Source: an optimization exercise on an open RTL-to-GDS flow (aim: small area, a short achievable clock period and few clock cycles per item). Production flows keep margins and buffers that such runs may drop.
At most, simulation tests tie the RTL to the original design; equivalence was not proved.
The series may have gaps, and a smaller design here may also do less where the tests do not look.
No functional check of the RTL was part of runs 2 to 4 and 8 to 10.

[flow/config.mk]
export PLATFORM = sky130hd
export DESIGN_NAME = bubble_sort_unit
export DESIGN_NICKNAME = bubble_sort_unit
export VERILOG_FILES = /design/flow/design.v
export SDC_FILE = /design/flow/constraint.sdc
export NUM_CORES = 4
export LEC_CHECK = 0
export CAP_MARGIN = 20
export CORE_MARGIN = 2
export CORE_UTILIZATION = 40
export SLEW_MARGIN = 20
[flow/constraint.sdc]
create_clock -name core_clock -period 5.0 [get_ports {CLK}]
set_input_delay 1.0000 -clock core_clock [delete_from_list [all_inputs] [get_ports {CLK}]]
set_output_delay 1.0000 -clock core_clock [all_outputs]
set_load 0.01 [all_outputs]
[flow/design.v]
module bubble_sort_unit(
    input wire       CLK,
    input wire       RST,
    input wire       start_i,
    input wire  [8-1:0] in_data0_i,
    input wire  [8-1:0] in_data1_i,
    input wire  [8-1:0] in_data2_i,
    input wire  [8-1:0] in_data3_i,
    input wire  [8-1:0] in_data4_i,
    input wire  [8-1:0] in_data5_i,
    input wire  [8-1:0] in_data6_i,
    input wire  [8-1:0] in_data7_i,
    input wire  [8-1:0] in_data8_i,
    output wire [8-1:0] out_data0_o,
    output wire [8-1:0] out_data1_o,
    output wire [8-1:0] out_data2_o,
    output wire [8-1:0] out_data3_o,
    output wire [8-1:0] out_data4_o,
    output wire [8-1:0] out_data5_o,
    output wire [8-1:0] out_data6_o,
    output wire [8-1:0] out_data7_o,
    output wire [8-1:0] out_data8_o,
    output reg valid_o
);
    reg     [8-1:0] data0_r, data1_r, data2_r, data3_r, data4_r, data5_r, data6_r, data7_r, data8_r;
    wire    [8-1:0] data0_w, data1_w, data2_w, data3_w, data4_w, data5_w, data6_w, data7_w, data8_w;
    assign data0_w = data0_r;
    assign data1_w = data1_r;
    assign data2_w = data2_r;
    assign data3_w = data3_r;
    assign data4_w = data4_r;
    assign data5_w = data5_r;
    assign data6_w = data6_r;
    assign data7_w = data7_r;
    assign data8_w = data8_r;
    assign out_data0_o = data0_r;
    assign out_data1_o = data1_r;
    assign out_data2_o = data2_r;
    assign out_data3_o = data3_r;
    assign out_data4_o = data4_r;
    assign out_data5_o = data5_r;
    assign out_data6_o = data6_r;
    assign out_data7_o = data7_r;
    assign out_data8_o = data8_r;
    wire [2:0]  count_i_w;
    wire        increment_i_w;
    wire        clear_i_w;
    reg         increment_i_r, clear_i_r;
    assign increment_i_w    = increment_i_r;
    assign clear_i_w        = clear_i_r;
    counter_3_bit counter_i (
        .CLK(CLK),
        .RST(RST),
        .increment_i(increment_i_w),
        .clear_i(clear_i_w),
        .count_o(count_i_w)
    );
    wire [2:0] count_j_w;
    wire increment_j_w;
    wire clear_j_w;
    reg increment_j_r, clear_j_r;
    assign increment_j_w = increment_j_r;
    assign clear_j_w = clear_j_r;
    counter_3_bit counter_j (
        .CLK(CLK),
        .RST(RST),
        .increment_i(increment_j_w),
        .clear_i(clear_j_w),
        .count_o(count_j_w)
    );
    reg [1:0] state_r, next_state_r;
    wire [1:0] state_w, next_state_w;
    assign state_w = state_r;
    assign next_state_w = next_state_r;
    localparam IDLE = 2'b00;
    localparam SORT = 2'b01;
    localparam DONE = 2'b10;
    always @(posedge CLK or negedge RST) begin
        if (!RST) begin
            state_r <= IDLE;
        end else begin
            state_r <= next_state_w;
        end
    end
    always @(state_w or start_i or count_i_w or count_j_w) begin
        case (state_w)
            IDLE: begin
                if (start_i) begin
                    next_state_r = SORT;
                end else begin
                    next_state_r = IDLE;
                end
            end
            SORT: begin
                if ((count_i_w==3'd7) && (count_j_w == 3'd0)) begin
                    next_state_r = DONE;
                end else begin
                    next_state_r = SORT;
                end
            end
            DONE: begin
                if (!start_i) begin
                    next_state_r = IDLE;
                end else begin
                    next_state_r = DONE;
                end
            end
            default: begin
                next_state_r = IDLE;
            end
        endcase
    end
    wire [3:0] last_j_w;
    assign last_j_w = 3'd7 - count_i_w;
    wire swap_w;
    reg  swap_r;
    assign swap_w = swap_r;
    wire init_input_w;
    reg  init_input_r;
    assign init_input_w = init_input_r;
    always @(state_w or count_j_w or last_j_w) begin
        case (state_w)
            IDLE: begin
                valid_o         = 1'b0;
                increment_i_r   = 1'b0;
                increment_j_r   = 1'b0;
                clear_i_r       = 1'b1;
                clear_j_r       = 1'b1;
                swap_r          = 1'b0;
                init_input_r    = 1'b1;
            end
            SORT: begin
                valid_o         = 1'b0;
                swap_r          = 1'b1;
                init_input_r    = 1'b0;
                if (count_j_w == last_j_w) begin
                    increment_i_r   = 1'b1;
                    increment_j_r   = 1'b0;
                    clear_i_r       = 1'b0;
                    clear_j_r       = 1'b1;
                end
                else begin
                    increment_i_r   = 1'b0;
                    increment_j_r   = 1'b1;
                    clear_i_r       = 1'b0;
                    clear_j_r       = 1'b0;
                end
            end
            DONE: begin
                valid_o         = 1'b1;
                init_input_r    = 1'b0;
                increment_i_r   = 1'b0;
                increment_j_r   = 1'b0;
                clear_i_r       = 1'b1;
                clear_j_r       = 1'b1;
                swap_r          = 1'b0;
            end
            default: begin
                valid_o         = 1'b0;
                init_input_r    = 1'b0;
                increment_i_r   = 1'b0;
                increment_j_r   = 1'b0;
                clear_i_r       = 1'b0;
                clear_j_r       = 1'b0;
                swap_r          = 1'b0;
            end
        endcase
    end
    wire [8-1:0] swap_in_j_w, swap_in_j_incr_w;
    assign swap_in_j_w =       (count_j_w == 3'd0) ? data0_w : 
                               (count_j_w == 3'd1) ? data1_w :
                               (count_j_w == 3'd2) ? data2_w :
                               (count_j_w == 3'd3) ? data3_w :
                               (count_j_w == 3'd4) ? data4_w :
                               (count_j_w == 3'd5) ? data5_w :
                               (count_j_w == 3'd6) ? data6_w : 
                                                     data7_w ;
    assign swap_in_j_incr_w =  (count_j_w == 3'd0) ? data1_w : 
                               (count_j_w == 3'd1) ? data2_w :
                               (count_j_w == 3'd2) ? data3_w :
                               (count_j_w == 3'd3) ? data4_w :
                               (count_j_w == 3'd4) ? data5_w :
                               (count_j_w == 3'd5) ? data6_w :
                               (count_j_w == 3'd6) ? data7_w : 
                                                     data8_w ;
    wire [8-1:0] max_w, min_w;
    compare_two compare_i (
        .a_i(swap_in_j_w),
        .b_i(swap_in_j_incr_w),
        .max_o(max_w),
        .min_o(min_w)
    );
    always @(posedge CLK or negedge RST) begin
        if(!RST) begin
            data0_r <= 8'b0;
            data1_r <= 8'b0;
            data2_r <= 8'b0;
            data3_r <= 8'b0;
            data4_r <= 8'b0;
            data5_r <= 8'b0;
            data6_r <= 8'b0;
            data7_r <= 8'b0;
            data8_r <= 8'b0;
        end
        else begin
            if (init_input_w) begin
                data0_r <= in_data0_i;
                data1_r <= in_data1_i;
                data2_r <= in_data2_i;
                data3_r <= in_data3_i;
                data4_r <= in_data4_i;
                data5_r <= in_data5_i;
                data6_r <= in_data6_i;
                data7_r <= in_data7_i;
                data8_r <= in_data8_i;
            end
            else begin
                if(swap_w) begin
                    case (count_j_w)
                        3'd0: begin
                            data0_r <= min_w;
                            data1_r <= max_w;
                            data2_r <= data2_w;
                            data3_r <= data3_w;
                            data4_r <= data4_w;
                            data5_r <= data5_w;
                            data6_r <= data6_w;
                            data7_r <= data7_w;
                            data8_r <= data8_w;
                        end
                        3'd1: begin
                            data0_r <= data0_w;
                            data1_r <= min_w;
                            data2_r <= max_w;
                            data3_r <= data3_w;
                            data4_r <= data4_w;
                            data5_r <= data5_w;
                            data6_r <= data6_w;
                            data7_r <= data7_w;
                            data8_r <= data8_w;
                        end
                        3'd2: begin
                            data0_r <= data0_w;
                            data1_r <= data1_w;
                            data2_r <= min_w;
                            data3_r <= max_w;
                            data4_r <= data4_w;
                            data5_r <= data5_w;
                            data6_r <= data6_w;
                            data7_r <= data7_w;
                            data8_r <= data8_w;
                        end
                        3'd3: begin
                            data0_r <= data0_w;
                            data1_r <= data1_w;
                            data2_r <= data2_w;
                            data3_r <= min_w;
                            data4_r <= max_w;
                            data5_r <= data5_w;
                            data6_r <= data6_w;
                            data7_r <= data7_w;
                            data8_r <= data8_w;
                        end
                        3'd4: begin
                            data0_r <= data0_w;
                            data1_r <= data1_w;
                            data2_r <= data2_w;
                            data3_r <= data3_w;
                            data4_r <= min_w;
                            data5_r <= max_w;
                            data6_r <= data6_w;
                            data7_r <= data7_w;
                            data8_r <= data8_w;
                        end
                        3'd5: begin
                            data0_r <= data0_w;
                            data1_r <= data1_w;
                            data2_r <= data2_w;
                            data3_r <= data3_w;
                            data4_r <= data4_w;
                            data5_r <= min_w;
                            data6_r <= max_w;
                            data7_r <= data7_w;
                            data8_r <= data8_w;
                        end
                        3'd6: begin
                            data0_r <= data0_w;
                            data1_r <= data1_w;
                            data2_r <= data2_w;
                            data3_r <= data3_w;
                            data4_r <= data4_w;
                            data5_r <= data5_w;
                            data6_r <= min_w;
                            data7_r <= max_w;
                            data8_r <= data8_w;
                        end
                        3'd7: begin
                            data0_r <= data0_w;
                            data1_r <= data1_w;
                            data2_r <= data2_w;
                            data3_r <= data3_w;
                            data4_r <= data4_w;
                            data5_r <= data5_w;
                            data6_r <= data6_w;
                            data7_r <= min_w;
                            data8_r <= max_w;
                        end
                        default: begin
                            data0_r <= data0_w;
                            data1_r <= data1_w;
                            data2_r <= data2_w;
                            data3_r <= data3_w;
                            data4_r <= data4_w;
                            data5_r <= data5_w;
                            data6_r <= data6_w;
                            data7_r <= data7_w;
                            data8_r <= data8_w;
                        end
                    endcase
                end
                else begin
                    data0_r <= data0_w;
                    data1_r <= data1_w;
                    data2_r <= data2_w;
                    data3_r <= data3_w;
                    data4_r <= data4_w;
                    data5_r <= data5_w;
                    data6_r <= data6_w;
                    data7_r <= data7_w;
                    data8_r <= data8_w;
                end
            end
        end
    end
endmodule
module compare_two(
    input wire [8-1:0] a_i,
    input wire [8-1:0] b_i,
    output wire [8-1:0] max_o,
    output wire [8-1:0] min_o
);
    assign max_o = (a_i > b_i) ? a_i : b_i;
    assign min_o = (a_i < b_i) ? a_i : b_i;
endmodule
module counter_3_bit(
    input wire CLK,
    input wire RST,
    input wire increment_i,
    input wire clear_i,
    output wire [2:0] count_o
);
    reg [2:0] count_r;
    assign count_o = count_r;
    always @(posedge CLK or negedge RST) begin
        if (!RST) begin
            count_r <= 3'b000;
        end else begin
            if (clear_i) begin
                count_r <= 3'b000;
            end else begin
                if (increment_i) begin
                    count_r <= count_o + 3'b001;
                end
                else begin
                    count_r <= count_o;
                end
            end
        end
    end
endmodule
[flow/run.sh]
#!/bin/bash
# synth_recipe.tcl (not shown) runs the flow's synth.tcl, then flattens the netlist and writes it again
# the make line also repeats each setting of config.mk as NAME=value (left out here)
make -C /OpenROAD-flow-scripts/flow DESIGN_CONFIG=/design/flow/config.mk WORK_HOME=/design/flow/orfs CLKGATE_MAP_FILE= SYNTH_SCRIPT=/design/flow/synth_recipe.tcl finish
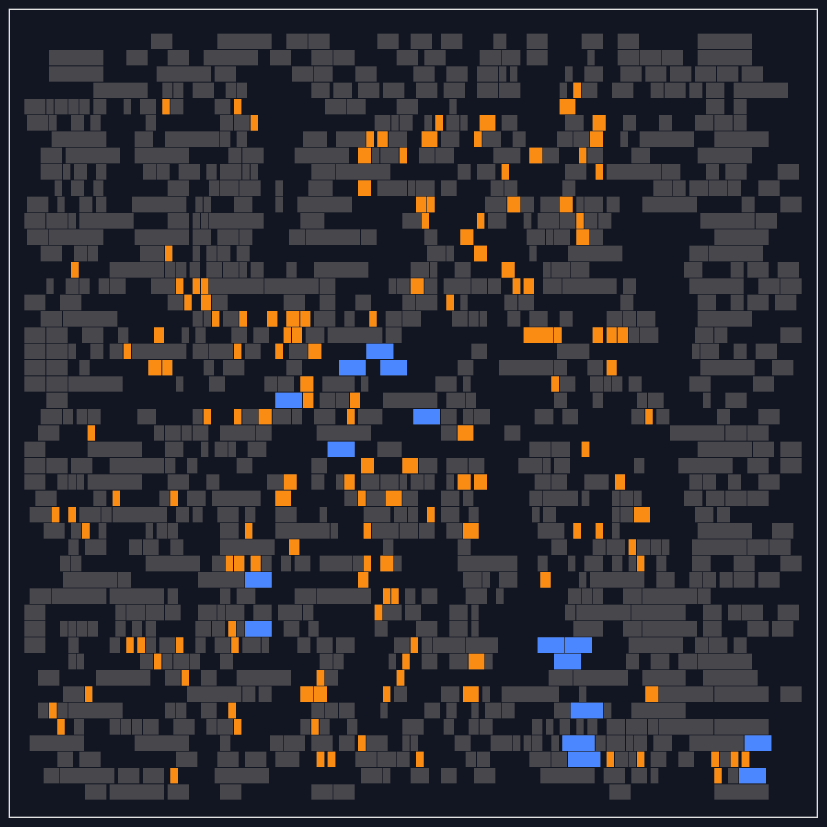
(run_1/logic_types.png)
(6 px per um)
color	family	cells
orange	nand cells	144
blue	fa/ha/maj cells	16

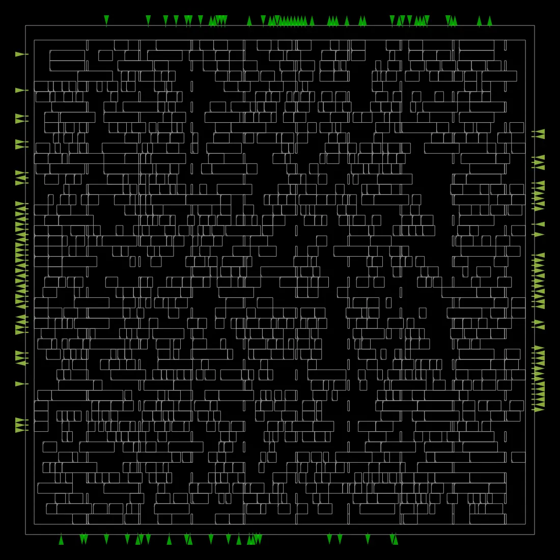
(run_1/placement.png)
Tap Cells: 220
Finished Core Util: 0.533
Seq area share: 0.227
final non-filler cell total: 1,201

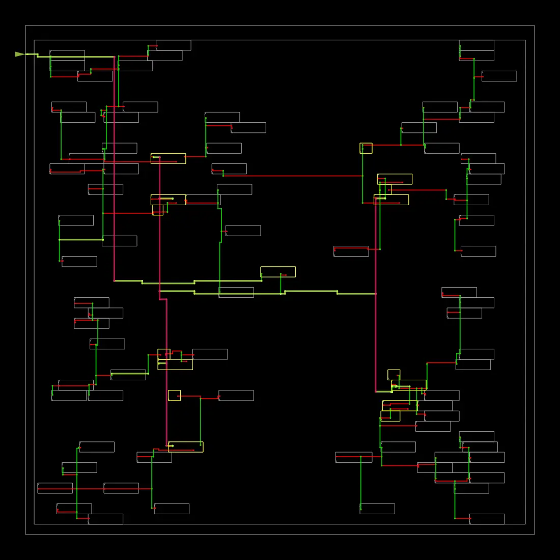
(run_1/clocks.png)
CTS Buf Count: 9
CTS Sinks: 80

==> flow_metrics.tcl, run 1 <==
set metrics [dict create \
    outcome "timing/DRC/antenna clean" \
    drive_above_1_share 0.125 \
    finalHoldViolCount 0 \
    synth_mux_area_frac 0.0257 \
    routed_wl_um 30600 \
    ctsResizeCount 0 \
    synth_top_family_by_area "compound AO/OA/AOI/OAI gates" \
    grt-busiest-layer "met2" \
    crit_path_max_incr_delay_ns 0.53 \
    grt_max_degree 84 \
    clock_buffers 10 \
    ys.flop_type "dfrtp_1" \
    crit_slowest_cell "or3_4" \
    async_flop_share 1.00 \
    criticalPathCategory "flip-flop to flip-flop" \
    via_count 7837 \
    avgViaCountPerCell 6.53 \
    met2_length_um 13300 \
    synth_common_cells "85 x nand2_1, 80 x dfrtp_1, 70 x nor2_1, 58 x a21oi_1, 50 x o22ai_1" \
    crit_family "compound AO/OA/AOI/OAI gates" \
    die_w_um 134 \
    tightest_slew_ns 1.12 \
    areaGrowthSynthToFinish_pct 29.9 \
    postSynthAreaPerCell_sq_um 8.07 \
    nNonClkInverters 35 \
    clockBufferDepth 2 \
    synthSimpleGateAreaFrac 0.238 \
    synth_compound_area_frac 0.339 \
    grt_util_met2 0.497 \
    highest_layer "met4" \
    cp.arrival_ns 4.85 \
    slew_headroom 0.245 \
    multi_input_cells 663 \
    ios 148 \
    firstDrtPassIters 5 \
    ys_ff_latch 80 \
    wl_met1_um 13400 \
    fin_crit_ns 4.68 \
    n_sequential_cell 80 \
    insertion_delay_ns 0.36 \
    crit_chain "inv_1 -> ha_2 -> or3_4 -> o21ai_2 -> o221ai_1 -> mux2i_2 -> inv_2 -> ha_1 -> and3_4 -> a221oi_2 -> o21a_1 -> buf_4 -> nor3_2 -> nor2_2 -> a221oi_1" \
    fin_nets 1067 \
    place_area_sq_um 8520 \
    multi_input_area_sq_um 4360 \
    rr_endpoint "data4_r[3]" \
    critPathBufInv 3 \
    placementRows 47 \
    synth_enable_flop_cells 0 \
    cp-startpoint "counter_j.count_r[0]" \
    grt_pass1_vias 7664 \
    fmax_mhz 214 \
    dieArea_sq_um 18100 \
    multi_input_area_share 0.493 \
    rr_worst_depth 15 \
    critPathLaunchType "flip-flop" \
    clkCellAreaFrac 0.0328 \
    synth_fa_ha_area_frac 0.0294 \
    endpoint_kind "flip-flop" \
    core-area_sq_um 16600 \
    min_to "counter_i.count_r[0]" \
    hold_depth 1 \
    ys_types 85 \
    cp_max_fo 24 \
    use_met1 0.493 \
    yosysMostFrequentCell "nand2_1" \
    whs_ns 0.562 \
    hp-class "flip-flop to flip-flop" \
    drt-wirelength-per-cell_um 25.5 \
    fin_skew_ns 0.0121 \
    use_met3 0.0642 \
    grt_overflow 0 \
    largest_class "multi-input combinational cells" \
    ctsHoldBuffers 0 \
    cp.depth 15 \
    worst_slack_ns 0.318 \
    slew_violations 0 \
    grt_use_total 0.339 \
    antenna_found_initial 0 \
    wl_met3_um 3030 \
    synth_xor_area_frac 0.00386 \
    yosys.area.top_type "dfrtp_1" \
    n_all_buffers 187 \
    mostFrequentLayoutCells "146 x clkdlybuf4s50_1, 85 x nand2_1, 79 x dfrtp_1, 66 x nor2_1, 58 x a21oi_1" \
    yosysSeqAreaShare 0.294 \
    fp.dieH_um 134 \
    hpwlAfterDp_um 23100 \
    preCtsSetupSlack_ns 0.187 \
    yosys-top-cells-area "dfrtp_1 29%, a221oi_1 5.5%, nand2_1 4.7%" \
    register_area_sq_um 2000 \
    r2r-start "counter_j.count_r[0]" \
    yosysWarnings 2 \
]
Testbench counts for the RTL of run 1, summed over its fixed seeds: cycles 93,592, items 2,400.
==> run_1/layer_met1.png <==
(4 px per um) Supply wires on this layer in gray. Cells faint in the background.
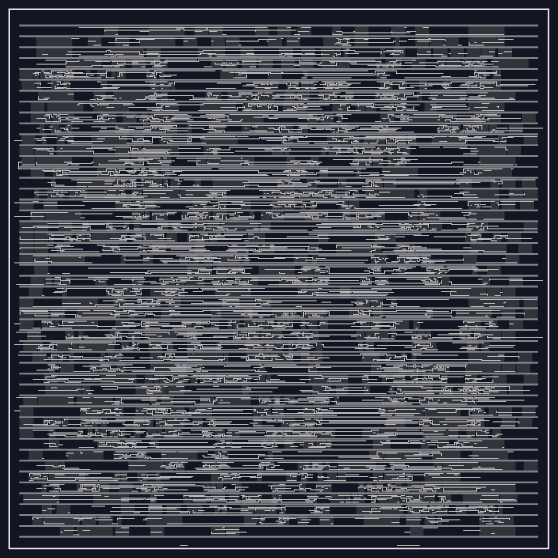

--- run 2 (diff from run 1) ---
==> flow/design.v (replaced) <==
module bubble_sort_unit(
    input wire       CLK,
    input wire       RST,
    input wire       start_i,
    input wire  [8-1:0] in_data0_i,
    input wire  [8-1:0] in_data1_i,
    input wire  [8-1:0] in_data2_i,
    input wire  [8-1:0] in_data3_i,
    input wire  [8-1:0] in_data4_i,
    input wire  [8-1:0] in_data5_i,
    input wire  [8-1:0] in_data6_i,
    input wire  [8-1:0] in_data7_i,
    input wire  [8-1:0] in_data8_i,
    output wire [8-1:0] out_data0_o,
    output wire [8-1:0] out_data1_o,
    output wire [8-1:0] out_data2_o,
    output wire [8-1:0] out_data3_o,
    output wire [8-1:0] out_data4_o,
    output wire [8-1:0] out_data5_o,
    output wire [8-1:0] out_data6_o,
    output wire [8-1:0] out_data7_o,
    output wire [8-1:0] out_data8_o,
    output wire valid_o
);
    localparam W = 8;
    localparam IDLE = 2'd0;
    localparam SORT = 2'd1;
    localparam DONE = 2'd2;
    reg [1:0] state_r;
    reg [1:0] pass_r;
    reg [W-1:0] d_r [0:8];
    wire load_w = (state_r == IDLE);
    wire [W-1:0] in_w [0:8];
    assign in_w[0] = in_data0_i;
    assign in_w[1] = in_data1_i;
    assign in_w[2] = in_data2_i;
    assign in_w[3] = in_data3_i;
    assign in_w[4] = in_data4_i;
    assign in_w[5] = in_data5_i;
    assign in_w[6] = in_data6_i;
    assign in_w[7] = in_data7_i;
    assign in_w[8] = in_data8_i;
    wire [W-1:0] a_w [0:8];
    wire [W-1:0] m_w [0:8];
    wire [W-1:0] b_w [0:8];
    wire [3:0]   swap_b_w;
    genvar i;
    generate
        for (i = 0; i < 8; i = i + 2) begin : layer_a
            wire s = d_r[i] > d_r[i+1];
            assign a_w[i]   = s ? d_r[i+1] : d_r[i];
            assign a_w[i+1] = s ? d_r[i]   : d_r[i+1];
        end
        assign a_w[8] = d_r[8];
        for (i = 0; i < 9; i = i + 1) begin : sel
            assign m_w[i] = load_w ? in_w[i] : a_w[i];
        end
        assign b_w[0] = m_w[0];
        for (i = 1; i < 9; i = i + 2) begin : layer_b
            wire s = m_w[i] > m_w[i+1];
            assign swap_b_w[i/2] = s;
            assign b_w[i]   = s ? m_w[i+1] : m_w[i];
            assign b_w[i+1] = s ? m_w[i]   : m_w[i+1];
        end
        for (i = 0; i < 9; i = i + 1) begin : regs
            always @(posedge CLK) d_r[i] <= b_w[i];
        end
    endgenerate
    wire sorted_w = ~|swap_b_w;
    always @(posedge CLK or negedge RST) begin
        if (!RST) begin
            state_r <= IDLE;
            pass_r  <= 2'd0;
        end else begin
            case (state_r)
                IDLE: begin
                    pass_r <= 2'd0;
                    if (start_i) state_r <= SORT;
                end
                SORT: begin
                    pass_r <= pass_r + 2'd1;
                    if (sorted_w || pass_r == 2'd3) state_r <= DONE;
                end
                default: begin
                    if (!start_i) state_r <= IDLE;
                end
            endcase
        end
    end
    assign valid_o = (state_r == DONE);
    assign out_data0_o = d_r[0];
    assign out_data1_o = d_r[1];
    assign out_data2_o = d_r[2];
    assign out_data3_o = d_r[3];
    assign out_data4_o = d_r[4];
    assign out_data5_o = d_r[5];
    assign out_data6_o = d_r[6];
    assign out_data7_o = d_r[7];
    assign out_data8_o = d_r[8];
endmodule
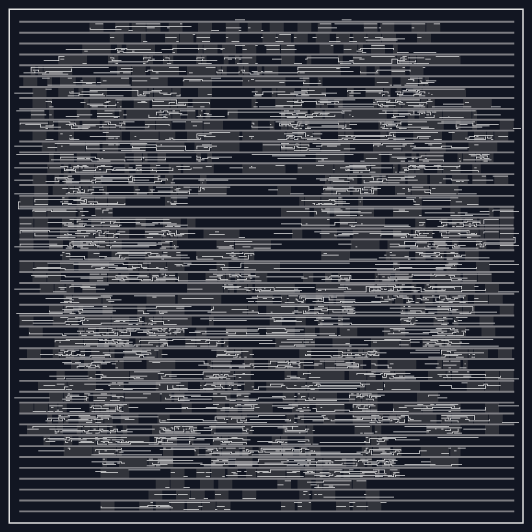
(run_2/layer_met1.png)
(4 px per um) Supply wires on this layer in gray. Cells faint in the background.
nets with wire on the layer	899
longest straight run	30.8 um

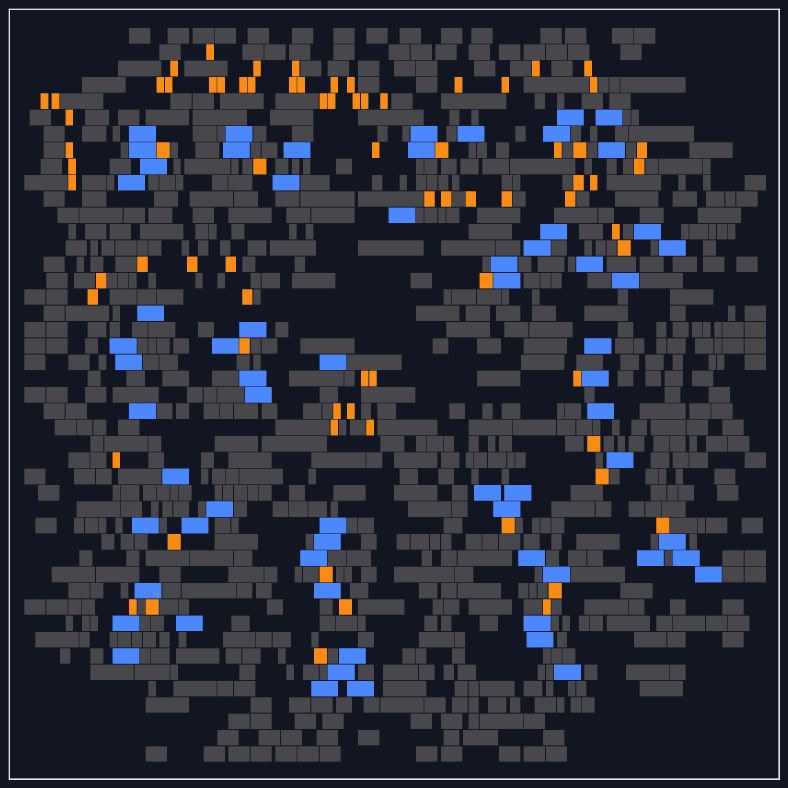
(run_2/logic_types.png)
(6 px per um)
color	family	cells
orange	nand cells	75
blue	fa/ha/maj cells	65

==> run 2 against run 1 <==
Still clean. Sequential cell count decreased by 4. Sequential share of layout area decreased by 2.5 points. Critical path depth increased by 1. Critical endpoint is now d_r[4][5]. Largest cell class unchanged.
==> flow_metrics.tcl, run 2 <==
set metrics [dict create \
    post-route-util 0.531 \
    r2r-start "d_r[3][2]" \
    crit_family "compound AO/OA/AOI/OAI gates" \
    cp-startpoint "d_r[3][2]" \
    synthSimpleGateAreaFrac 0.156 \
    grt_util_met2 0.379 \
    crit_slowest_cell "a221oi_1" \
    grt-busiest-layer "met2" \
    fin_nets 988 \
    stdcell_count 1041 \
    synth_enable_flop_cells 8 \
    rr_worst_depth 16 \
    drive_above_1_share 0.127 \
    synth_xor_area_frac 0 \
    hp-class "flip-flop to flip-flop" \
    met2_length_um 8850 \
    ys.flop_type "dfxtp_1" \
    via_count 6093 \
    clockBufferDepth 2 \
    ctsResizeCount 0 \
    outcome "timing/DRC/antenna clean" \
    yosys.area.top_type "dfxtp_1" \
    routed_wl_um 18800 \
    endpoint_kind "flip-flop" \
    cp.arrival_ns 4.67 \
    dieArea_sq_um 16400 \
    clkCellAreaFrac 0.0376 \
    fp.dieH_um 128 \
    multi_input_area_sq_um 4140 \
    ios 148 \
    tightest_slew_ns 0.878 \
    hold_depth 1 \
    grt_overflow 0 \
    n_tap_cell 188 \
    synth_common_cells "68 x nor2_1, 65 x ha_1, 64 x dfxtp_1, 58 x o21ai_0, 50 x inv_1" \
    criticalPathCategory "flip-flop to flip-flop" \
    worst_slack_ns 0.555 \
    whs_ns 0.503 \
    yosys-top-cells-area "dfxtp_1 21%, ha_1 13%, mux2_2 4.8%" \
    register_area_sq_um 1620 \
    grt_use_total 0.230 \
    synth_top_family_by_area "compound AO/OA/AOI/OAI gates" \
    async_flop_share 0.0526 \
    critPathBufInv 2 \
    yosysWarnings 2 \
    mostFrequentLayoutCells "147 x clkdlybuf4s50_1, 67 x nor2_1, 65 x ha_1, 64 x dfxtp_1, 58 x o21ai_0" \
    crit_chain "inv_1 -> ha_1 -> o21ai_0 -> a21oi_1 -> o21a_2 -> o21a_1 -> a221oi_1 -> nor2_1 -> ha_1 -> and4b_1 -> a211oi_1 -> o221ai_1 -> o21ai_1 -> buf_4 -> o21ai_0 -> o32ai_1" \
    fin_crit_ns 4.44 \
    cp.depth 16 \
    place_area_sq_um 7740 \
    synth_mux_area_frac 0.0541 \
    ctsHoldBuffers 0 \
    crit_path_max_incr_delay_ns 0.50 \
    placementRows 45 \
    ys_types 64 \
    portBuffers 147 \
    wl_met3_um 1010 \
    grt_pass1_vias 6016 \
    n_all_buffers 159 \
    cp_max_fo 24 \
    multi_input_cells 552 \
    synth_fa_ha_area_frac 0.132 \
    preCtsSetupSlack_ns 0.594 \
    fin_skew_ns 0.00815 \
    hpwlAfterDp_um 14600 \
    postSynthAreaPerCell_sq_um 8.58 \
    firstDrtPassIters 5 \
    use_met3 0.0543 \
    layout_commonest_cell "clkdlybuf4s50_1" \
    areaGrowthSynthToFinish_pct 30.7 \
    use_met1 0.296 \
    ys_ff_latch 76 \
    wl_met1_um 8470 \
    antenna_found_initial 0 \
    yosysMostFrequentCell "nor2_1" \
    die_w_um 128 \
    synth_compound_area_frac 0.328 \
    critPathLaunchType "flip-flop" \
    cts_buffers 9 \
    slew_violations 0 \
    largest_class "multi-input combinational cells" \
    nNonClkInverters 50 \
    multi_input_area_share 0.514 \
    min_to "pass_r[0]" \
    grt_max_degree 34 \
    fmax_mhz 225 \
    gp_congestion 0.881 \
    rr_endpoint "d_r[4][5]" \
    finalHoldViolCount 0 \
    n_sequential_cell 76 \
    drt-wirelength-per-cell_um 18.1 \
    avgViaCountPerCell 5.85 \
    sh_seq_area 0.202 \
    yosysSeqAreaShare 0.263 \
    slew_headroom 0.415 \
    core-area_sq_um 15100 \
]
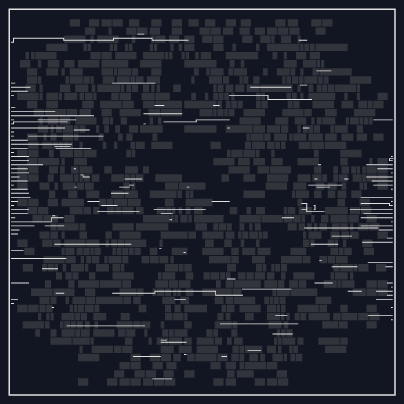
(run_2/layer_met3.png)
(3 px per um) Cells faint in the background.
nets with wire on the layer	122
main direction	horizontal

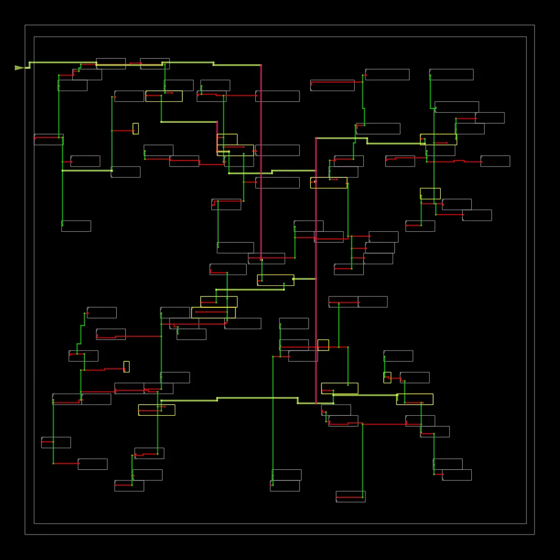
(run_2/clocks.png)
worst skew pair latency: 0.35 ns
Clock buffer cells: 11
CTS Sinks: 76

==> run_2/wires.png <==
(4 px per um)
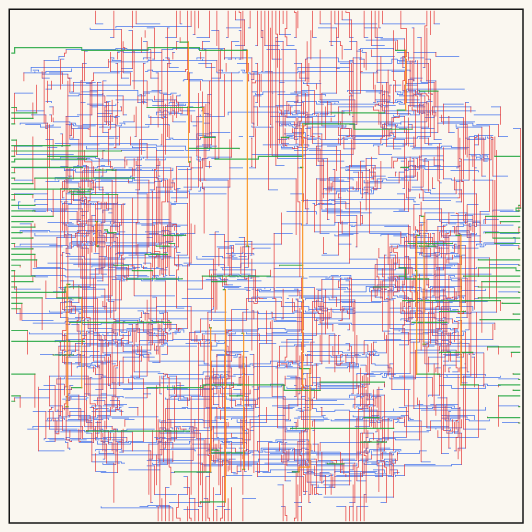

--- run 3 (diff from run 2) ---
--- a/flow/design.v
+++ b/flow/design.v
@@ -46,2 +46,21 @@
     wire [3:0]   swap_b_w;
+    function automatic gt8(input [7:0] a, input [7:0] b);
+        reg [7:0] g1, e1;
+        reg [3:0] g2, e2;
+        reg [1:0] g3, e3;
+        integer n;
+        begin
+            g1 = a & ~b;
+            e1 = ~(a ^ b);
+            for (n = 0; n < 4; n = n + 1) begin
+                g2[n] = g1[2*n+1] | (e1[2*n+1] & g1[2*n]);
+                e2[n] = e1[2*n+1] & e1[2*n];
+            end
+            for (n = 0; n < 2; n = n + 1) begin
+                g3[n] = g2[2*n+1] | (e2[2*n+1] & g2[2*n]);
+                e3[n] = e2[2*n+1] & e2[2*n];
+            end
+            gt8 = g3[1] | (e3[1] & g3[0]);
+        end
+    endfunction
     genvar i;
@@ -49,3 +68,3 @@
         for (i = 0; i < 8; i = i + 2) begin : layer_a
-            wire s = d_r[i] > d_r[i+1];
+            wire s = gt8(d_r[i], d_r[i+1]);
             assign a_w[i]   = s ? d_r[i+1] : d_r[i];
@@ -59,3 +78,3 @@
         for (i = 1; i < 9; i = i + 2) begin : layer_b
-            wire s = m_w[i] > m_w[i+1];
+            wire s = gt8(m_w[i], m_w[i+1]);
             assign swap_b_w[i/2] = s;
==> flow/flow/run.sh (new file) <==
#!/bin/bash
# The standard layout, with the port buffers made from the smallest buffer cell.
set -euo pipefail
bash standard.sh 'BUFFER_PORTS_ARGS=-buffer_cell sky130_fd_sc_hd__buf_1' finish > standard_flow.log 2>&1
==> flow/standard.sh (new file) <==
#!/bin/bash
# synth_recipe.tcl (not shown) runs the flow's synth.tcl, then flattens the netlist and writes it again
# the make line also repeats each setting of config.mk as NAME=value (left out here)
make -C /OpenROAD-flow-scripts/flow DESIGN_CONFIG=/design/flow/config.mk WORK_HOME=/design/flow/orfs CLKGATE_MAP_FILE= SYNTH_SCRIPT=/design/flow/synth_recipe.tcl "${@:-finish}"
removed: flow/run.sh
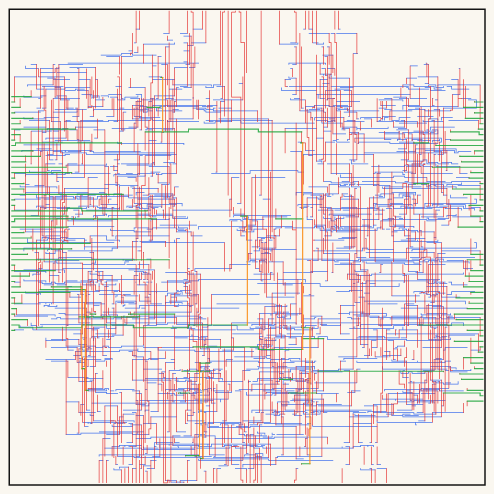
(run_3/wires.png)
(4 px per um)
color	layer	wire length
red	metal 2	6,540 um
orange	metal 4	217 um
green	metal 3	862 um
blue	metal 1	6,490 um

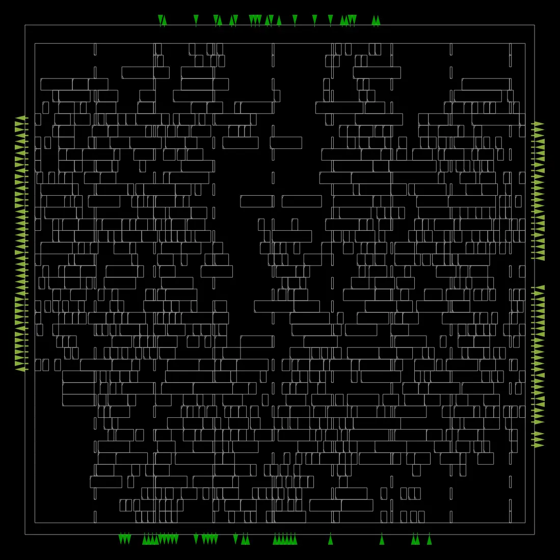
(run_3/placement.png)
final non-filler cell total: 931
Seq area share: 0.256
total core area: 12,700 sq um
# fillers: 1,294
Tap Cells: 172

==> run 3 against run 2 <==
Global-route usage fell by 2.7 points. Fmax rose by 2.0%. Critical path type unchanged. Still clean. Critical endpoint is now state_r[0].
==> flow_metrics.tcl, run 3 <==
set metrics [dict create \
    outcome "timing/DRC/antenna clean" \
    synth_mux_area_frac 0.191 \
    crit_chain "inv_1 -> ha_1 -> or3_1 -> a31oi_1 -> o21ai_1 -> a21oi_4 -> mux2i_1 -> o21ai_0 -> ha_1 -> a21o_1 -> a21oi_1 -> nor2_1 -> nor2_1 -> nand2_1 -> a21oi_1 -> a41oi_2 -> a31o_1" \
    clock_buffers 12 \
    crit_slowest_cell "a21oi_4" \
    async_flop_share 0.0526 \
    synth_top_family_by_area "multiplexers" \
    routed_wl_um 14100 \
    placementRows 41 \
    grt_max_degree 58 \
    rr_worst_depth 17 \
    cts_buffers 9 \
    die_w_um 119 \
    synth_fa_ha_area_frac 0.136 \
    wl_met3_um 862 \
    use_met3 0.0550 \
    hpwlAfterDp_um 11300 \
    grt_overflow 0 \
    preCtsSetupSlack_ns 0.670 \
    grt_pass1_vias 4826 \
    synth_enable_flop_cells 8 \
    synth_compound_area_frac 0.175 \
    slew_violations 0 \
    post-route-util 0.498 \
    fmax_mhz 229 \
    whs_ns 0.487 \
    clockBufferDepth 2 \
    criticalPathCategory "flip-flop to flip-flop" \
    firstDrtPassIters 4 \
    synthSimpleGateAreaFrac 0.123 \
    nNonClkInverters 62 \
    portBuffers 147 \
    dieArea_sq_um 14100 \
    crit_family "compound AO/OA/AOI/OAI gates" \
    cp.depth 17 \
    yosysSeqAreaShare 0.309 \
    drt-wirelength-per-cell_um 15.2 \
    yosysMostFrequentCell "nand2_1" \
    finalHoldViolCount 0 \
    multi_input_cells 451 \
    fin_nets 886 \
    grt_util_met2 0.344 \
    slew_headroom 0.536 \
    ys.flop_type "dfxtp_1" \
    yosysWarnings 2 \
]
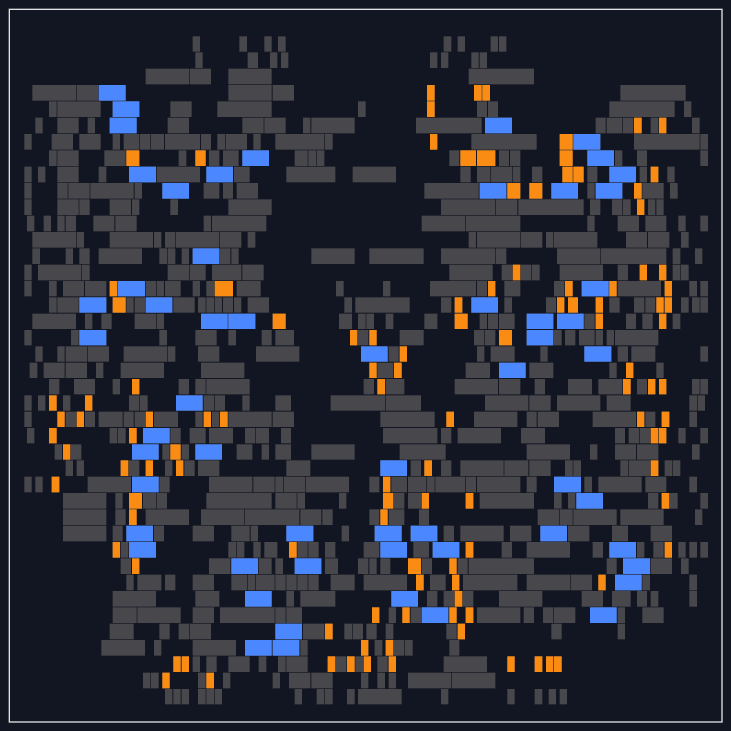
(run_3/logic_types.png)
(6 px per um)
color	family	cells	where
orange	nand cells	113	spread over the die
blue	fa/ha/maj cells	57	spread over the die

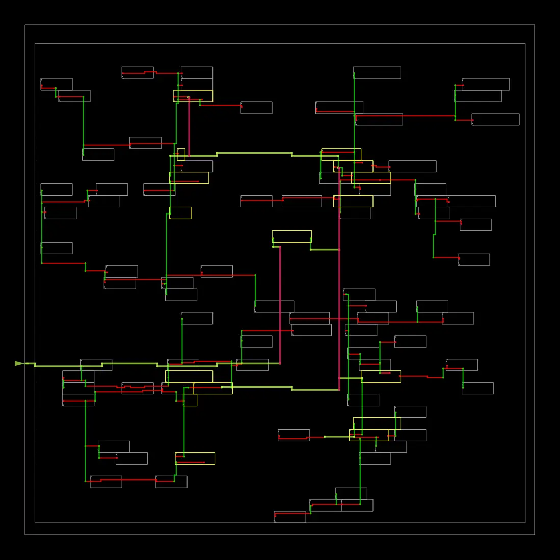
(run_3/clocks.png)
flip-flop and latch count: 76

==> run_3/layer_met1.png <==
(4 px per um) Supply wires on this layer in gray. Cells faint in the background.
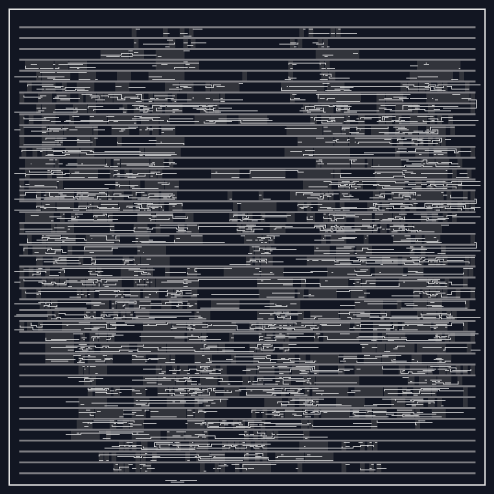

--- run 4 (diff from run 3) ---
--- a/flow/config.mk
+++ b/flow/config.mk
@@ -10,2 +10,3 @@
 export CORE_UTILIZATION = 40
+export SETUP_SLACK_MARGIN = 2.0
 export SLEW_MARGIN = 20
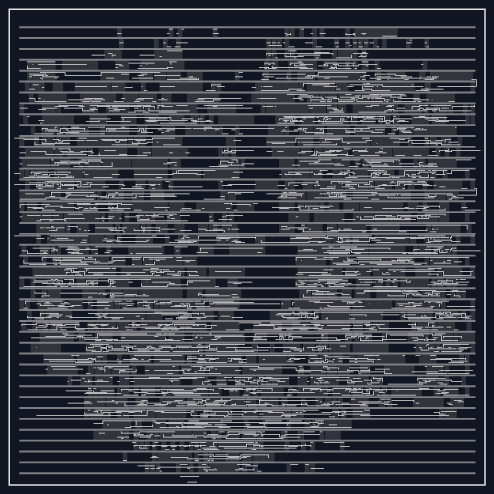
(run_4/layer_met1.png)
(4 px per um) Supply wires on this layer in gray. Cells faint in the background.
nets with wire on the layer	866
main direction	horizontal

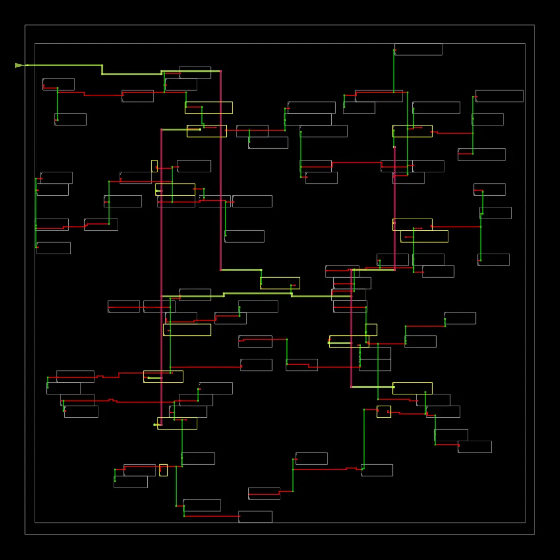
(run_4/clocks.png)
Clock buffer cells: 10
skew final: 0.00660 ns

==> run 4 against run 3 <==
Still clean. Synthesized cell count stayed put. Routed wire length is 21% higher. Die area stayed put. Critical path type unchanged.
==> flow_metrics.tcl, run 4 <==
set metrics [dict create \
    n_sequential_cell 76 \
    grt_pass1_vias 5395 \
    sh_seq_area 0.210 \
    criticalPathCategory "flip-flop to flip-flop" \
    ys.flop_type "dfxtp_1" \
    core-area_sq_um 12700 \
    n_all_buffers 242 \
    layout_commonest_cell "buf_1" \
    use_met1 0.271 \
    drt-wirelength-per-cell_um 16.7 \
    wl_met3_um 977 \
    synth_common_cells "93 x nand2_1, 89 x o21ai_0, 74 x mux2i_1, 64 x dfxtp_1, 62 x inv_1" \
    avgViaCountPerCell 5.26 \
    areaGrowthSynthToFinish_pct 51.3 \
    post-route-util 0.624 \
    multi_input_area_sq_um 4010 \
    antenna_found_initial 0 \
    async_flop_share 0.0526 \
    worst_slack_ns 1.39 \
    register_area_sq_um 1670 \
    synth_compound_area_frac 0.175 \
    crit_slowest_cell "or3_4" \
    stdcell_count 1022 \
    use_met3 0.0497 \
    endpoint_kind "flip-flop" \
    ys_ff_latch 76 \
    slew_violations 0 \
    grt_use_total 0.231 \
    cp_max_fo 8 \
    finalHoldViolCount 0 \
    multi_input_area_share 0.505 \
    slew_headroom 0.457 \
    r2r-start "d_r[5][1]" \
    cts_buffers 9 \
    ios 148 \
    multi_input_cells 454 \
    crit_family "compound AO/OA/AOI/OAI gates" \
    portBuffers 147 \
    via_count 5373 \
    insertion_delay_ns 0.35 \
    ys_types 51 \
    place_area_sq_um 6110 \
    die_w_um 119 \
    clkCellAreaFrac 0.0429 \
    grt_pass1_wl_um 26300 \
    grt-busiest-layer "met2" \
    firstDrtPassIters 4 \
    highest_layer "met4" \
    placementRows 41 \
    rsz0062_at_grt "true" \
    yosysMostFrequentCell "nand2_1" \
    synthSimpleGateAreaFrac 0.123 \
    yosys.area.top_type "dfxtp_1" \
    netlist_instances 616 \
    clockBufferDepth 2 \
    yosysSeqAreaShare 0.309 \
    critPathLaunchType "flip-flop" \
    ctsHoldBuffers 0 \
    nNonClkInverters 62 \
    whs_ns 0.481 \
    grt_overflow 0 \
    fin_crit_ns 3.61 \
    cts_sinks 76 \
    routed_wl_um 17100 \
    fillCellCount 1129 \
    cp-startpoint "d_r[5][1]" \
    rr_endpoint "d_r[5][1]" \
    critPathBufInv 3 \
    cp.arrival_ns 3.84 \
    crit_path_max_incr_delay_ns 0.39 \
    synth_top_family_by_area "multiplexers" \
    hp-class "input port to asynchronous set/reset pin" \
    crit_chain "inv_2 -> ha_4 -> or3_4 -> a31oi_4 -> o21ai_2 -> a21oi_4 -> buf_12 -> mux2i_4 -> o21ai_2 -> ha_1 -> nand4_1 -> nor2_4 -> o211ai_1 -> mux2i_2 -> buf_4 -> a21o_4 -> mux2_4" \
    synth_xor_area_frac 0 \
    dieArea_sq_um 14100 \
    grt_util_met2 0.403 \
    fmax_mhz 277 \
    tightest_slew_ns 0.815 \
    wl_met1_um 7050 \
    synth_fa_ha_area_frac 0.136 \
    gp_congestion 0.859 \
    preCtsSetupSlack_ns 0.737 \
    met2_length_um 8610 \
    drive_above_1_share 0.321 \
    rr_worst_depth 17 \
    grt_max_degree 60 \
    synth_mux_area_frac 0.191 \
    fp.dieH_um 119 \
    mostFrequentLayoutCells "147 x buf_1, 91 x nand2_1, 61 x mux2i_1, 53 x buf_4, 52 x inv_1" \
    outcome "timing/DRC/antenna clean" \
    yosysWarnings 2 \
    largest_class "multi-input combinational cells" \
    netlist_area_sq_um 5250 \
    yosys-top-cells-area "dfxtp_1 24%, mux2i_1 14%, ha_1 14%" \
    ctsResizeCount 129 \
]
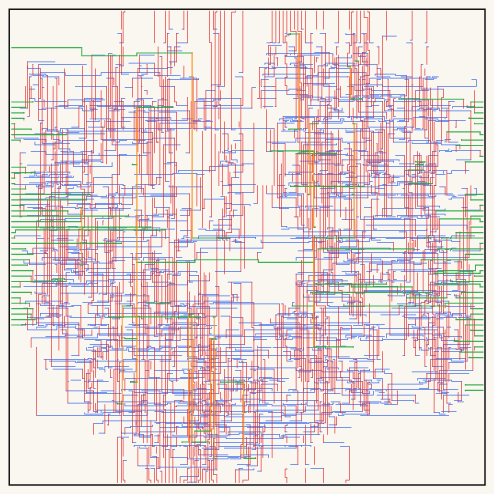
(run_4/wires.png)
(4 px per um)
color	layer	wire length
red	metal 2	8,610 um
blue	metal 1	7,050 um
green	metal 3	978 um
orange	metal 4	419 um

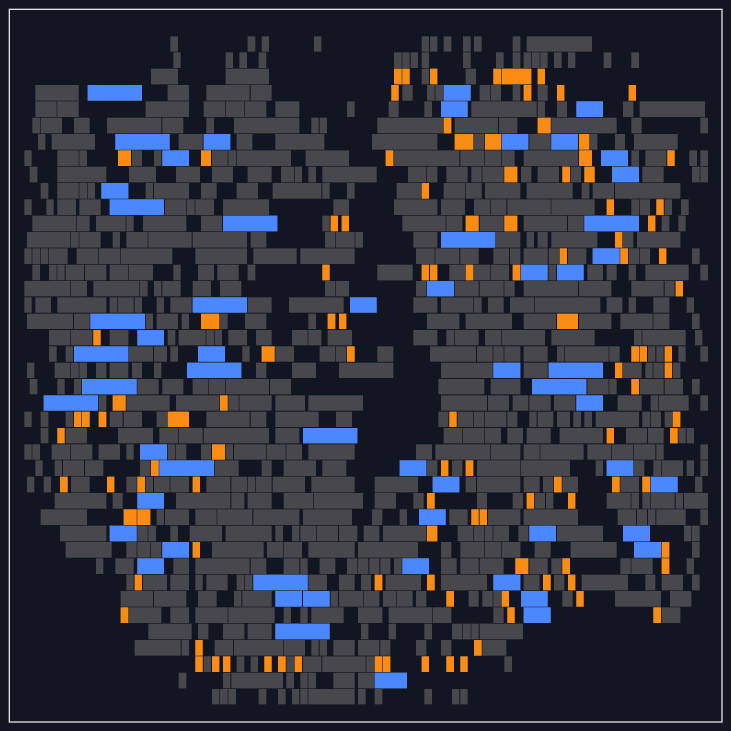
(run_4/logic_types.png)
(6 px per um)
color	family	cells	where
blue	fa/ha/maj cells	57	spread over the die
orange	nand cells	113	spread over the die

==> run_4/placement.png <==
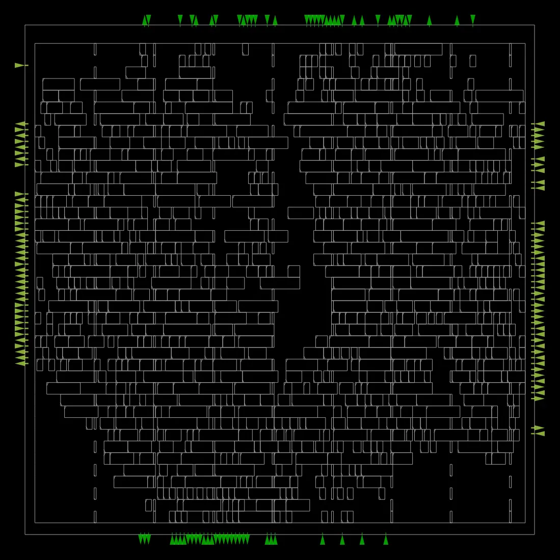

--- run 5 (diff from run 4) ---
==> flow/design.v (replaced) <==
module bubble_sort_unit(
    input wire       CLK,
    input wire       RST,
    input wire       start_i,
    input wire  [8-1:0] in_data0_i,
    input wire  [8-1:0] in_data1_i,
    input wire  [8-1:0] in_data2_i,
    input wire  [8-1:0] in_data3_i,
    input wire  [8-1:0] in_data4_i,
    input wire  [8-1:0] in_data5_i,
    input wire  [8-1:0] in_data6_i,
    input wire  [8-1:0] in_data7_i,
    input wire  [8-1:0] in_data8_i,
    output wire [8-1:0] out_data0_o,
    output wire [8-1:0] out_data1_o,
    output wire [8-1:0] out_data2_o,
    output wire [8-1:0] out_data3_o,
    output wire [8-1:0] out_data4_o,
    output wire [8-1:0] out_data5_o,
    output wire [8-1:0] out_data6_o,
    output wire [8-1:0] out_data7_o,
    output wire [8-1:0] out_data8_o,
    output wire valid_o
);
    localparam W = 8;
    localparam IDLE = 2'd0;
    localparam SORT = 2'd1;
    localparam DONE = 2'd2;
    reg [1:0] state_r;
    reg       phase_r;
    reg [W-1:0] d_r [0:8];
    wire load_w = (state_r == IDLE);
    wire [W-1:0] in_w [0:8];
    assign in_w[0] = in_data0_i;
    assign in_w[1] = in_data1_i;
    assign in_w[2] = in_data2_i;
    assign in_w[3] = in_data3_i;
    assign in_w[4] = in_data4_i;
    assign in_w[5] = in_data5_i;
    assign in_w[6] = in_data6_i;
    assign in_w[7] = in_data7_i;
    assign in_w[8] = in_data8_i;
    wire [7:0] gt_w;
    wire [8:0] take_r_w, take_l_w;
    genvar i;
    generate
        for (i = 0; i < 8; i = i + 1) begin : cmp
            assign gt_w[i] = d_r[i] > d_r[i+1];
            assign take_r_w[i]   = gt_w[i] & (phase_r == i[0]);
            assign take_l_w[i+1] = gt_w[i] & (phase_r == i[0]);
        end
        assign take_r_w[8] = 1'b0;
        assign take_l_w[0] = 1'b0;
        for (i = 0; i < 9; i = i + 1) begin : regs
            always @(posedge CLK) begin
                if (load_w)
                    d_r[i] <= in_w[i];
                else if (take_r_w[i])
                    d_r[i] <= d_r[(i+1) % 9];
                else if (take_l_w[i])
                    d_r[i] <= d_r[(i+8) % 9];
            end
        end
    endgenerate
    wire sorted_w = ~|gt_w;
    always @(posedge CLK or negedge RST) begin
        if (!RST) begin
            state_r <= IDLE;
            phase_r <= 1'b0;
        end else begin
            case (state_r)
                IDLE: begin
                    phase_r <= 1'b0;
                    if (start_i) state_r <= SORT;
                end
                SORT: begin
                    phase_r <= ~phase_r;
                    if (sorted_w) state_r <= DONE;
                end
                default: begin
                    if (!start_i) state_r <= IDLE;
                end
            endcase
        end
    end
    assign valid_o = (state_r == DONE);
    assign out_data0_o = d_r[0];
    assign out_data1_o = d_r[1];
    assign out_data2_o = d_r[2];
    assign out_data3_o = d_r[3];
    assign out_data4_o = d_r[4];
    assign out_data5_o = d_r[5];
    assign out_data6_o = d_r[6];
    assign out_data7_o = d_r[7];
    assign out_data8_o = d_r[8];
endmodule
==> flow/run.sh (new file) <==
#!/bin/bash
# synth_recipe.tcl (not shown) runs the flow's synth.tcl, then flattens the netlist and writes it again
# the make line also repeats each setting of config.mk as NAME=value (left out here)
make -C /OpenROAD-flow-scripts/flow DESIGN_CONFIG=/design/flow/config.mk WORK_HOME=/design/flow/orfs CLKGATE_MAP_FILE= SYNTH_SCRIPT=/design/flow/synth_recipe.tcl finish
--- a/flow/config.mk
+++ b/flow/config.mk
@@ -10,3 +10,2 @@
 export CORE_UTILIZATION = 40
-export SETUP_SLACK_MARGIN = 2.0
 export SLEW_MARGIN = 20
removed: flow/flow/run.sh
removed: flow/standard.sh
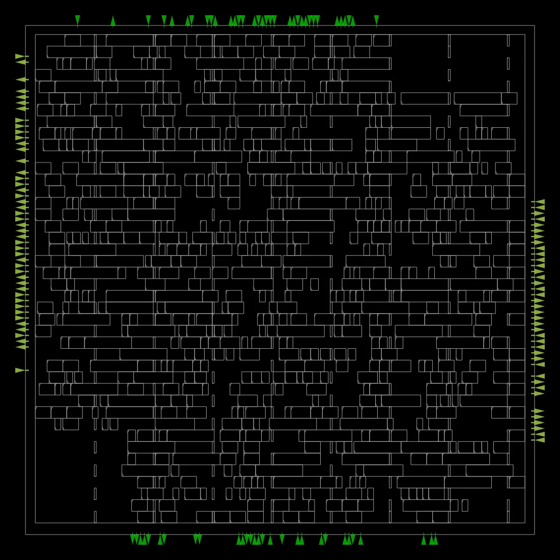
(run_5/placement.png)
Tap Cells: 176
Site Rows: 42
total core area: 13,100 sq um
Seq area share: 0.308
flip-flop and latch count: 75

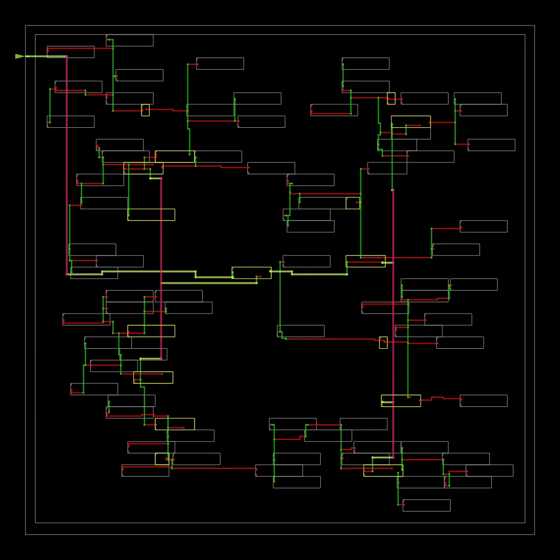
(run_5/clocks.png)
CTS Sinks: 75
Clock buffer cells: 9
skew final: 0.00857 ns

==> run 5 against run 4 <==
Via count fell by 14%. Critical path depth is 10 lower. Final cell count fell by 14%. Sequential share of layout area grew 9.8 points. Worst setup slack improved by 0.68 ns. First-iteration DRC count increased by 18%.
==> flow_metrics.tcl, run 5 <==
set metrics [dict create \
    synth_enable_flop_cells 72 \
    drt-wirelength-per-cell_um 18.6 \
    criticalPathCategory "flip-flop to flip-flop" \
    synth_mux_area_frac 0.106 \
    preCtsSetupSlack_ns 1.83 \
    n_all_buffers 154 \
    async_flop_share 0.0400 \
    multi_input_cells 385 \
    rr_endpoint "d_r[6][5]" \
    drive_above_1_share 0.0458 \
    fillCellCount 1141 \
    gp_congestion 0.827 \
    cp.depth 7 \
    multi_input_area_sq_um 2710 \
    portBuffers 147 \
    grt_overflow 0 \
    antenna_found_initial 0 \
    rr_worst_depth 7 \
    nNonClkInverters 68 \
    fin_crit_ns 2.93 \
    routed_wl_um 16300 \
    grt_max_degree 97 \
    slew_violations 0 \
    die_w_um 119 \
    fin_nets 832 \
    cts_buffers 9 \
    yosys-top-cells-area "edfxtp_1 41%, ha_1 15%, mux2i_1 11%" \
    yosys.area.top_type "edfxtp_1" \
    outcome "timing/DRC/antenna clean" \
    worst_slack_ns 2.07 \
    grt_pass1_vias 4700 \
    crit_path_max_incr_delay_ns 0.86 \
    register_area_sq_um 2240 \
    highest_layer "met4" \
    rsz0062_at_grt "false" \
    ctsHoldBuffers 0 \
    netlist_instances 551 \
    critPathLaunchType "flip-flop" \
    clockBufferDepth 2 \
    largest_class "multi-input combinational cells" \
    grt-busiest-layer "met2" \
    cp_max_fo 10 \
    place_area_sq_um 6930 \
    ys_ff_latch 75 \
    yosysMostFrequentCell "edfxtp_1" \
    stdcell_count 874 \
    avgViaCountPerCell 5.31 \
    cp.arrival_ns 2.93 \
    grt_use_total 0.237 \
    tightest_slew_ns 1.06 \
    wl_met1_um 7170 \
    insertion_delay_ns 0.35 \
    crit_family "compound AO/OA/AOI/OAI gates" \
    dieArea_sq_um 14200 \
    endpoint_kind "flip-flop" \
    via_count 4637 \
    met2_length_um 7810 \
    netlist_area_sq_um 5300 \
    synth_top_family_by_area "adder cells" \
    hp-class "flip-flop to flip-flop" \
    fmax_mhz 341 \
    critPathBufInv 1 \
    ys_types 28 \
]
Testbench counts for the RTL of run 5, summed over its fixed seeds: cycles 26,749, items 2,400.
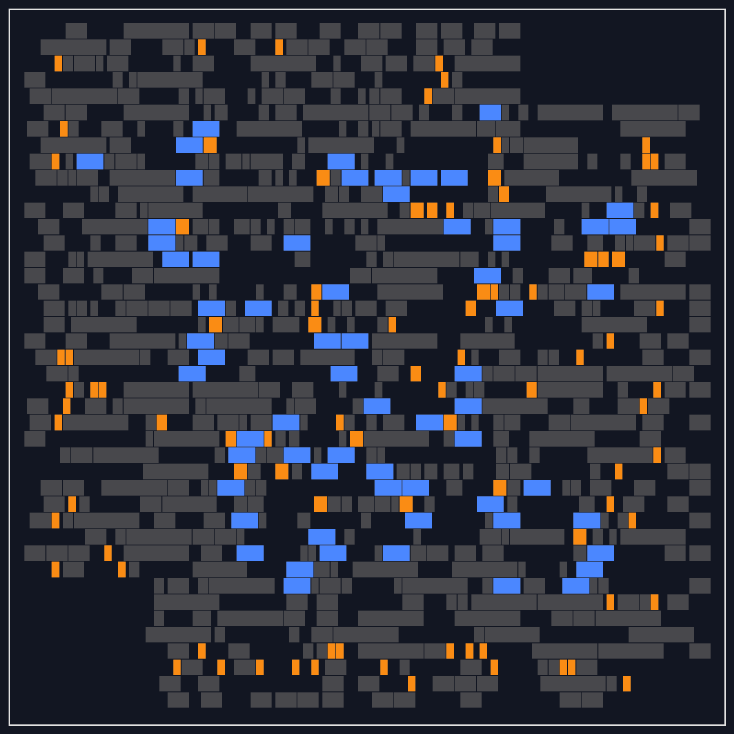
(run_5/logic_types.png)
(6 px per um)
color	family	cells
orange	nand cells	90
blue	fa/ha/maj cells	65

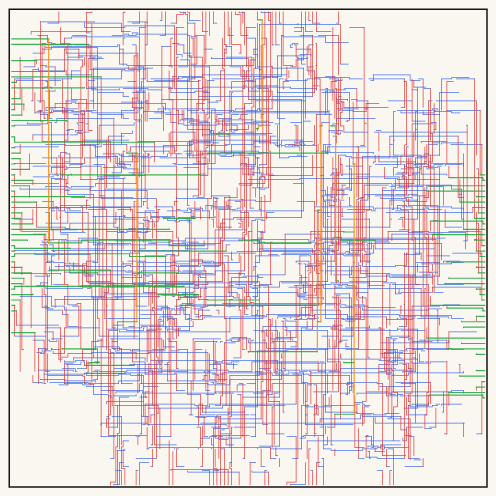
(run_5/wires.png)
(4 px per um)
color	layer	wire length
orange	metal 4	307 um
blue	metal 1	7,170 um
green	metal 3	1,000 um
red	metal 2	7,810 um

==> run_5/layer_met1.png <==
(4 px per um) Supply wires on this layer in gray. Cells faint in the background.
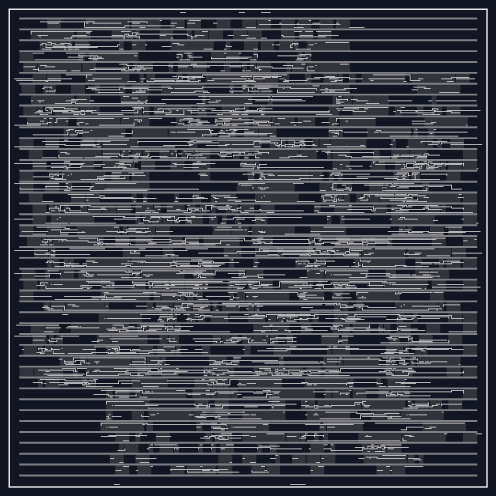

--- run 6 (diff from run 5) ---
--- a/flow/config.mk
+++ b/flow/config.mk
@@ -7,2 +7,3 @@
 export LEC_CHECK = 0
+export ABC_CLOCK_PERIOD_IN_PS = 2000
 export CAP_MARGIN = 20
@@ -10,2 +11,3 @@
 export CORE_UTILIZATION = 40
+export SETUP_SLACK_MARGIN = 3.0
 export SLEW_MARGIN = 20
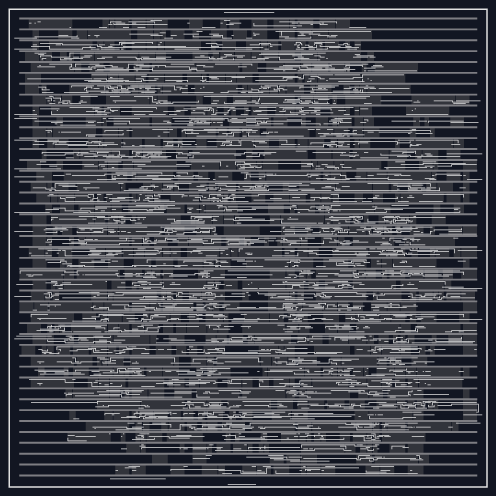
(run_6/layer_met1.png)
(4 px per um) Supply wires on this layer in gray. Cells faint in the background.
via count: 5,566
met1 usage: 0.356
routed wire length: 20,300 um

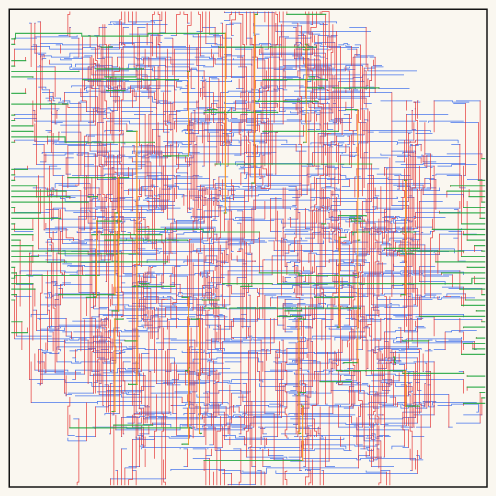
(run_6/wires.png)
(4 px per um)
color	layer	wire length
green	metal 3	1,260 um
red	metal 2	9,800 um
orange	metal 4	522 um
blue	metal 1	8,700 um

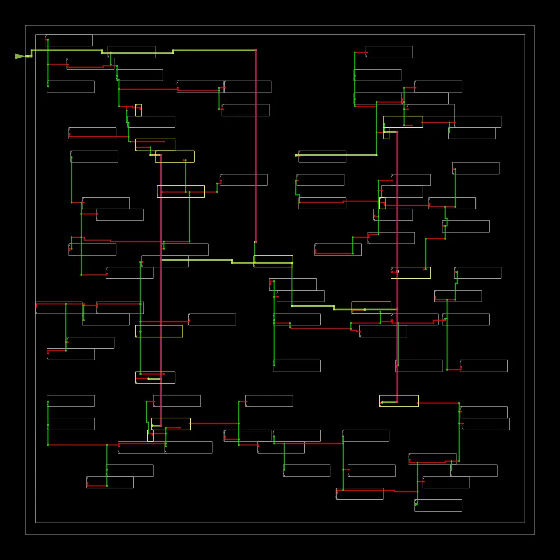
(run_6/clocks.png)
Clock buffer cells: 12
skew final: 0.00597 ns

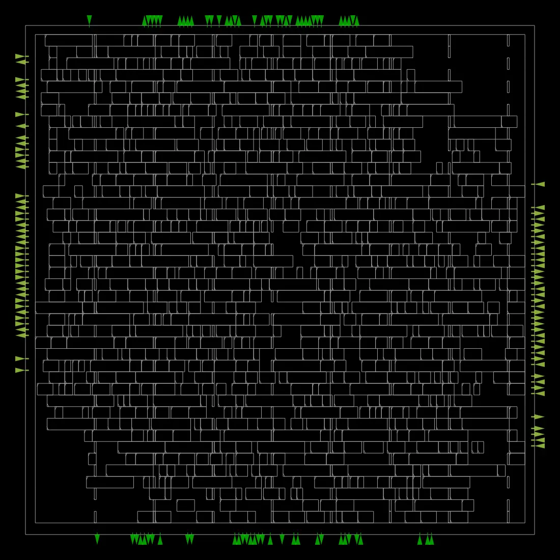
(run_6/placement.png)
# fillers: 944
final non-filler cell total: 1,057
Seq area share: 0.242

==> run 6 against run 5 <==
Still clean on timing, DRC and antenna. First-iteration DRC count is 65% higher. Sequential share of layout area is 6.6 points lower. Sequential cell count stayed put. Largest cell class unchanged.
==> flow_metrics.tcl, run 6 <==
set metrics [dict create \
    yosys-top-cells-area "edfxtp_1 41%, ha_1 15%, mux2i_1 11%" \
    grt_pass1_wl_um 29400 \
    ys_ff_latch 75 \
    insertion_delay_ns 0.35 \
    crit_slowest_cell "edfxtp_1" \
    grt_pass1_vias 5448 \
    rsz0062_at_grt "true" \
    wl_met3_um 1260 \
    n_all_buffers 337 \
    outcome "timing/DRC/antenna clean" \
    cts_sinks 75 \
    crit_chain "inv_2 -> ha_4 -> nor2b_4 -> o211ai_1 -> a21o_1 -> a211oi_4 -> buf_6 -> mux2i_1 -> a21oi_1" \
    hpwlAfterDp_um 12700 \
    drive_above_1_share 0.394 \
    hold_depth 3 \
    grt_max_degree 38 \
    multi_input_area_sq_um 3190 \
    postSynthAreaPerCell_sq_um 9.61 \
    placementRows 42 \
    cp-startpoint "d_r[7][1]" \
    grt_overflow 0 \
    criticalPathCategory "flip-flop to flip-flop" \
    cts_buffers 9 \
    fin_crit_ns 2.39 \
    rr_worst_depth 9 \
    critPathLaunchType "flip-flop" \
    die_w_um 119 \
    endpoint_kind "flip-flop" \
    synth_compound_area_frac 0.139 \
    clockBufferDepth 2 \
    synth_enable_flop_cells 72 \
    ctsHoldBuffers 0 \
    netlist_instances 551 \
    use_met3 0.0493 \
    core-area_sq_um 13100 \
    n_tap_cell 176 \
    firstDrtPassIters 5 \
]
==> run_6/layer_met3.png <==
(3 px per um) Cells faint in the background.
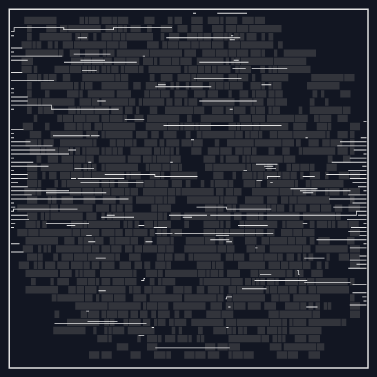

--- run 7 (diff from run 6) ---
==> flow/flow/run.sh (new file) <==
#!/bin/bash
# The standard layout, with the port buffers made from the smallest buffer cell.
set -euo pipefail
bash standard.sh 'BUFFER_PORTS_ARGS=-buffer_cell sky130_fd_sc_hd__buf_1' finish > standard_flow.log 2>&1
==> flow/standard.sh (new file) <==
#!/bin/bash
# synth_recipe.tcl (not shown) runs the flow's synth.tcl, then flattens the netlist and writes it again
# the make line also repeats each setting of config.mk as NAME=value (left out here)
make -C /OpenROAD-flow-scripts/flow DESIGN_CONFIG=/design/flow/config.mk WORK_HOME=/design/flow/orfs CLKGATE_MAP_FILE= SYNTH_SCRIPT=/design/flow/synth_recipe.tcl "${@:-finish}"
--- a/flow/config.mk
+++ b/flow/config.mk
@@ -7,3 +7,2 @@
 export LEC_CHECK = 0
-export ABC_CLOCK_PERIOD_IN_PS = 2000
 export CAP_MARGIN = 20
@@ -11,3 +10,2 @@
 export CORE_UTILIZATION = 40
-export SETUP_SLACK_MARGIN = 3.0
 export SLEW_MARGIN = 20
removed: flow/run.sh
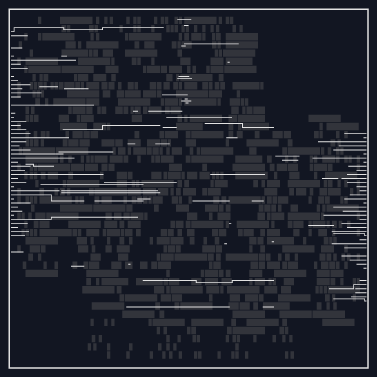
(run_7/layer_met3.png)
(3 px per um) Cells faint in the background.
nets with wire on the layer	112
longest straight run	34.3 um
share of all routed wire	7.4%
main direction	horizontal
wire length on this layer	1,150 um

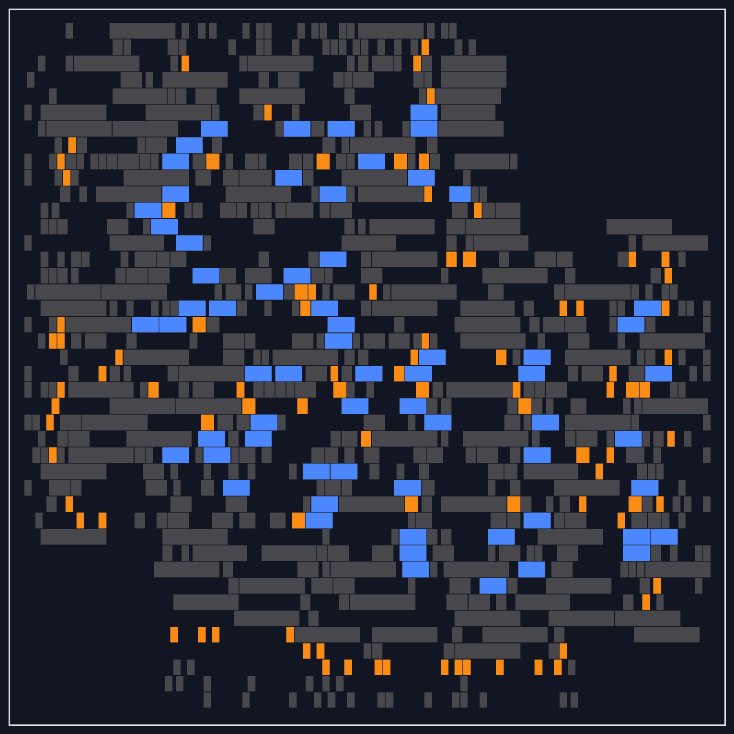
(run_7/logic_types.png)
(6 px per um)
color	family	cells
orange	nand cells	90
blue	fa/ha/maj cells	65

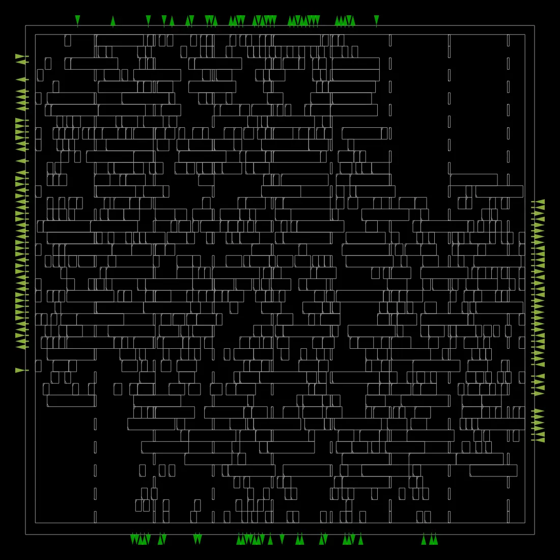
(run_7/placement.png)
Finished Core Util: 0.484
final non-filler cell total: 873
# fillers: 1,262

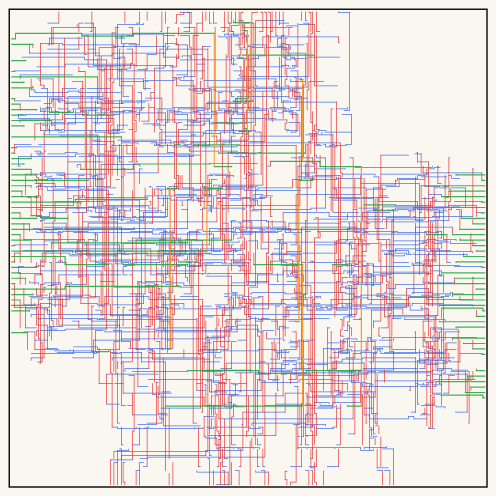
(run_7/wires.png)
(4 px per um)
Routed WL per cell: 17.7 um
GRT Util Overall: 0.223
via count: 4,704
routed wire length: 15,500 um

==> run 7 against run 6 <==
Critical path type unchanged. Routed wire length down 24%. Count of clock-buffer cells in the layout down 3.
==> flow_metrics.tcl, run 7 <==
set metrics [dict create \
    avgViaCountPerCell 5.39 \
    hp-class "input port to asynchronous set/reset pin" \
    highest_layer "met4" \
    r2r_slack_ns 2.07 \
    register_area_sq_um 2240 \
    largest_class "multi-input combinational cells" \
    finalHoldViolCount 0 \
    grt_pass1_wl_um 24400 \
    fp.dieH_um 119 \
    antenna_found_initial 0 \
    cp-startpoint "d_r[6][6]" \
    worst_slack_ns 2.07 \
    synth_compound_area_frac 0.139 \
    areaGrowthSynthToFinish_pct 19.6 \
    synth_xor_area_frac 0 \
    place_area_sq_um 6000 \
    insertion_delay_ns 0.35 \
    synth_common_cells "72 x edfxtp_1, 68 x inv_1, 64 x ha_1, 63 x nand2_1, 59 x o21ai_0" \
    gp_congestion 0.845 \
    cts_sinks 75 \
    wl_met1_um 6830 \
    whs_ns 0.460 \
    postSynthAreaPerCell_sq_um 9.61 \
    clkCellAreaFrac 0.0486 \
    grt_max_degree 67 \
    met2_length_um 7140 \
    multi_input_cells 385 \
    synth_top_family_by_area "adder cells" \
    netlist_area_sq_um 5300 \
    criticalPathCategory "flip-flop to flip-flop" \
    n_all_buffers 153 \
    clockBufferDepth 2 \
    slew_violations 0 \
    ys_types 28 \
    synth_fa_ha_area_frac 0.153 \
    fin_nets 831 \
    n_tap_cell 176 \
    cts_buffers 9 \
    multi_input_area_sq_um 2720 \
    crit_slowest_cell "a211oi_2" \
    wl_met3_um 1150 \
    crit_family "compound AO/OA/AOI/OAI gates" \
    r2r-start "d_r[6][6]" \
    use_met3 0.0666 \
    mostFrequentLayoutCells "147 x buf_1, 72 x edfxtp_1, 68 x inv_1, 64 x ha_1, 63 x nand2_1" \
    grt_overflow 0 \
    preCtsSetupSlack_ns 1.87 \
    yosys.area.top_type "edfxtp_1" \
    synth_fp_nets 690 \
    die_w_um 119 \
    fmax_mhz 341 \
    grt-busiest-layer "met2" \
    nNonClkInverters 68 \
    grt_util_met2 0.353 \
    fin_area_sq_um 6330 \
    sh_seq_area 0.353 \
    async_flop_share 0.0400 \
    start_util 0.405 \
    portBuffers 147 \
    multi_input_area_share 0.429 \
    outcome "timing/DRC/antenna clean" \
    yosysMostFrequentCell "edfxtp_1" \
    hpwlAfterDp_um 11900 \
    critPathLaunchType "flip-flop" \
    ys.flop_type "edfxtp_1" \
    synth_enable_flop_cells 72 \
    cp_max_fo 10 \
    synthSimpleGateAreaFrac 0.111 \
    n_sequential_cell 75 \
    netlist_instances 551 \
    cp.depth 5 \
    critPathBufInv 0 \
    fin_skew_ns 0.00588 \
    finalSetupViolations 0 \
    endpoint_kind "flip-flop" \
    cp.arrival_ns 2.93 \
    firstDrtPassIters 5 \
    use_met1 0.296 \
    fin_crit_ns 2.93 \
    layout_commonest_cell "buf_1" \
    yosysSeqAreaShare 0.422 \
    yosysWarnings 2 \
    yosys-top-cells-area "edfxtp_1 41%, ha_1 15%, mux2i_1 11%" \
    core-area_sq_um 13100 \
    grt_pass1_vias 4614 \
    ctsHoldBuffers 0 \
    rsz0062_at_grt "false" \
    ctsResizeCount 0 \
    dieArea_sq_um 14200 \
    crit_path_max_incr_delay_ns 0.81 \
]
==> run_7/clocks.png <==
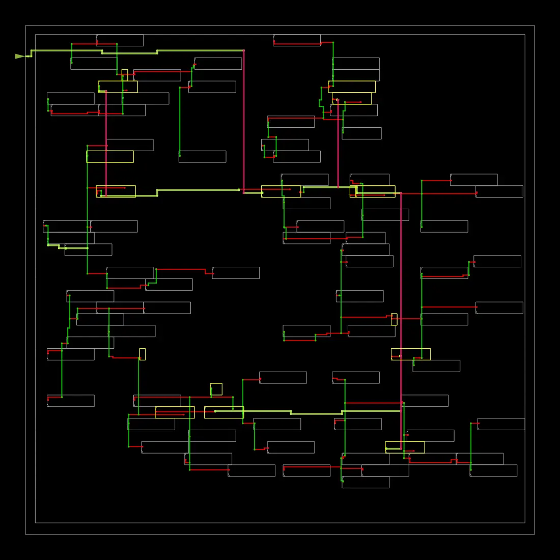

--- run 8 (diff from run 7) ---
==> flow/design.v (replaced) <==
module bubble_sort_unit(
    input wire       CLK,
    input wire       RST,
    input wire       start_i,
    input wire  [8-1:0] in_data0_i,
    input wire  [8-1:0] in_data1_i,
    input wire  [8-1:0] in_data2_i,
    input wire  [8-1:0] in_data3_i,
    input wire  [8-1:0] in_data4_i,
    input wire  [8-1:0] in_data5_i,
    input wire  [8-1:0] in_data6_i,
    input wire  [8-1:0] in_data7_i,
    input wire  [8-1:0] in_data8_i,
    output wire [8-1:0] out_data0_o,
    output wire [8-1:0] out_data1_o,
    output wire [8-1:0] out_data2_o,
    output wire [8-1:0] out_data3_o,
    output wire [8-1:0] out_data4_o,
    output wire [8-1:0] out_data5_o,
    output wire [8-1:0] out_data6_o,
    output wire [8-1:0] out_data7_o,
    output wire [8-1:0] out_data8_o,
    output wire valid_o
);
    localparam W = 8;
    reg         busy_r;
    reg         phase_r;
    reg [W-1:0] d_r [0:8];
    reg [7:0]   gt_r;
    wire [W-1:0] in_w [0:8];
    assign in_w[0] = in_data0_i;
    assign in_w[1] = in_data1_i;
    assign in_w[2] = in_data2_i;
    assign in_w[3] = in_data3_i;
    assign in_w[4] = in_data4_i;
    assign in_w[5] = in_data5_i;
    assign in_w[6] = in_data6_i;
    assign in_w[7] = in_data7_i;
    assign in_w[8] = in_data8_i;
    wire [8:0]   take_r_w, take_l_w;
    wire [W-1:0] nx_w [0:8];
    genvar i;
    generate
        for (i = 0; i < 8; i = i + 1) begin : sw
            assign take_r_w[i]   = gt_r[i] & (phase_r == i[0]);
            assign take_l_w[i+1] = gt_r[i] & (phase_r == i[0]);
        end
        assign take_r_w[8] = 1'b0;
        assign take_l_w[0] = 1'b0;
        for (i = 0; i < 9; i = i + 1) begin : regs
            assign nx_w[i] = !busy_r      ? in_w[i] :
                             take_r_w[i]  ? d_r[(i+1) % 9] :
                             take_l_w[i]  ? d_r[(i+8) % 9] :
                                            d_r[i];
            always @(posedge CLK) d_r[i] <= nx_w[i];
        end
        for (i = 0; i < 8; i = i + 1) begin : cmp
            always @(posedge CLK) gt_r[i] <= nx_w[i] > nx_w[i+1];
        end
    endgenerate
    always @(posedge CLK or negedge RST) begin
        if (!RST) begin
            busy_r  <= 1'b0;
            phase_r <= 1'b0;
        end else begin
            busy_r  <= start_i;
            phase_r <= busy_r & ~phase_r;
        end
    end
    assign valid_o = busy_r & ~|gt_r;
    assign out_data0_o = d_r[0];
    assign out_data1_o = d_r[1];
    assign out_data2_o = d_r[2];
    assign out_data3_o = d_r[3];
    assign out_data4_o = d_r[4];
    assign out_data5_o = d_r[5];
    assign out_data6_o = d_r[6];
    assign out_data7_o = d_r[7];
    assign out_data8_o = d_r[8];
endmodule
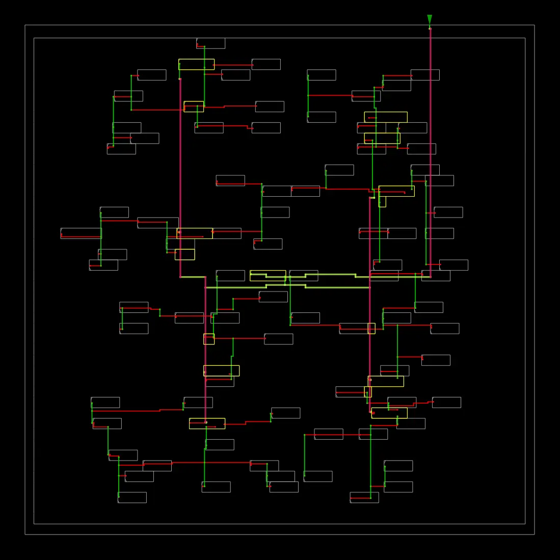
(run_8/clocks.png)
skew final: 0.00670 ns
Clock buffer cells: 11

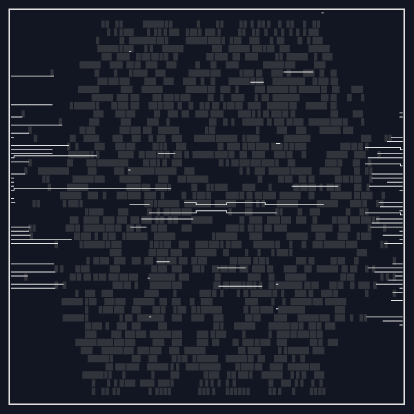
(run_8/layer_met3.png)
(3 px per um) Cells faint in the background.
wire length on this layer	732 um
nets with wire on the layer	75
longest straight run	52.2 um

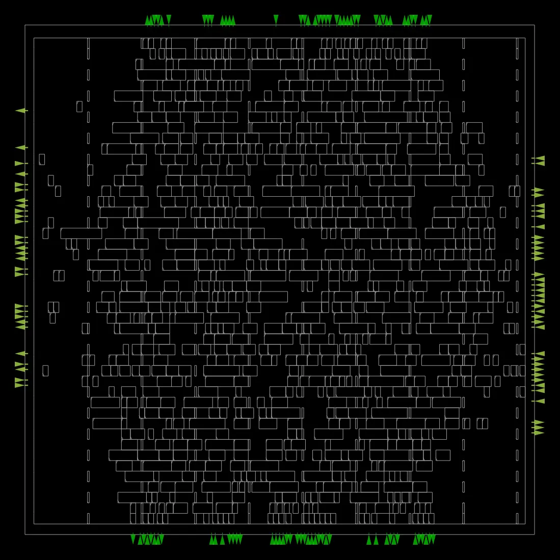
(run_8/placement.png)
# fillers: 1,631
total core area: 15,800 sq um

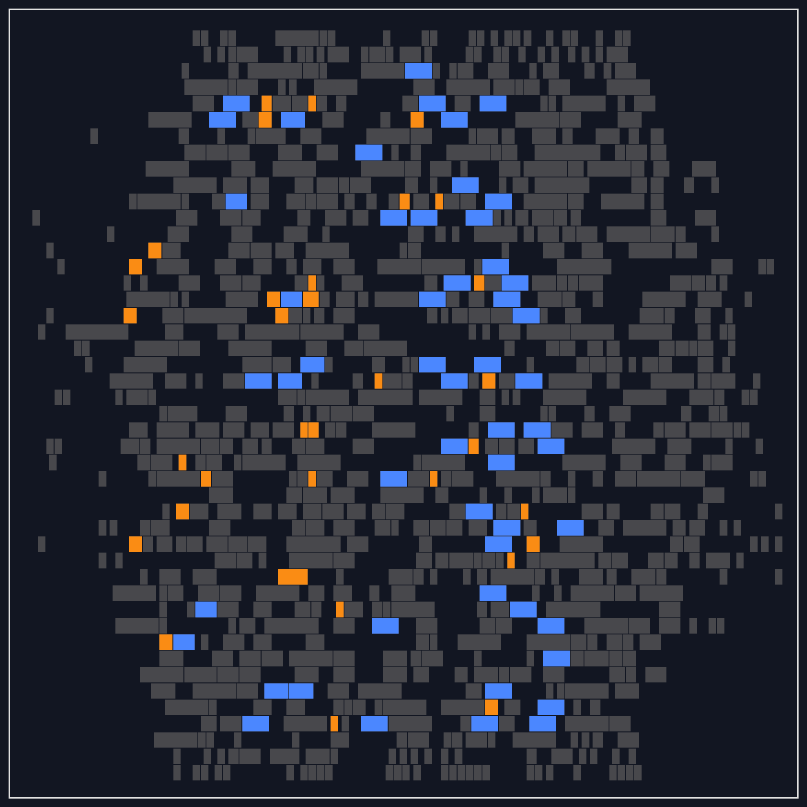
(run_8/logic_types.png)
(6 px per um)
color	family	cells
blue	fa/ha/maj cells	53
orange	nand cells	33

==> run 8 against run 7 <==
Sequential cell count increased by 7. Sequential share of layout area shrank 13 points. Count of clock-buffer cells in the layout rose by 2. Non-clock buffer count down 4. Via count is 16% higher. Routed wire length grew 5.7%. Utilization shrank 1.8 points. Cell area is 16% higher. Final cell count rose by 21%. Fmax fell by 9.2%. Critical path type unchanged. Highest routed layer unchanged.
==> flow_metrics.tcl, run 8 <==
set metrics [dict create \
    use_met3 0.0386 \
    slew_violations 0 \
    yosysMostFrequentCell "mux2i_1" \
    endpoint_kind "flip-flop" \
    synth_enable_flop_cells 0 \
    fin_nets 953 \
    yosys.area.top_type "dfxtp_1" \
    ctsResizeCount 0 \
    fin_crit_ns 3.23 \
    largest_class "multi-input combinational cells" \
    synth_top_family_by_area "multiplexers" \
    cp_max_fo 74 \
    post-route-util 0.466 \
    critPathLaunchType "flip-flop" \
    gp_congestion 0.789 \
    outcome "timing/DRC/antenna clean" \
    synth_xor_area_frac 0.0379 \
    portBuffers 147 \
    slew_headroom 0.316 \
    grt_max_degree 114 \
    grt_pass1_wl_um 27300 \
    r2r_slack_ns 1.77 \
    place_area_sq_um 7070 \
    cts_sinks 82 \
    crit_slowest_cell "dfrtp_4" \
    finalSetupViolations 0 \
    antenna_found_initial 0 \
    synth_compound_area_frac 0.168 \
    hp-class "input port to asynchronous set/reset pin" \
    r2r-start "phase_r" \
    routed_wl_um 16300 \
    use_met1 0.267 \
    multi_input_area_sq_um 4310 \
    drt-wirelength-per-cell_um 15.5 \
    synth_fa_ha_area_frac 0.100 \
    n_sequential_cell 82 \
    async_flop_share 0.0244 \
    sh_seq_area 0.225 \
    firstDrtPassIters 4 \
    via_count 5447 \
    rr_worst_depth 12 \
    grt-busiest-layer "met2" \
    ctsHoldBuffers 0 \
    synth_common_cells "119 x mux2i_1, 80 x dfxtp_1, 67 x inv_1, 58 x a21oi_1, 44 x ha_1" \
    grt_pass1_vias 5435 \
    synth_mux_area_frac 0.263 \
    drive_above_1_share 0.0882 \
    tightest_slew_ns 1.02 \
    worst_slack_ns 1.77 \
    netlist_instances 717 \
    netlist_area_sq_um 6470 \
    placementRows 46 \
    whs_ns 0.437 \
]
==> run_8/wires.png <==
(4 px per um)
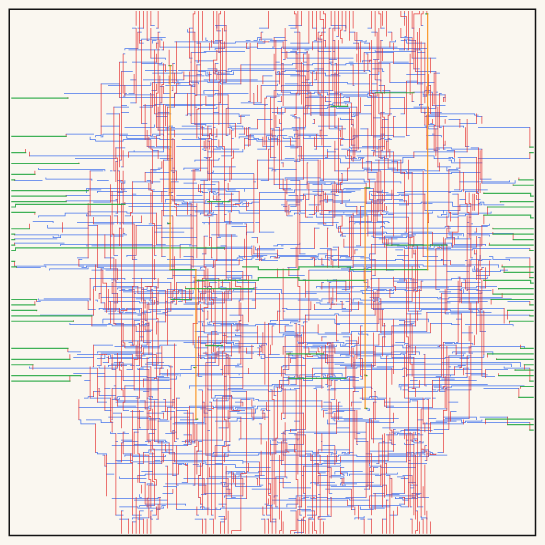

--- run 9 (diff from run 8) ---
--- a/flow/design.v
+++ b/flow/design.v
@@ -41,2 +41,21 @@
     wire [W-1:0] nx_w [0:8];
+    function automatic gt8(input [7:0] a, input [7:0] b);
+        reg [7:0] g1, e1;
+        reg [3:0] g2, e2;
+        reg [1:0] g3, e3;
+        integer n;
+        begin
+            g1 = a & ~b;
+            e1 = ~(a ^ b);
+            for (n = 0; n < 4; n = n + 1) begin
+                g2[n] = g1[2*n+1] | (e1[2*n+1] & g1[2*n]);
+                e2[n] = e1[2*n+1] & e1[2*n];
+            end
+            for (n = 0; n < 2; n = n + 1) begin
+                g3[n] = g2[2*n+1] | (e2[2*n+1] & g2[2*n]);
+                e3[n] = e2[2*n+1] & e2[2*n];
+            end
+            gt8 = g3[1] | (e3[1] & g3[0]);
+        end
+    endfunction
     genvar i;
@@ -57,3 +76,3 @@
         for (i = 0; i < 8; i = i + 1) begin : cmp
-            always @(posedge CLK) gt_r[i] <= nx_w[i] > nx_w[i+1];
+            always @(posedge CLK) gt_r[i] <= gt8(nx_w[i], nx_w[i+1]);
         end
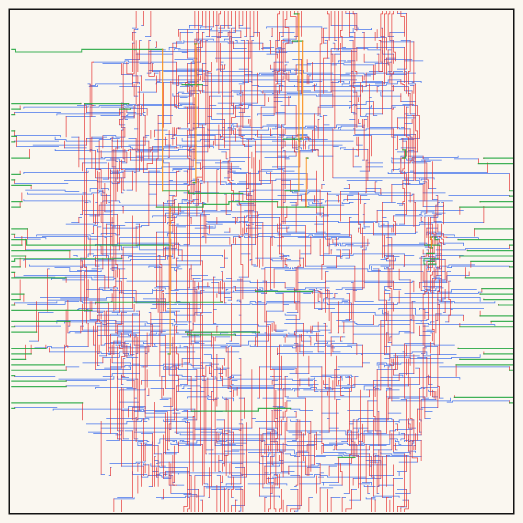
(run_9/wires.png)
(4 px per um)
GRT Util Overall: 0.188
via count: 5,169

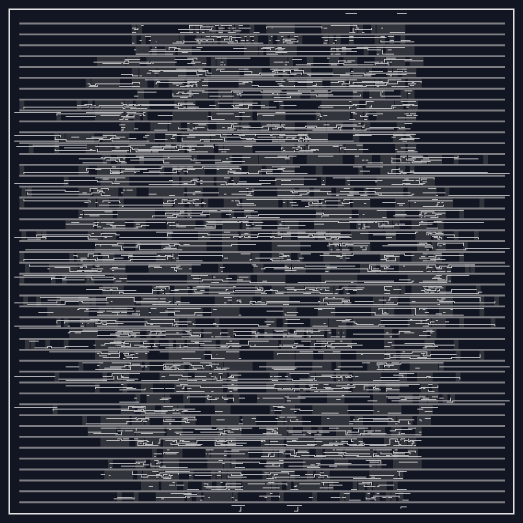
(run_9/layer_met1.png)
(4 px per um) Supply wires on this layer in gray. Cells faint in the background.
longest straight run	52.0 um
nets with wire on the layer	801
wire length on this layer	7,550 um
main direction	horizontal

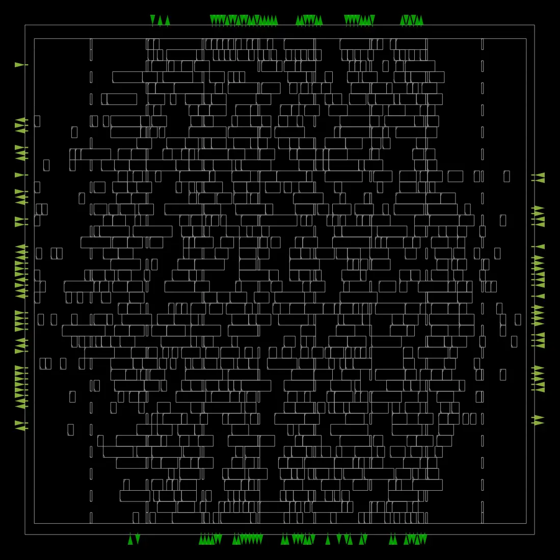
(run_9/placement.png)
Site Rows: 44
Finished Core Util: 0.468
flip-flop and latch count: 82
final non-filler cell total: 970

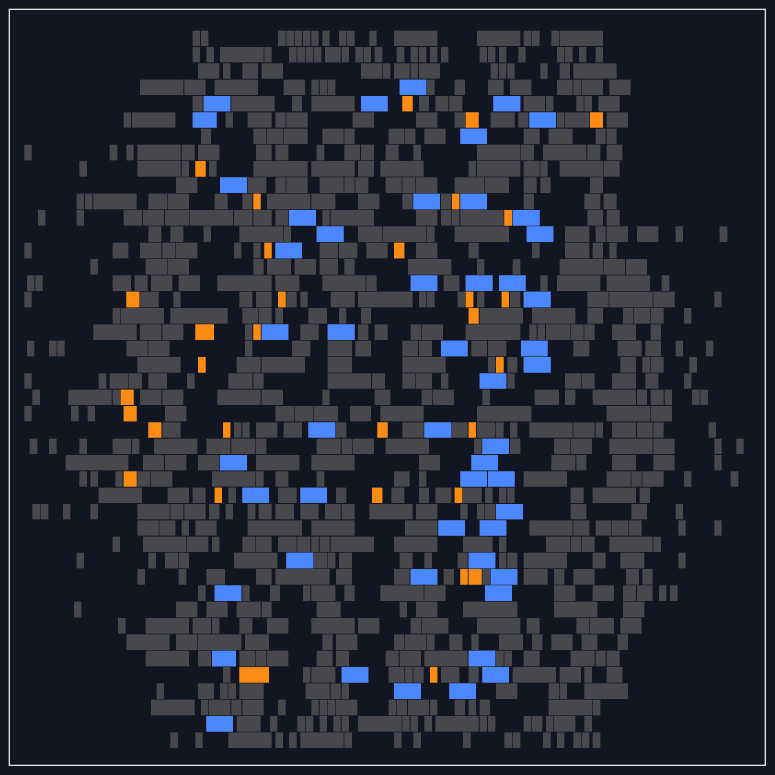
(run_9/logic_types.png)
(6 px per um)
color	family	cells
blue	fa/ha/maj cells	50
orange	nand cells	32

==> run 9 against run 8 <==
Hold slack improved by 0.020 ns. Fmax increased by 3.5%. Count of clock-buffer cells in the layout increased by 2. Register-to-register slack improved by 0.22 ns. Global-route usage decreased by 0.37 points. Synthesized area decreased by 8.4%. Cell area decreased by 7.8%. Critical endpoint is now valid_o. Highest routed layer unchanged. Worst setup slack improved by 0.11 ns. Sequential cell count unchanged. Clock skew increased by 0.0043 ns.
==> flow_metrics.tcl, run 9 <==
set metrics [dict create \
    sh_seq_area 0.244 \
    drt-wirelength-per-cell_um 15.8 \
    critPathBufInv 2 \
    place_area_sq_um 6510 \
    cts_sinks 82 \
    clkCellAreaFrac 0.0405 \
    preCtsSetupSlack_ns 1.99 \
    multi_input_area_share 0.563 \
    n_tap_cell 184 \
    met2_length_um 6850 \
    n_all_buffers 150 \
    whs_ns 0.457 \
    ys_types 45 \
    fmax_mhz 320 \
    yosysSeqAreaShare 0.278 \
    cp.arrival_ns 2.12 \
    ios 148 \
    nNonClkInverters 61 \
    mostFrequentLayoutCells "147 x buf_1, 94 x mux2i_1, 80 x dfxtp_1, 64 x a21oi_1, 58 x inv_1" \
    ctsHoldBuffers 0 \
    yosys-top-cells-area "dfxtp_1 27%, mux2i_1 16%, ha_1 10%" \
    fin_skew_ns 0.0110 \
    slew_violations 0 \
    antenna_found_initial 0 \
    clock_buffers 13 \
    synth_fa_ha_area_frac 0.105 \
    synth_xor_area_frac 0.00886 \
    drive_above_1_share 0.103 \
    synth_compound_area_frac 0.176 \
    crit_path_max_incr_delay_ns 0.87 \
    gp_congestion 0.833 \
    dieArea_sq_um 15800 \
    grt_overflow 0 \
    rr_worst_depth 9 \
    core-area_sq_um 14500 \
    synthSimpleGateAreaFrac 0.111 \
    hp-class "input port to asynchronous set/reset pin" \
    fillCellCount 1483 \
    synth_top_family_by_area "multiplexers" \
    fp.dieH_um 126 \
    grt_pass1_wl_um 24400 \
    netlist_instances 661 \
    fin_area_sq_um 6800 \
    worst_slack_ns 1.88 \
    synth_common_cells "94 x mux2i_1, 80 x dfxtp_1, 64 x a21oi_1, 58 x inv_1, 48 x ha_1" \
    start_util 0.408 \
    outcome "timing/DRC/antenna clean" \
    multi_input_area_sq_um 3830 \
    endpoint_kind "output pin" \
    wl_met1_um 7550 \
    grt_max_degree 61 \
    rsz0062_at_grt "false" \
    criticalPathCategory "flip-flop to output pin" \
    grt-busiest-layer "met2" \
    fin_crit_ns 3.12 \
    fin_nets 904 \
    cp-startpoint "busy_r" \
    cp.depth 3 \
    cp_max_fo 53 \
    layout_commonest_cell "buf_1" \
    synth_fp_nets 784 \
    register_area_sq_um 1660 \
    r2r-start "phase_r" \
    r2r_slack_ns 1.99 \
    firstDrtPassIters 4 \
    clockBufferDepth 2 \
    ctsResizeCount 0 \
    synth_enable_flop_cells 0 \
    multi_input_cells 477 \
    ys.flop_type "dfxtp_1" \
    wl_met3_um 772 \
    crit_slowest_cell "dfrtp_4" \
    highest_layer "met4" \
    hpwlAfterDp_um 11800 \
    largest_class "multi-input combinational cells" \
    use_met1 0.254 \
    grt_util_met2 0.303 \
    critPathLaunchType "flip-flop" \
    use_met3 0.0429 \
]
==> run_9/clocks.png <==
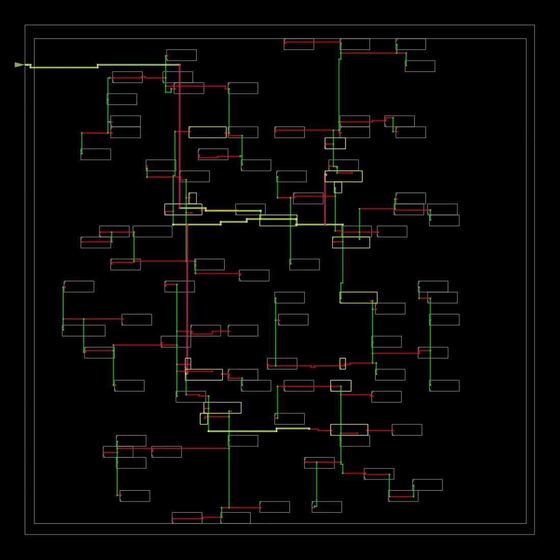

--- run 10 (diff from run 9) ---
--- a/flow/config.mk
+++ b/flow/config.mk
@@ -10,2 +10,3 @@
 export CORE_UTILIZATION = 40
+export SETUP_SLACK_MARGIN = 2.6
 export SLEW_MARGIN = 20
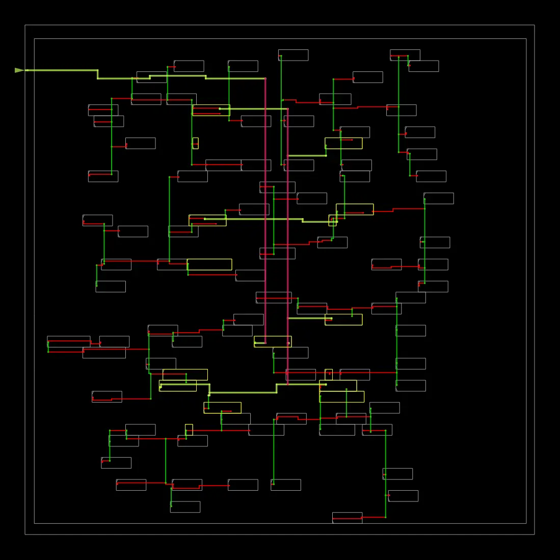
(run_10/clocks.png)
worst skew pair latency: 0.34 ns
skew final: 0.00468 ns
CTS Sinks: 82

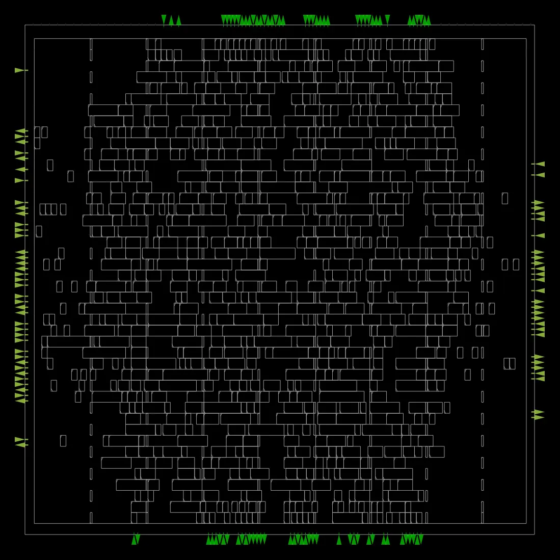
(run_10/placement.png)
Finished Core Util: 0.492
final non-filler cell total: 984
Tap Cells: 184

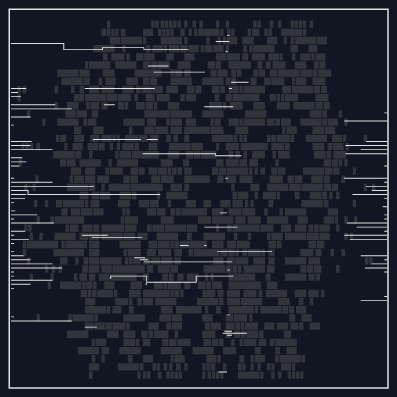
(run_10/layer_met3.png)
(3 px per um) Cells faint in the background.
share of all routed wire	5.0%
longest straight run	43.9 um
main direction	horizontal
wire length on this layer	832 um

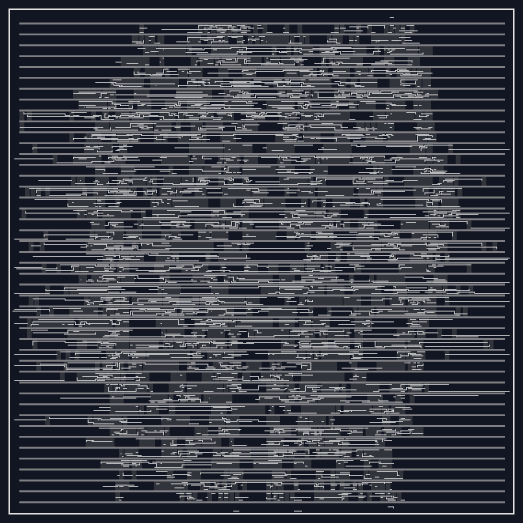
(run_10/layer_met1.png)
(4 px per um) Supply wires on this layer in gray. Cells faint in the background.
wire length on this layer	7,990 um
nets with wire on the layer	832
main direction	horizontal
longest straight run	37.7 um

==> run 10 against run 9 <==
Critical path type unchanged. Count of clock-buffer cells in the layout decreased by 3. Utilization increased by 2.4 points. Still clean on timing, DRC and antenna. Via count rose by 2.2%. Clock skew down 0.0063 ns. Routed wire length up 7.9%. Hold slack worse by 0.022 ns.
==> flow_metrics.tcl, run 10 <==
set metrics [dict create \
    yosysSeqAreaShare 0.278 \
    hpwlAfterDp_um 11700 \
    firstDrtPassIters 5 \
    sh_seq_area 0.236 \
    r2r_slack_ns 2.68 \
    synth_compound_area_frac 0.176 \
    ios 148 \
    worst_slack_ns 2.57 \
    use_met1 0.271 \
    multi_input_area_share 0.547 \
    fin_nets 918 \
    wl_met1_um 7990 \
    clock_buffers 10 \
    place_area_sq_um 6530 \
    n_sequential_cell 82 \
    fp.dieH_um 126 \
    outcome "timing/DRC/antenna clean" \
    grt_pass1_vias 5307 \
    ys.flop_type "dfxtp_1" \
    critPathLaunchType "flip-flop" \
    slew_violations 0 \
    tightest_slew_ns 0.549 \
    portBuffers 147 \
    async_flop_share 0.0244 \
    core-area_sq_um 14500 \
    grt_overflow 0 \
    multi_input_cells 477 \
    crit_family "simple AND/OR/NAND/NOR gates" \
    grt_util_met2 0.328 \
    yosys-top-cells-area "dfxtp_1 27%, mux2i_1 16%, ha_1 10%" \
    rsz0062_at_grt "true" \
    drive_above_1_share 0.148 \
    synth_mux_area_frac 0.244 \
    crit_chain "nor4_4 -> nand2_1 -> nor4_2 -> buf_2" \
    grt_use_total 0.205 \
    met2_length_um 7490 \
    cp.depth 4 \
    cp.arrival_ns 1.43 \
    cts_buffers 9 \
    grt_max_degree 36 \
]
==> run_10/wires.png <==
(4 px per um)
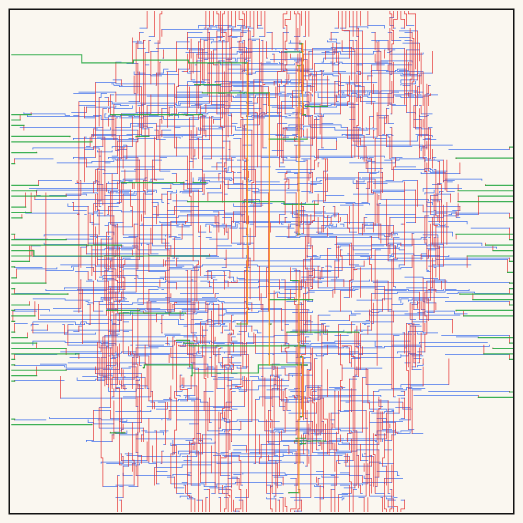

--- run 11 (diff from run 10) ---
--- a/flow/design.v
+++ b/flow/design.v
@@ -69,6 +69,10 @@
         for (i = 0; i < 9; i = i + 1) begin : regs
-            assign nx_w[i] = !busy_r      ? in_w[i] :
-                             take_r_w[i]  ? d_r[(i+1) % 9] :
-                             take_l_w[i]  ? d_r[(i+8) % 9] :
-                                            d_r[i];
+            wire s_in = ~busy_r;
+            wire s_r  = busy_r & take_r_w[i];
+            wire s_l  = busy_r & take_l_w[i];
+            wire s_h  = busy_r & ~take_r_w[i] & ~take_l_w[i];
+            assign nx_w[i] = ({W{s_in}} & in_w[i])
+                           | ({W{s_r}}  & d_r[(i+1) % 9])
+                           | ({W{s_l}}  & d_r[(i+8) % 9])
+                           | ({W{s_h}}  & d_r[i]);
             always @(posedge CLK) d_r[i] <= nx_w[i];
--- a/flow/config.mk
+++ b/flow/config.mk
@@ -10,3 +10,2 @@
 export CORE_UTILIZATION = 40
-export SETUP_SLACK_MARGIN = 2.6
 export SLEW_MARGIN = 20
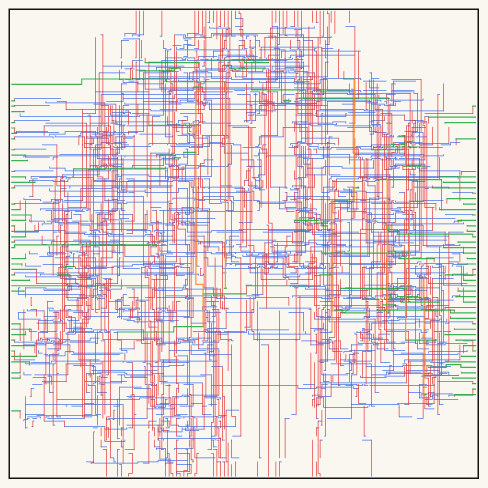
(run_11/wires.png)
(4 px per um)
color	layer	wire length
green	metal 3	906 um
orange	metal 4	296 um
blue	metal 1	7,160 um
red	metal 2	7,710 um

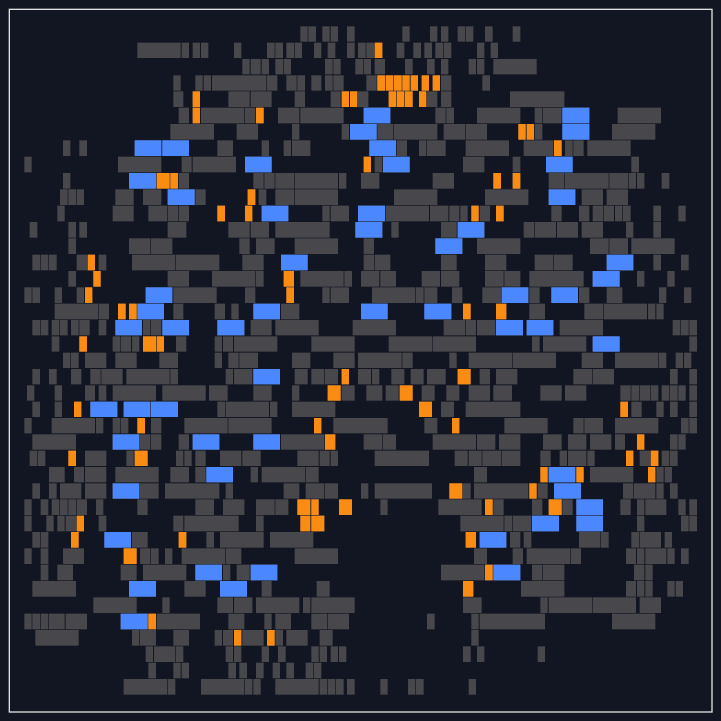
(run_11/logic_types.png)
(6 px per um)
multi-input combinational area share: 0.487
final non-filler cell total: 922
commonest non-fill, non-tap cell in the layout: buf_1

==> run 11 against run 10 <==
Still clean on timing, DRC and antenna. Fmax fell by 25%. Final cell count is 6.3% lower. Via count fell by 1.8%. Critical path type is now flip-flop to flip-flop.
==> flow_metrics.tcl, run 11 <==
set metrics [dict create \
    outcome "timing/DRC/antenna clean" \
    cts_buffers 9 \
    grt_max_degree 45 \
    via_count 5192 \
    yosys.area.top_type "dfxtp_1" \
    cp-startpoint "busy_r" \
    sh_seq_area 0.275 \
    gp_congestion 0.878 \
    hpwlAfterDp_um 12600 \
    cp.depth 10 \
    wl_met3_um 906 \
    synthSimpleGateAreaFrac 0.121 \
    n_tap_cell 172 \
    criticalPathCategory "flip-flop to flip-flop" \
    cts_sinks 82 \
    use_met3 0.0350 \
    preCtsSetupSlack_ns 1.79 \
    rsz0062_at_grt "false" \
    largest_class "multi-input combinational cells" \
    yosys-top-cells-area "dfxtp_1 31%, ha_1 14%, a221o_1 7.9%" \
    finalSetupViolations 0 \
    crit_chain "nor2b_1 -> and2_1 -> nand2_1 -> o21ai_0 -> a221oi_1 -> ha_1 -> a21oi_1 -> o21ai_0 -> a2111oi_0 -> a2bb2oi_1" \
    fin_crit_ns 3.22 \
    areaGrowthSynthToFinish_pct 18.0 \
    multi_input_cells 410 \
    fin_area_sq_um 6010 \
    slew_headroom 0.354 \
    fp.dieH_um 117 \
    synth_fa_ha_area_frac 0.137 \
    grt_overflow 0 \
    grt_use_total 0.235 \
    crit_family "compound AO/OA/AOI/OAI gates" \
    drive_above_1_share 0.0253 \
    ys.flop_type "dfxtp_1" \
    met2_length_um 7710 \
    fmax_mhz 311 \
    grt-busiest-layer "met2" \
    mostFrequentLayoutCells "147 x buf_1, 93 x inv_1, 80 x dfxtp_1, 61 x nand2_1, 56 x ha_1" \
    ys_types 40 \
    synth_enable_flop_cells 0 \
    yosysSeqAreaShare 0.324 \
    die_w_um 117 \
    clkCellAreaFrac 0.0495 \
    n_sequential_cell 82 \
    drt-wirelength-per-cell_um 17.4 \
    r2r_slack_ns 1.78 \
    crit_path_max_incr_delay_ns 0.80 \
    antenna_found_initial 0 \
    postSynthAreaPerCell_sq_um 8.17 \
    register_area_sq_um 1650 \
    finalHoldViolCount 0 \
    synth_fp_nets 755 \
    ctsHoldBuffers 0 \
    ys_ff_latch 82 \
    critPathBufInv 0 \
    rr_endpoint "gt_r[4]" \
    tightest_slew_ns 0.969 \
    highest_layer "met4" \
    grt_util_met2 0.408 \
    fin_nets 876 \
    endpoint_kind "flip-flop" \
    placementRows 41 \
    use_met1 0.298 \
    cp.arrival_ns 3.44 \
    firstDrtPassIters 5 \
    async_flop_share 0.0244 \
    whs_ns 0.440 \
    yosysWarnings 2 \
    synth_xor_area_frac 0 \
    grt_pass1_vias 4997 \
    worst_slack_ns 1.78 \
    critPathLaunchType "flip-flop" \
    dieArea_sq_um 13700 \
]
Testbench counts for the RTL of run 11, summed over its fixed seeds: cycles 24,349, items 2,400.
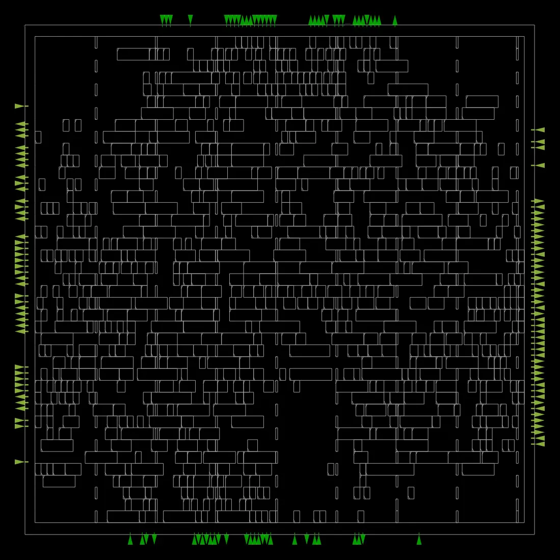
(run_11/placement.png)
total core area: 12,500 sq um
Finished Core Util: 0.480
# fillers: 1,317

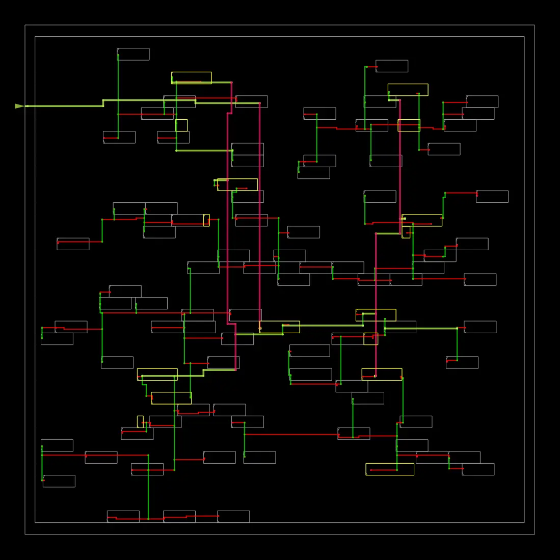
(run_11/clocks.png)
skew final: 0.00719 ns
Clock buffer cells: 12
worst skew pair latency: 0.35 ns

==> run_11/layer_met1.png <==
(4 px per um) Supply wires on this layer in gray. Cells faint in the background.
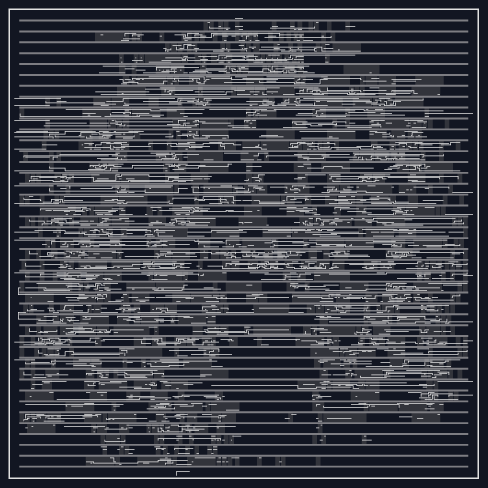

--- run 12 (diff from run 11) ---
--- a/flow/config.mk
+++ b/flow/config.mk
@@ -10,2 +10,3 @@
 export CORE_UTILIZATION = 40
+export SETUP_SLACK_MARGIN = 2.6
 export SLEW_MARGIN = 20
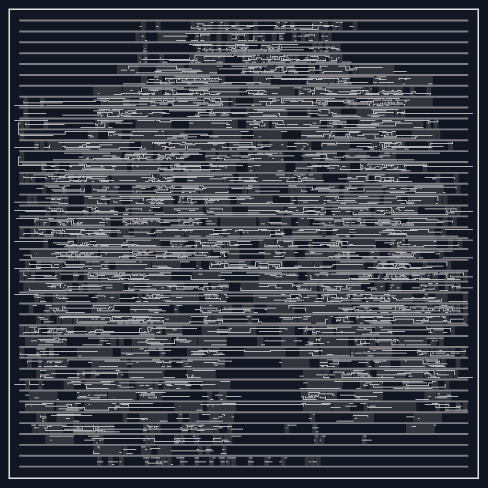
(run_12/layer_met1.png)
(4 px per um) Supply wires on this layer in gray. Cells faint in the background.
met1 usage: 0.320
routed wire length: 18,700 um
via count: 5,697

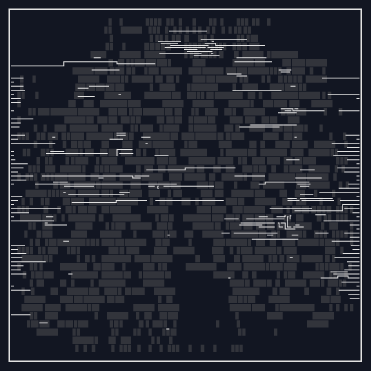
(run_12/layer_met3.png)
(3 px per um) Cells faint in the background.
met3 usage: 0.0412

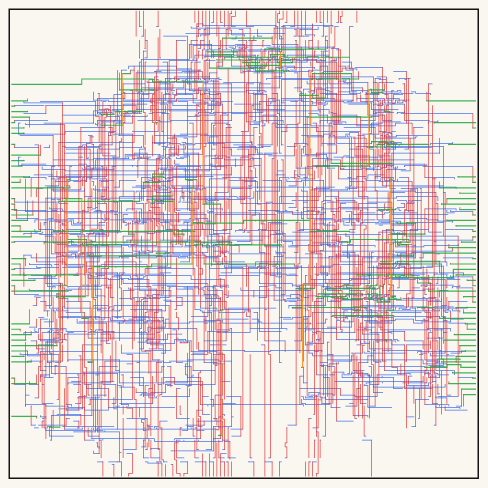
(run_12/wires.png)
(4 px per um)
color	layer	wire length
blue	metal 1	7,680 um
orange	metal 4	376 um
red	metal 2	9,400 um
green	metal 3	1,240 um

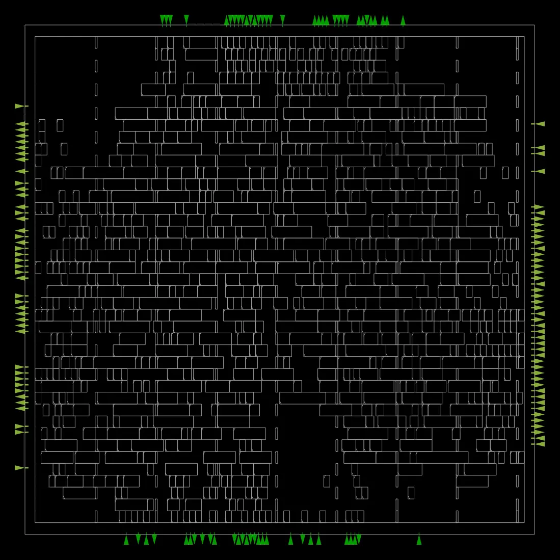
(run_12/placement.png)
Site Rows: 41
# fillers: 1,197
final non-filler cell total: 978
Seq area share: 0.234
Tap Cells: 172

==> run 12 against run 11 <==
Final cell count grew 6.1%. Global-route usage grew 2.9 points. Cell area grew 18%. Clock skew shrank 0.0031 ns. Fmax grew 32%. Sequential cell count is the same. Die area is the same. Routed wire length grew 16%. Count of clock-buffer cells in the layout grew 2. Critical path type unchanged. Largest cell class unchanged.
==> flow_metrics.tcl, run 12 <==
set metrics [dict create \
    outcome "timing/DRC/antenna clean" \
    place_area_sq_um 5770 \
    portBuffers 147 \
    hpwlAfterDp_um 12700 \
    crit_path_max_incr_delay_ns 0.53 \
    r2r-start "busy_r" \
    crit_slowest_cell "dfrtp_4" \
    fp.dieH_um 117 \
    synth_fp_nets 755 \
    synth_enable_flop_cells 0 \
    synth_compound_area_frac 0.287 \
    post-route-util 0.567 \
    avgViaCountPerCell 5.83 \
    synth_xor_area_frac 0 \
    n_sequential_cell 82 \
    fin_crit_ns 2.44 \
    fin_skew_ns 0.00411 \
    fin_area_sq_um 7100 \
    ctsHoldBuffers 0 \
    crit_chain "buf_6 -> buf_6 -> buf_12 -> o21ai_1 -> a221oi_4 -> buf_4 -> ha_1 -> a211o_1 -> a31oi_1 -> o21ai_1" \
    firstDrtPassIters 6 \
    synth_top_family_by_area "compound AO/OA/AOI/OAI gates" \
    rr_endpoint "gt_r[2]" \
    grt_overflow 0 \
    dieArea_sq_um 13700 \
    multi_input_area_share 0.498 \
    fmax_mhz 411 \
    critPathBufInv 4 \
    synth_common_cells "93 x inv_1, 80 x dfxtp_1, 61 x nand2_1, 56 x ha_1, 43 x o21ai_0" \
    multi_input_area_sq_um 3540 \
    mostFrequentLayoutCells "146 x buf_1, 87 x inv_1, 78 x dfxtp_1, 61 x nand2_1, 43 x ha_1" \
    ys.flop_type "dfxtp_1" \
    hp-class "input port to asynchronous set/reset pin" \
    highest_layer "met4" \
    r2r_slack_ns 2.56 \
    yosysWarnings 2 \
    netlist_instances 624 \
    ys_types 40 \
    nNonClkInverters 93 \
    wl_met1_um 7680 \
    grt_max_degree 42 \
    critPathLaunchType "flip-flop" \
    areaGrowthSynthToFinish_pct 39.4 \
    slew_violations 0 \
    tightest_slew_ns 0.578 \
    ios 148 \
    yosysSeqAreaShare 0.324 \
    start_util 0.407 \
    antenna_found_initial 0 \
    layout_commonest_cell "buf_1" \
    slew_headroom 0.614 \
    wl_met3_um 1240 \
    gp_congestion 0.887 \
    yosys-top-cells-area "dfxtp_1 31%, ha_1 14%, a221o_1 7.9%" \
    finalHoldViolCount 0 \
    drive_above_1_share 0.194 \
    cp.depth 10 \
    yosys.area.top_type "dfxtp_1" \
    largest_class "multi-input combinational cells" \
    ys_ff_latch 82 \
    synthSimpleGateAreaFrac 0.121 \
    netlist_area_sq_um 5100 \
    register_area_sq_um 1660 \
    synth_mux_area_frac 0.0295 \
    clkCellAreaFrac 0.0400 \
    whs_ns 0.438 \
    cp-startpoint "busy_r" \
]

==> screenshots <==
Selected gate families.
(6 px per um)
shot_01.png
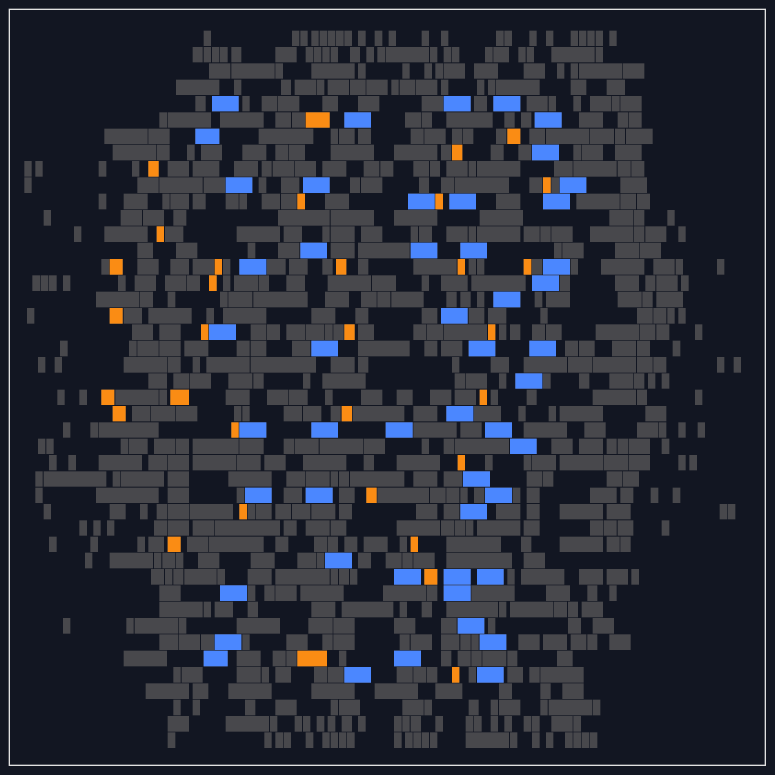
shot_02.png
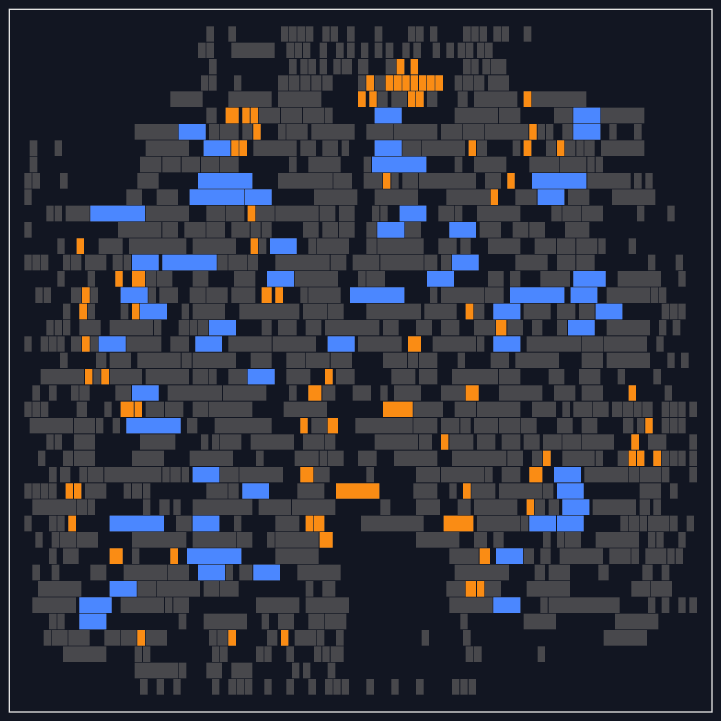
shot_03.png
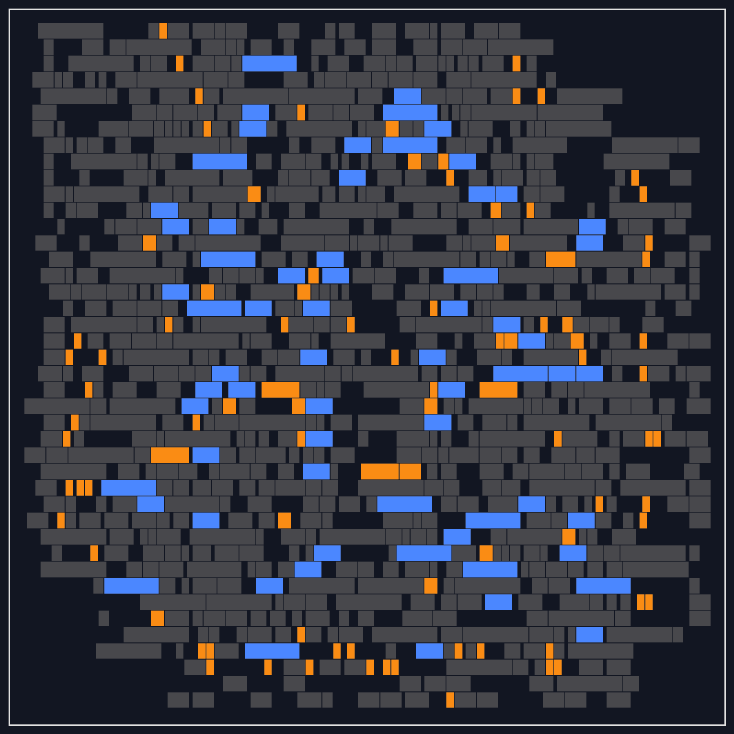
- run 6 = shot_03.png
- run 12 = shot_02.png
- run 10 = shot_01.png

Key to shot_02.png:
color	family	cells
orange	nand cells	80
blue	fa/ha/maj cells	56


## Gallery

Metal 3.
(3 px per um) Cells faint in the background.
picture 1
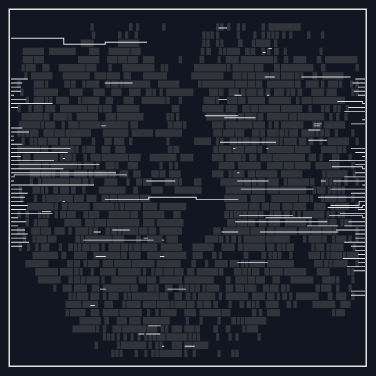
picture 2
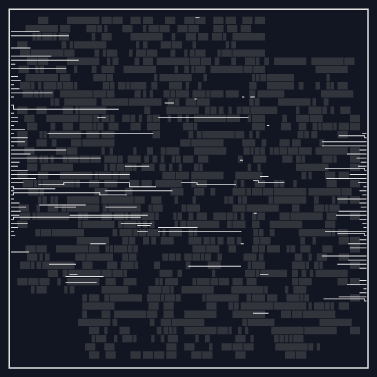
picture 3
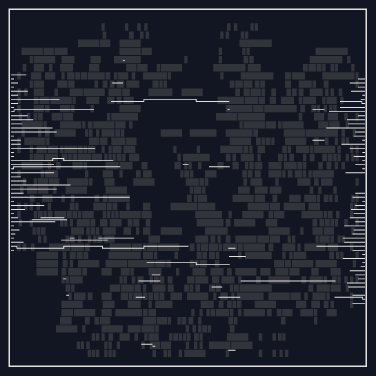
picture 4
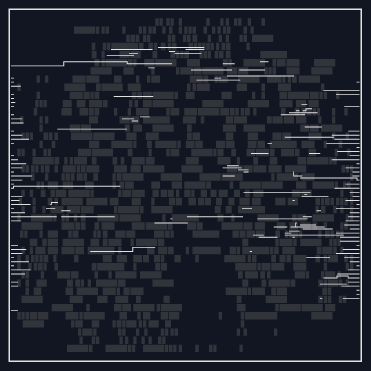
picture 5
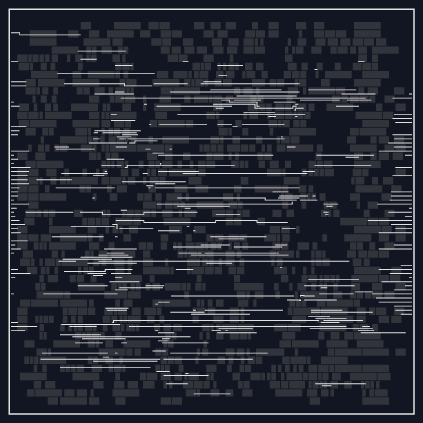
picture 6
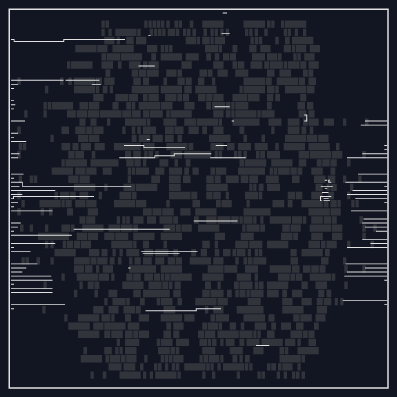
For run 5, see picture 2.
For run 4, see picture 1.
For run 1, see picture 5.
For run 11, see picture 4.
For run 3, see picture 3.
For run 9, see picture 6.

[afterwards: timing with drivers on the ports]
The results above use ideal ports. As a check the final layouts listed here were re-extracted and re-timed, cells and wires unchanged.
Step 1: set_driving_cell puts a clkbuf_16 on CLK and a buf_2 on each other input, an assumption about the parent block.
Step 2, shift: input delay + t, output delay - t, t = (earliest + latest rising clock arrival at the registers) / 2. This alone moves slack from input paths to output paths.
Slacks: ideal / step 1 / step 2; pairs: ideal / step 1.
run | shift t [ns] | setup slack, ns | worst setup path at the end | clock arrival spread, ns | cell pins on the clock port's net
run 1 | 0.401 | 0.318 / 0.318 / 0.318 | register to register | 0.012 / 0.012 | 1
run 2 | 0.388 | 0.555 / 0.555 / 0.555 | register to register | 0.009 / 0.009 | 1
run 3 | 0.372 | 0.642 / 0.642 / 0.642 | register to register | 0.011 / 0.011 | 1
run 4 | 0.383 | 1.388 / 1.388 / 1.388 | register to register | 0.007 / 0.006 | 1
run 5 | 0.384 | 2.072 / 2.072 / 2.072 | register to register | 0.008 / 0.008 | 1
run 6 | 0.384 | 2.607 / 2.607 / 2.607 | register to register | 0.007 / 0.006 | 1
run 7 | 0.380 | 2.067 / 2.067 / 2.067 | register to register | 0.006 / 0.006 | 1
run 8 | 0.384 | 1.769 / 1.769 / 1.769 | register to register | 0.009 / 0.009 | 1
run 9 | 0.367 | 1.880 / 1.843 / 1.985 | register to register | 0.011 / 0.011 | 1
run 10 | 0.383 | 2.570 / 2.525 / 2.571 | input to register | 0.007 / 0.007 | 1
run 11 | 0.385 | 1.780 / 1.780 / 1.780 | register to register | 0.008 / 0.008 | 1
run 12 | 0.385 | 2.565 / 2.565 / 2.391 | input to register | 0.006 / 0.006 | 1
After both steps every run listed still meets setup and hold. The setup slack of run 12, which loses most, moves by 0.000 ns with the drivers and by -0.174 ns with both steps.
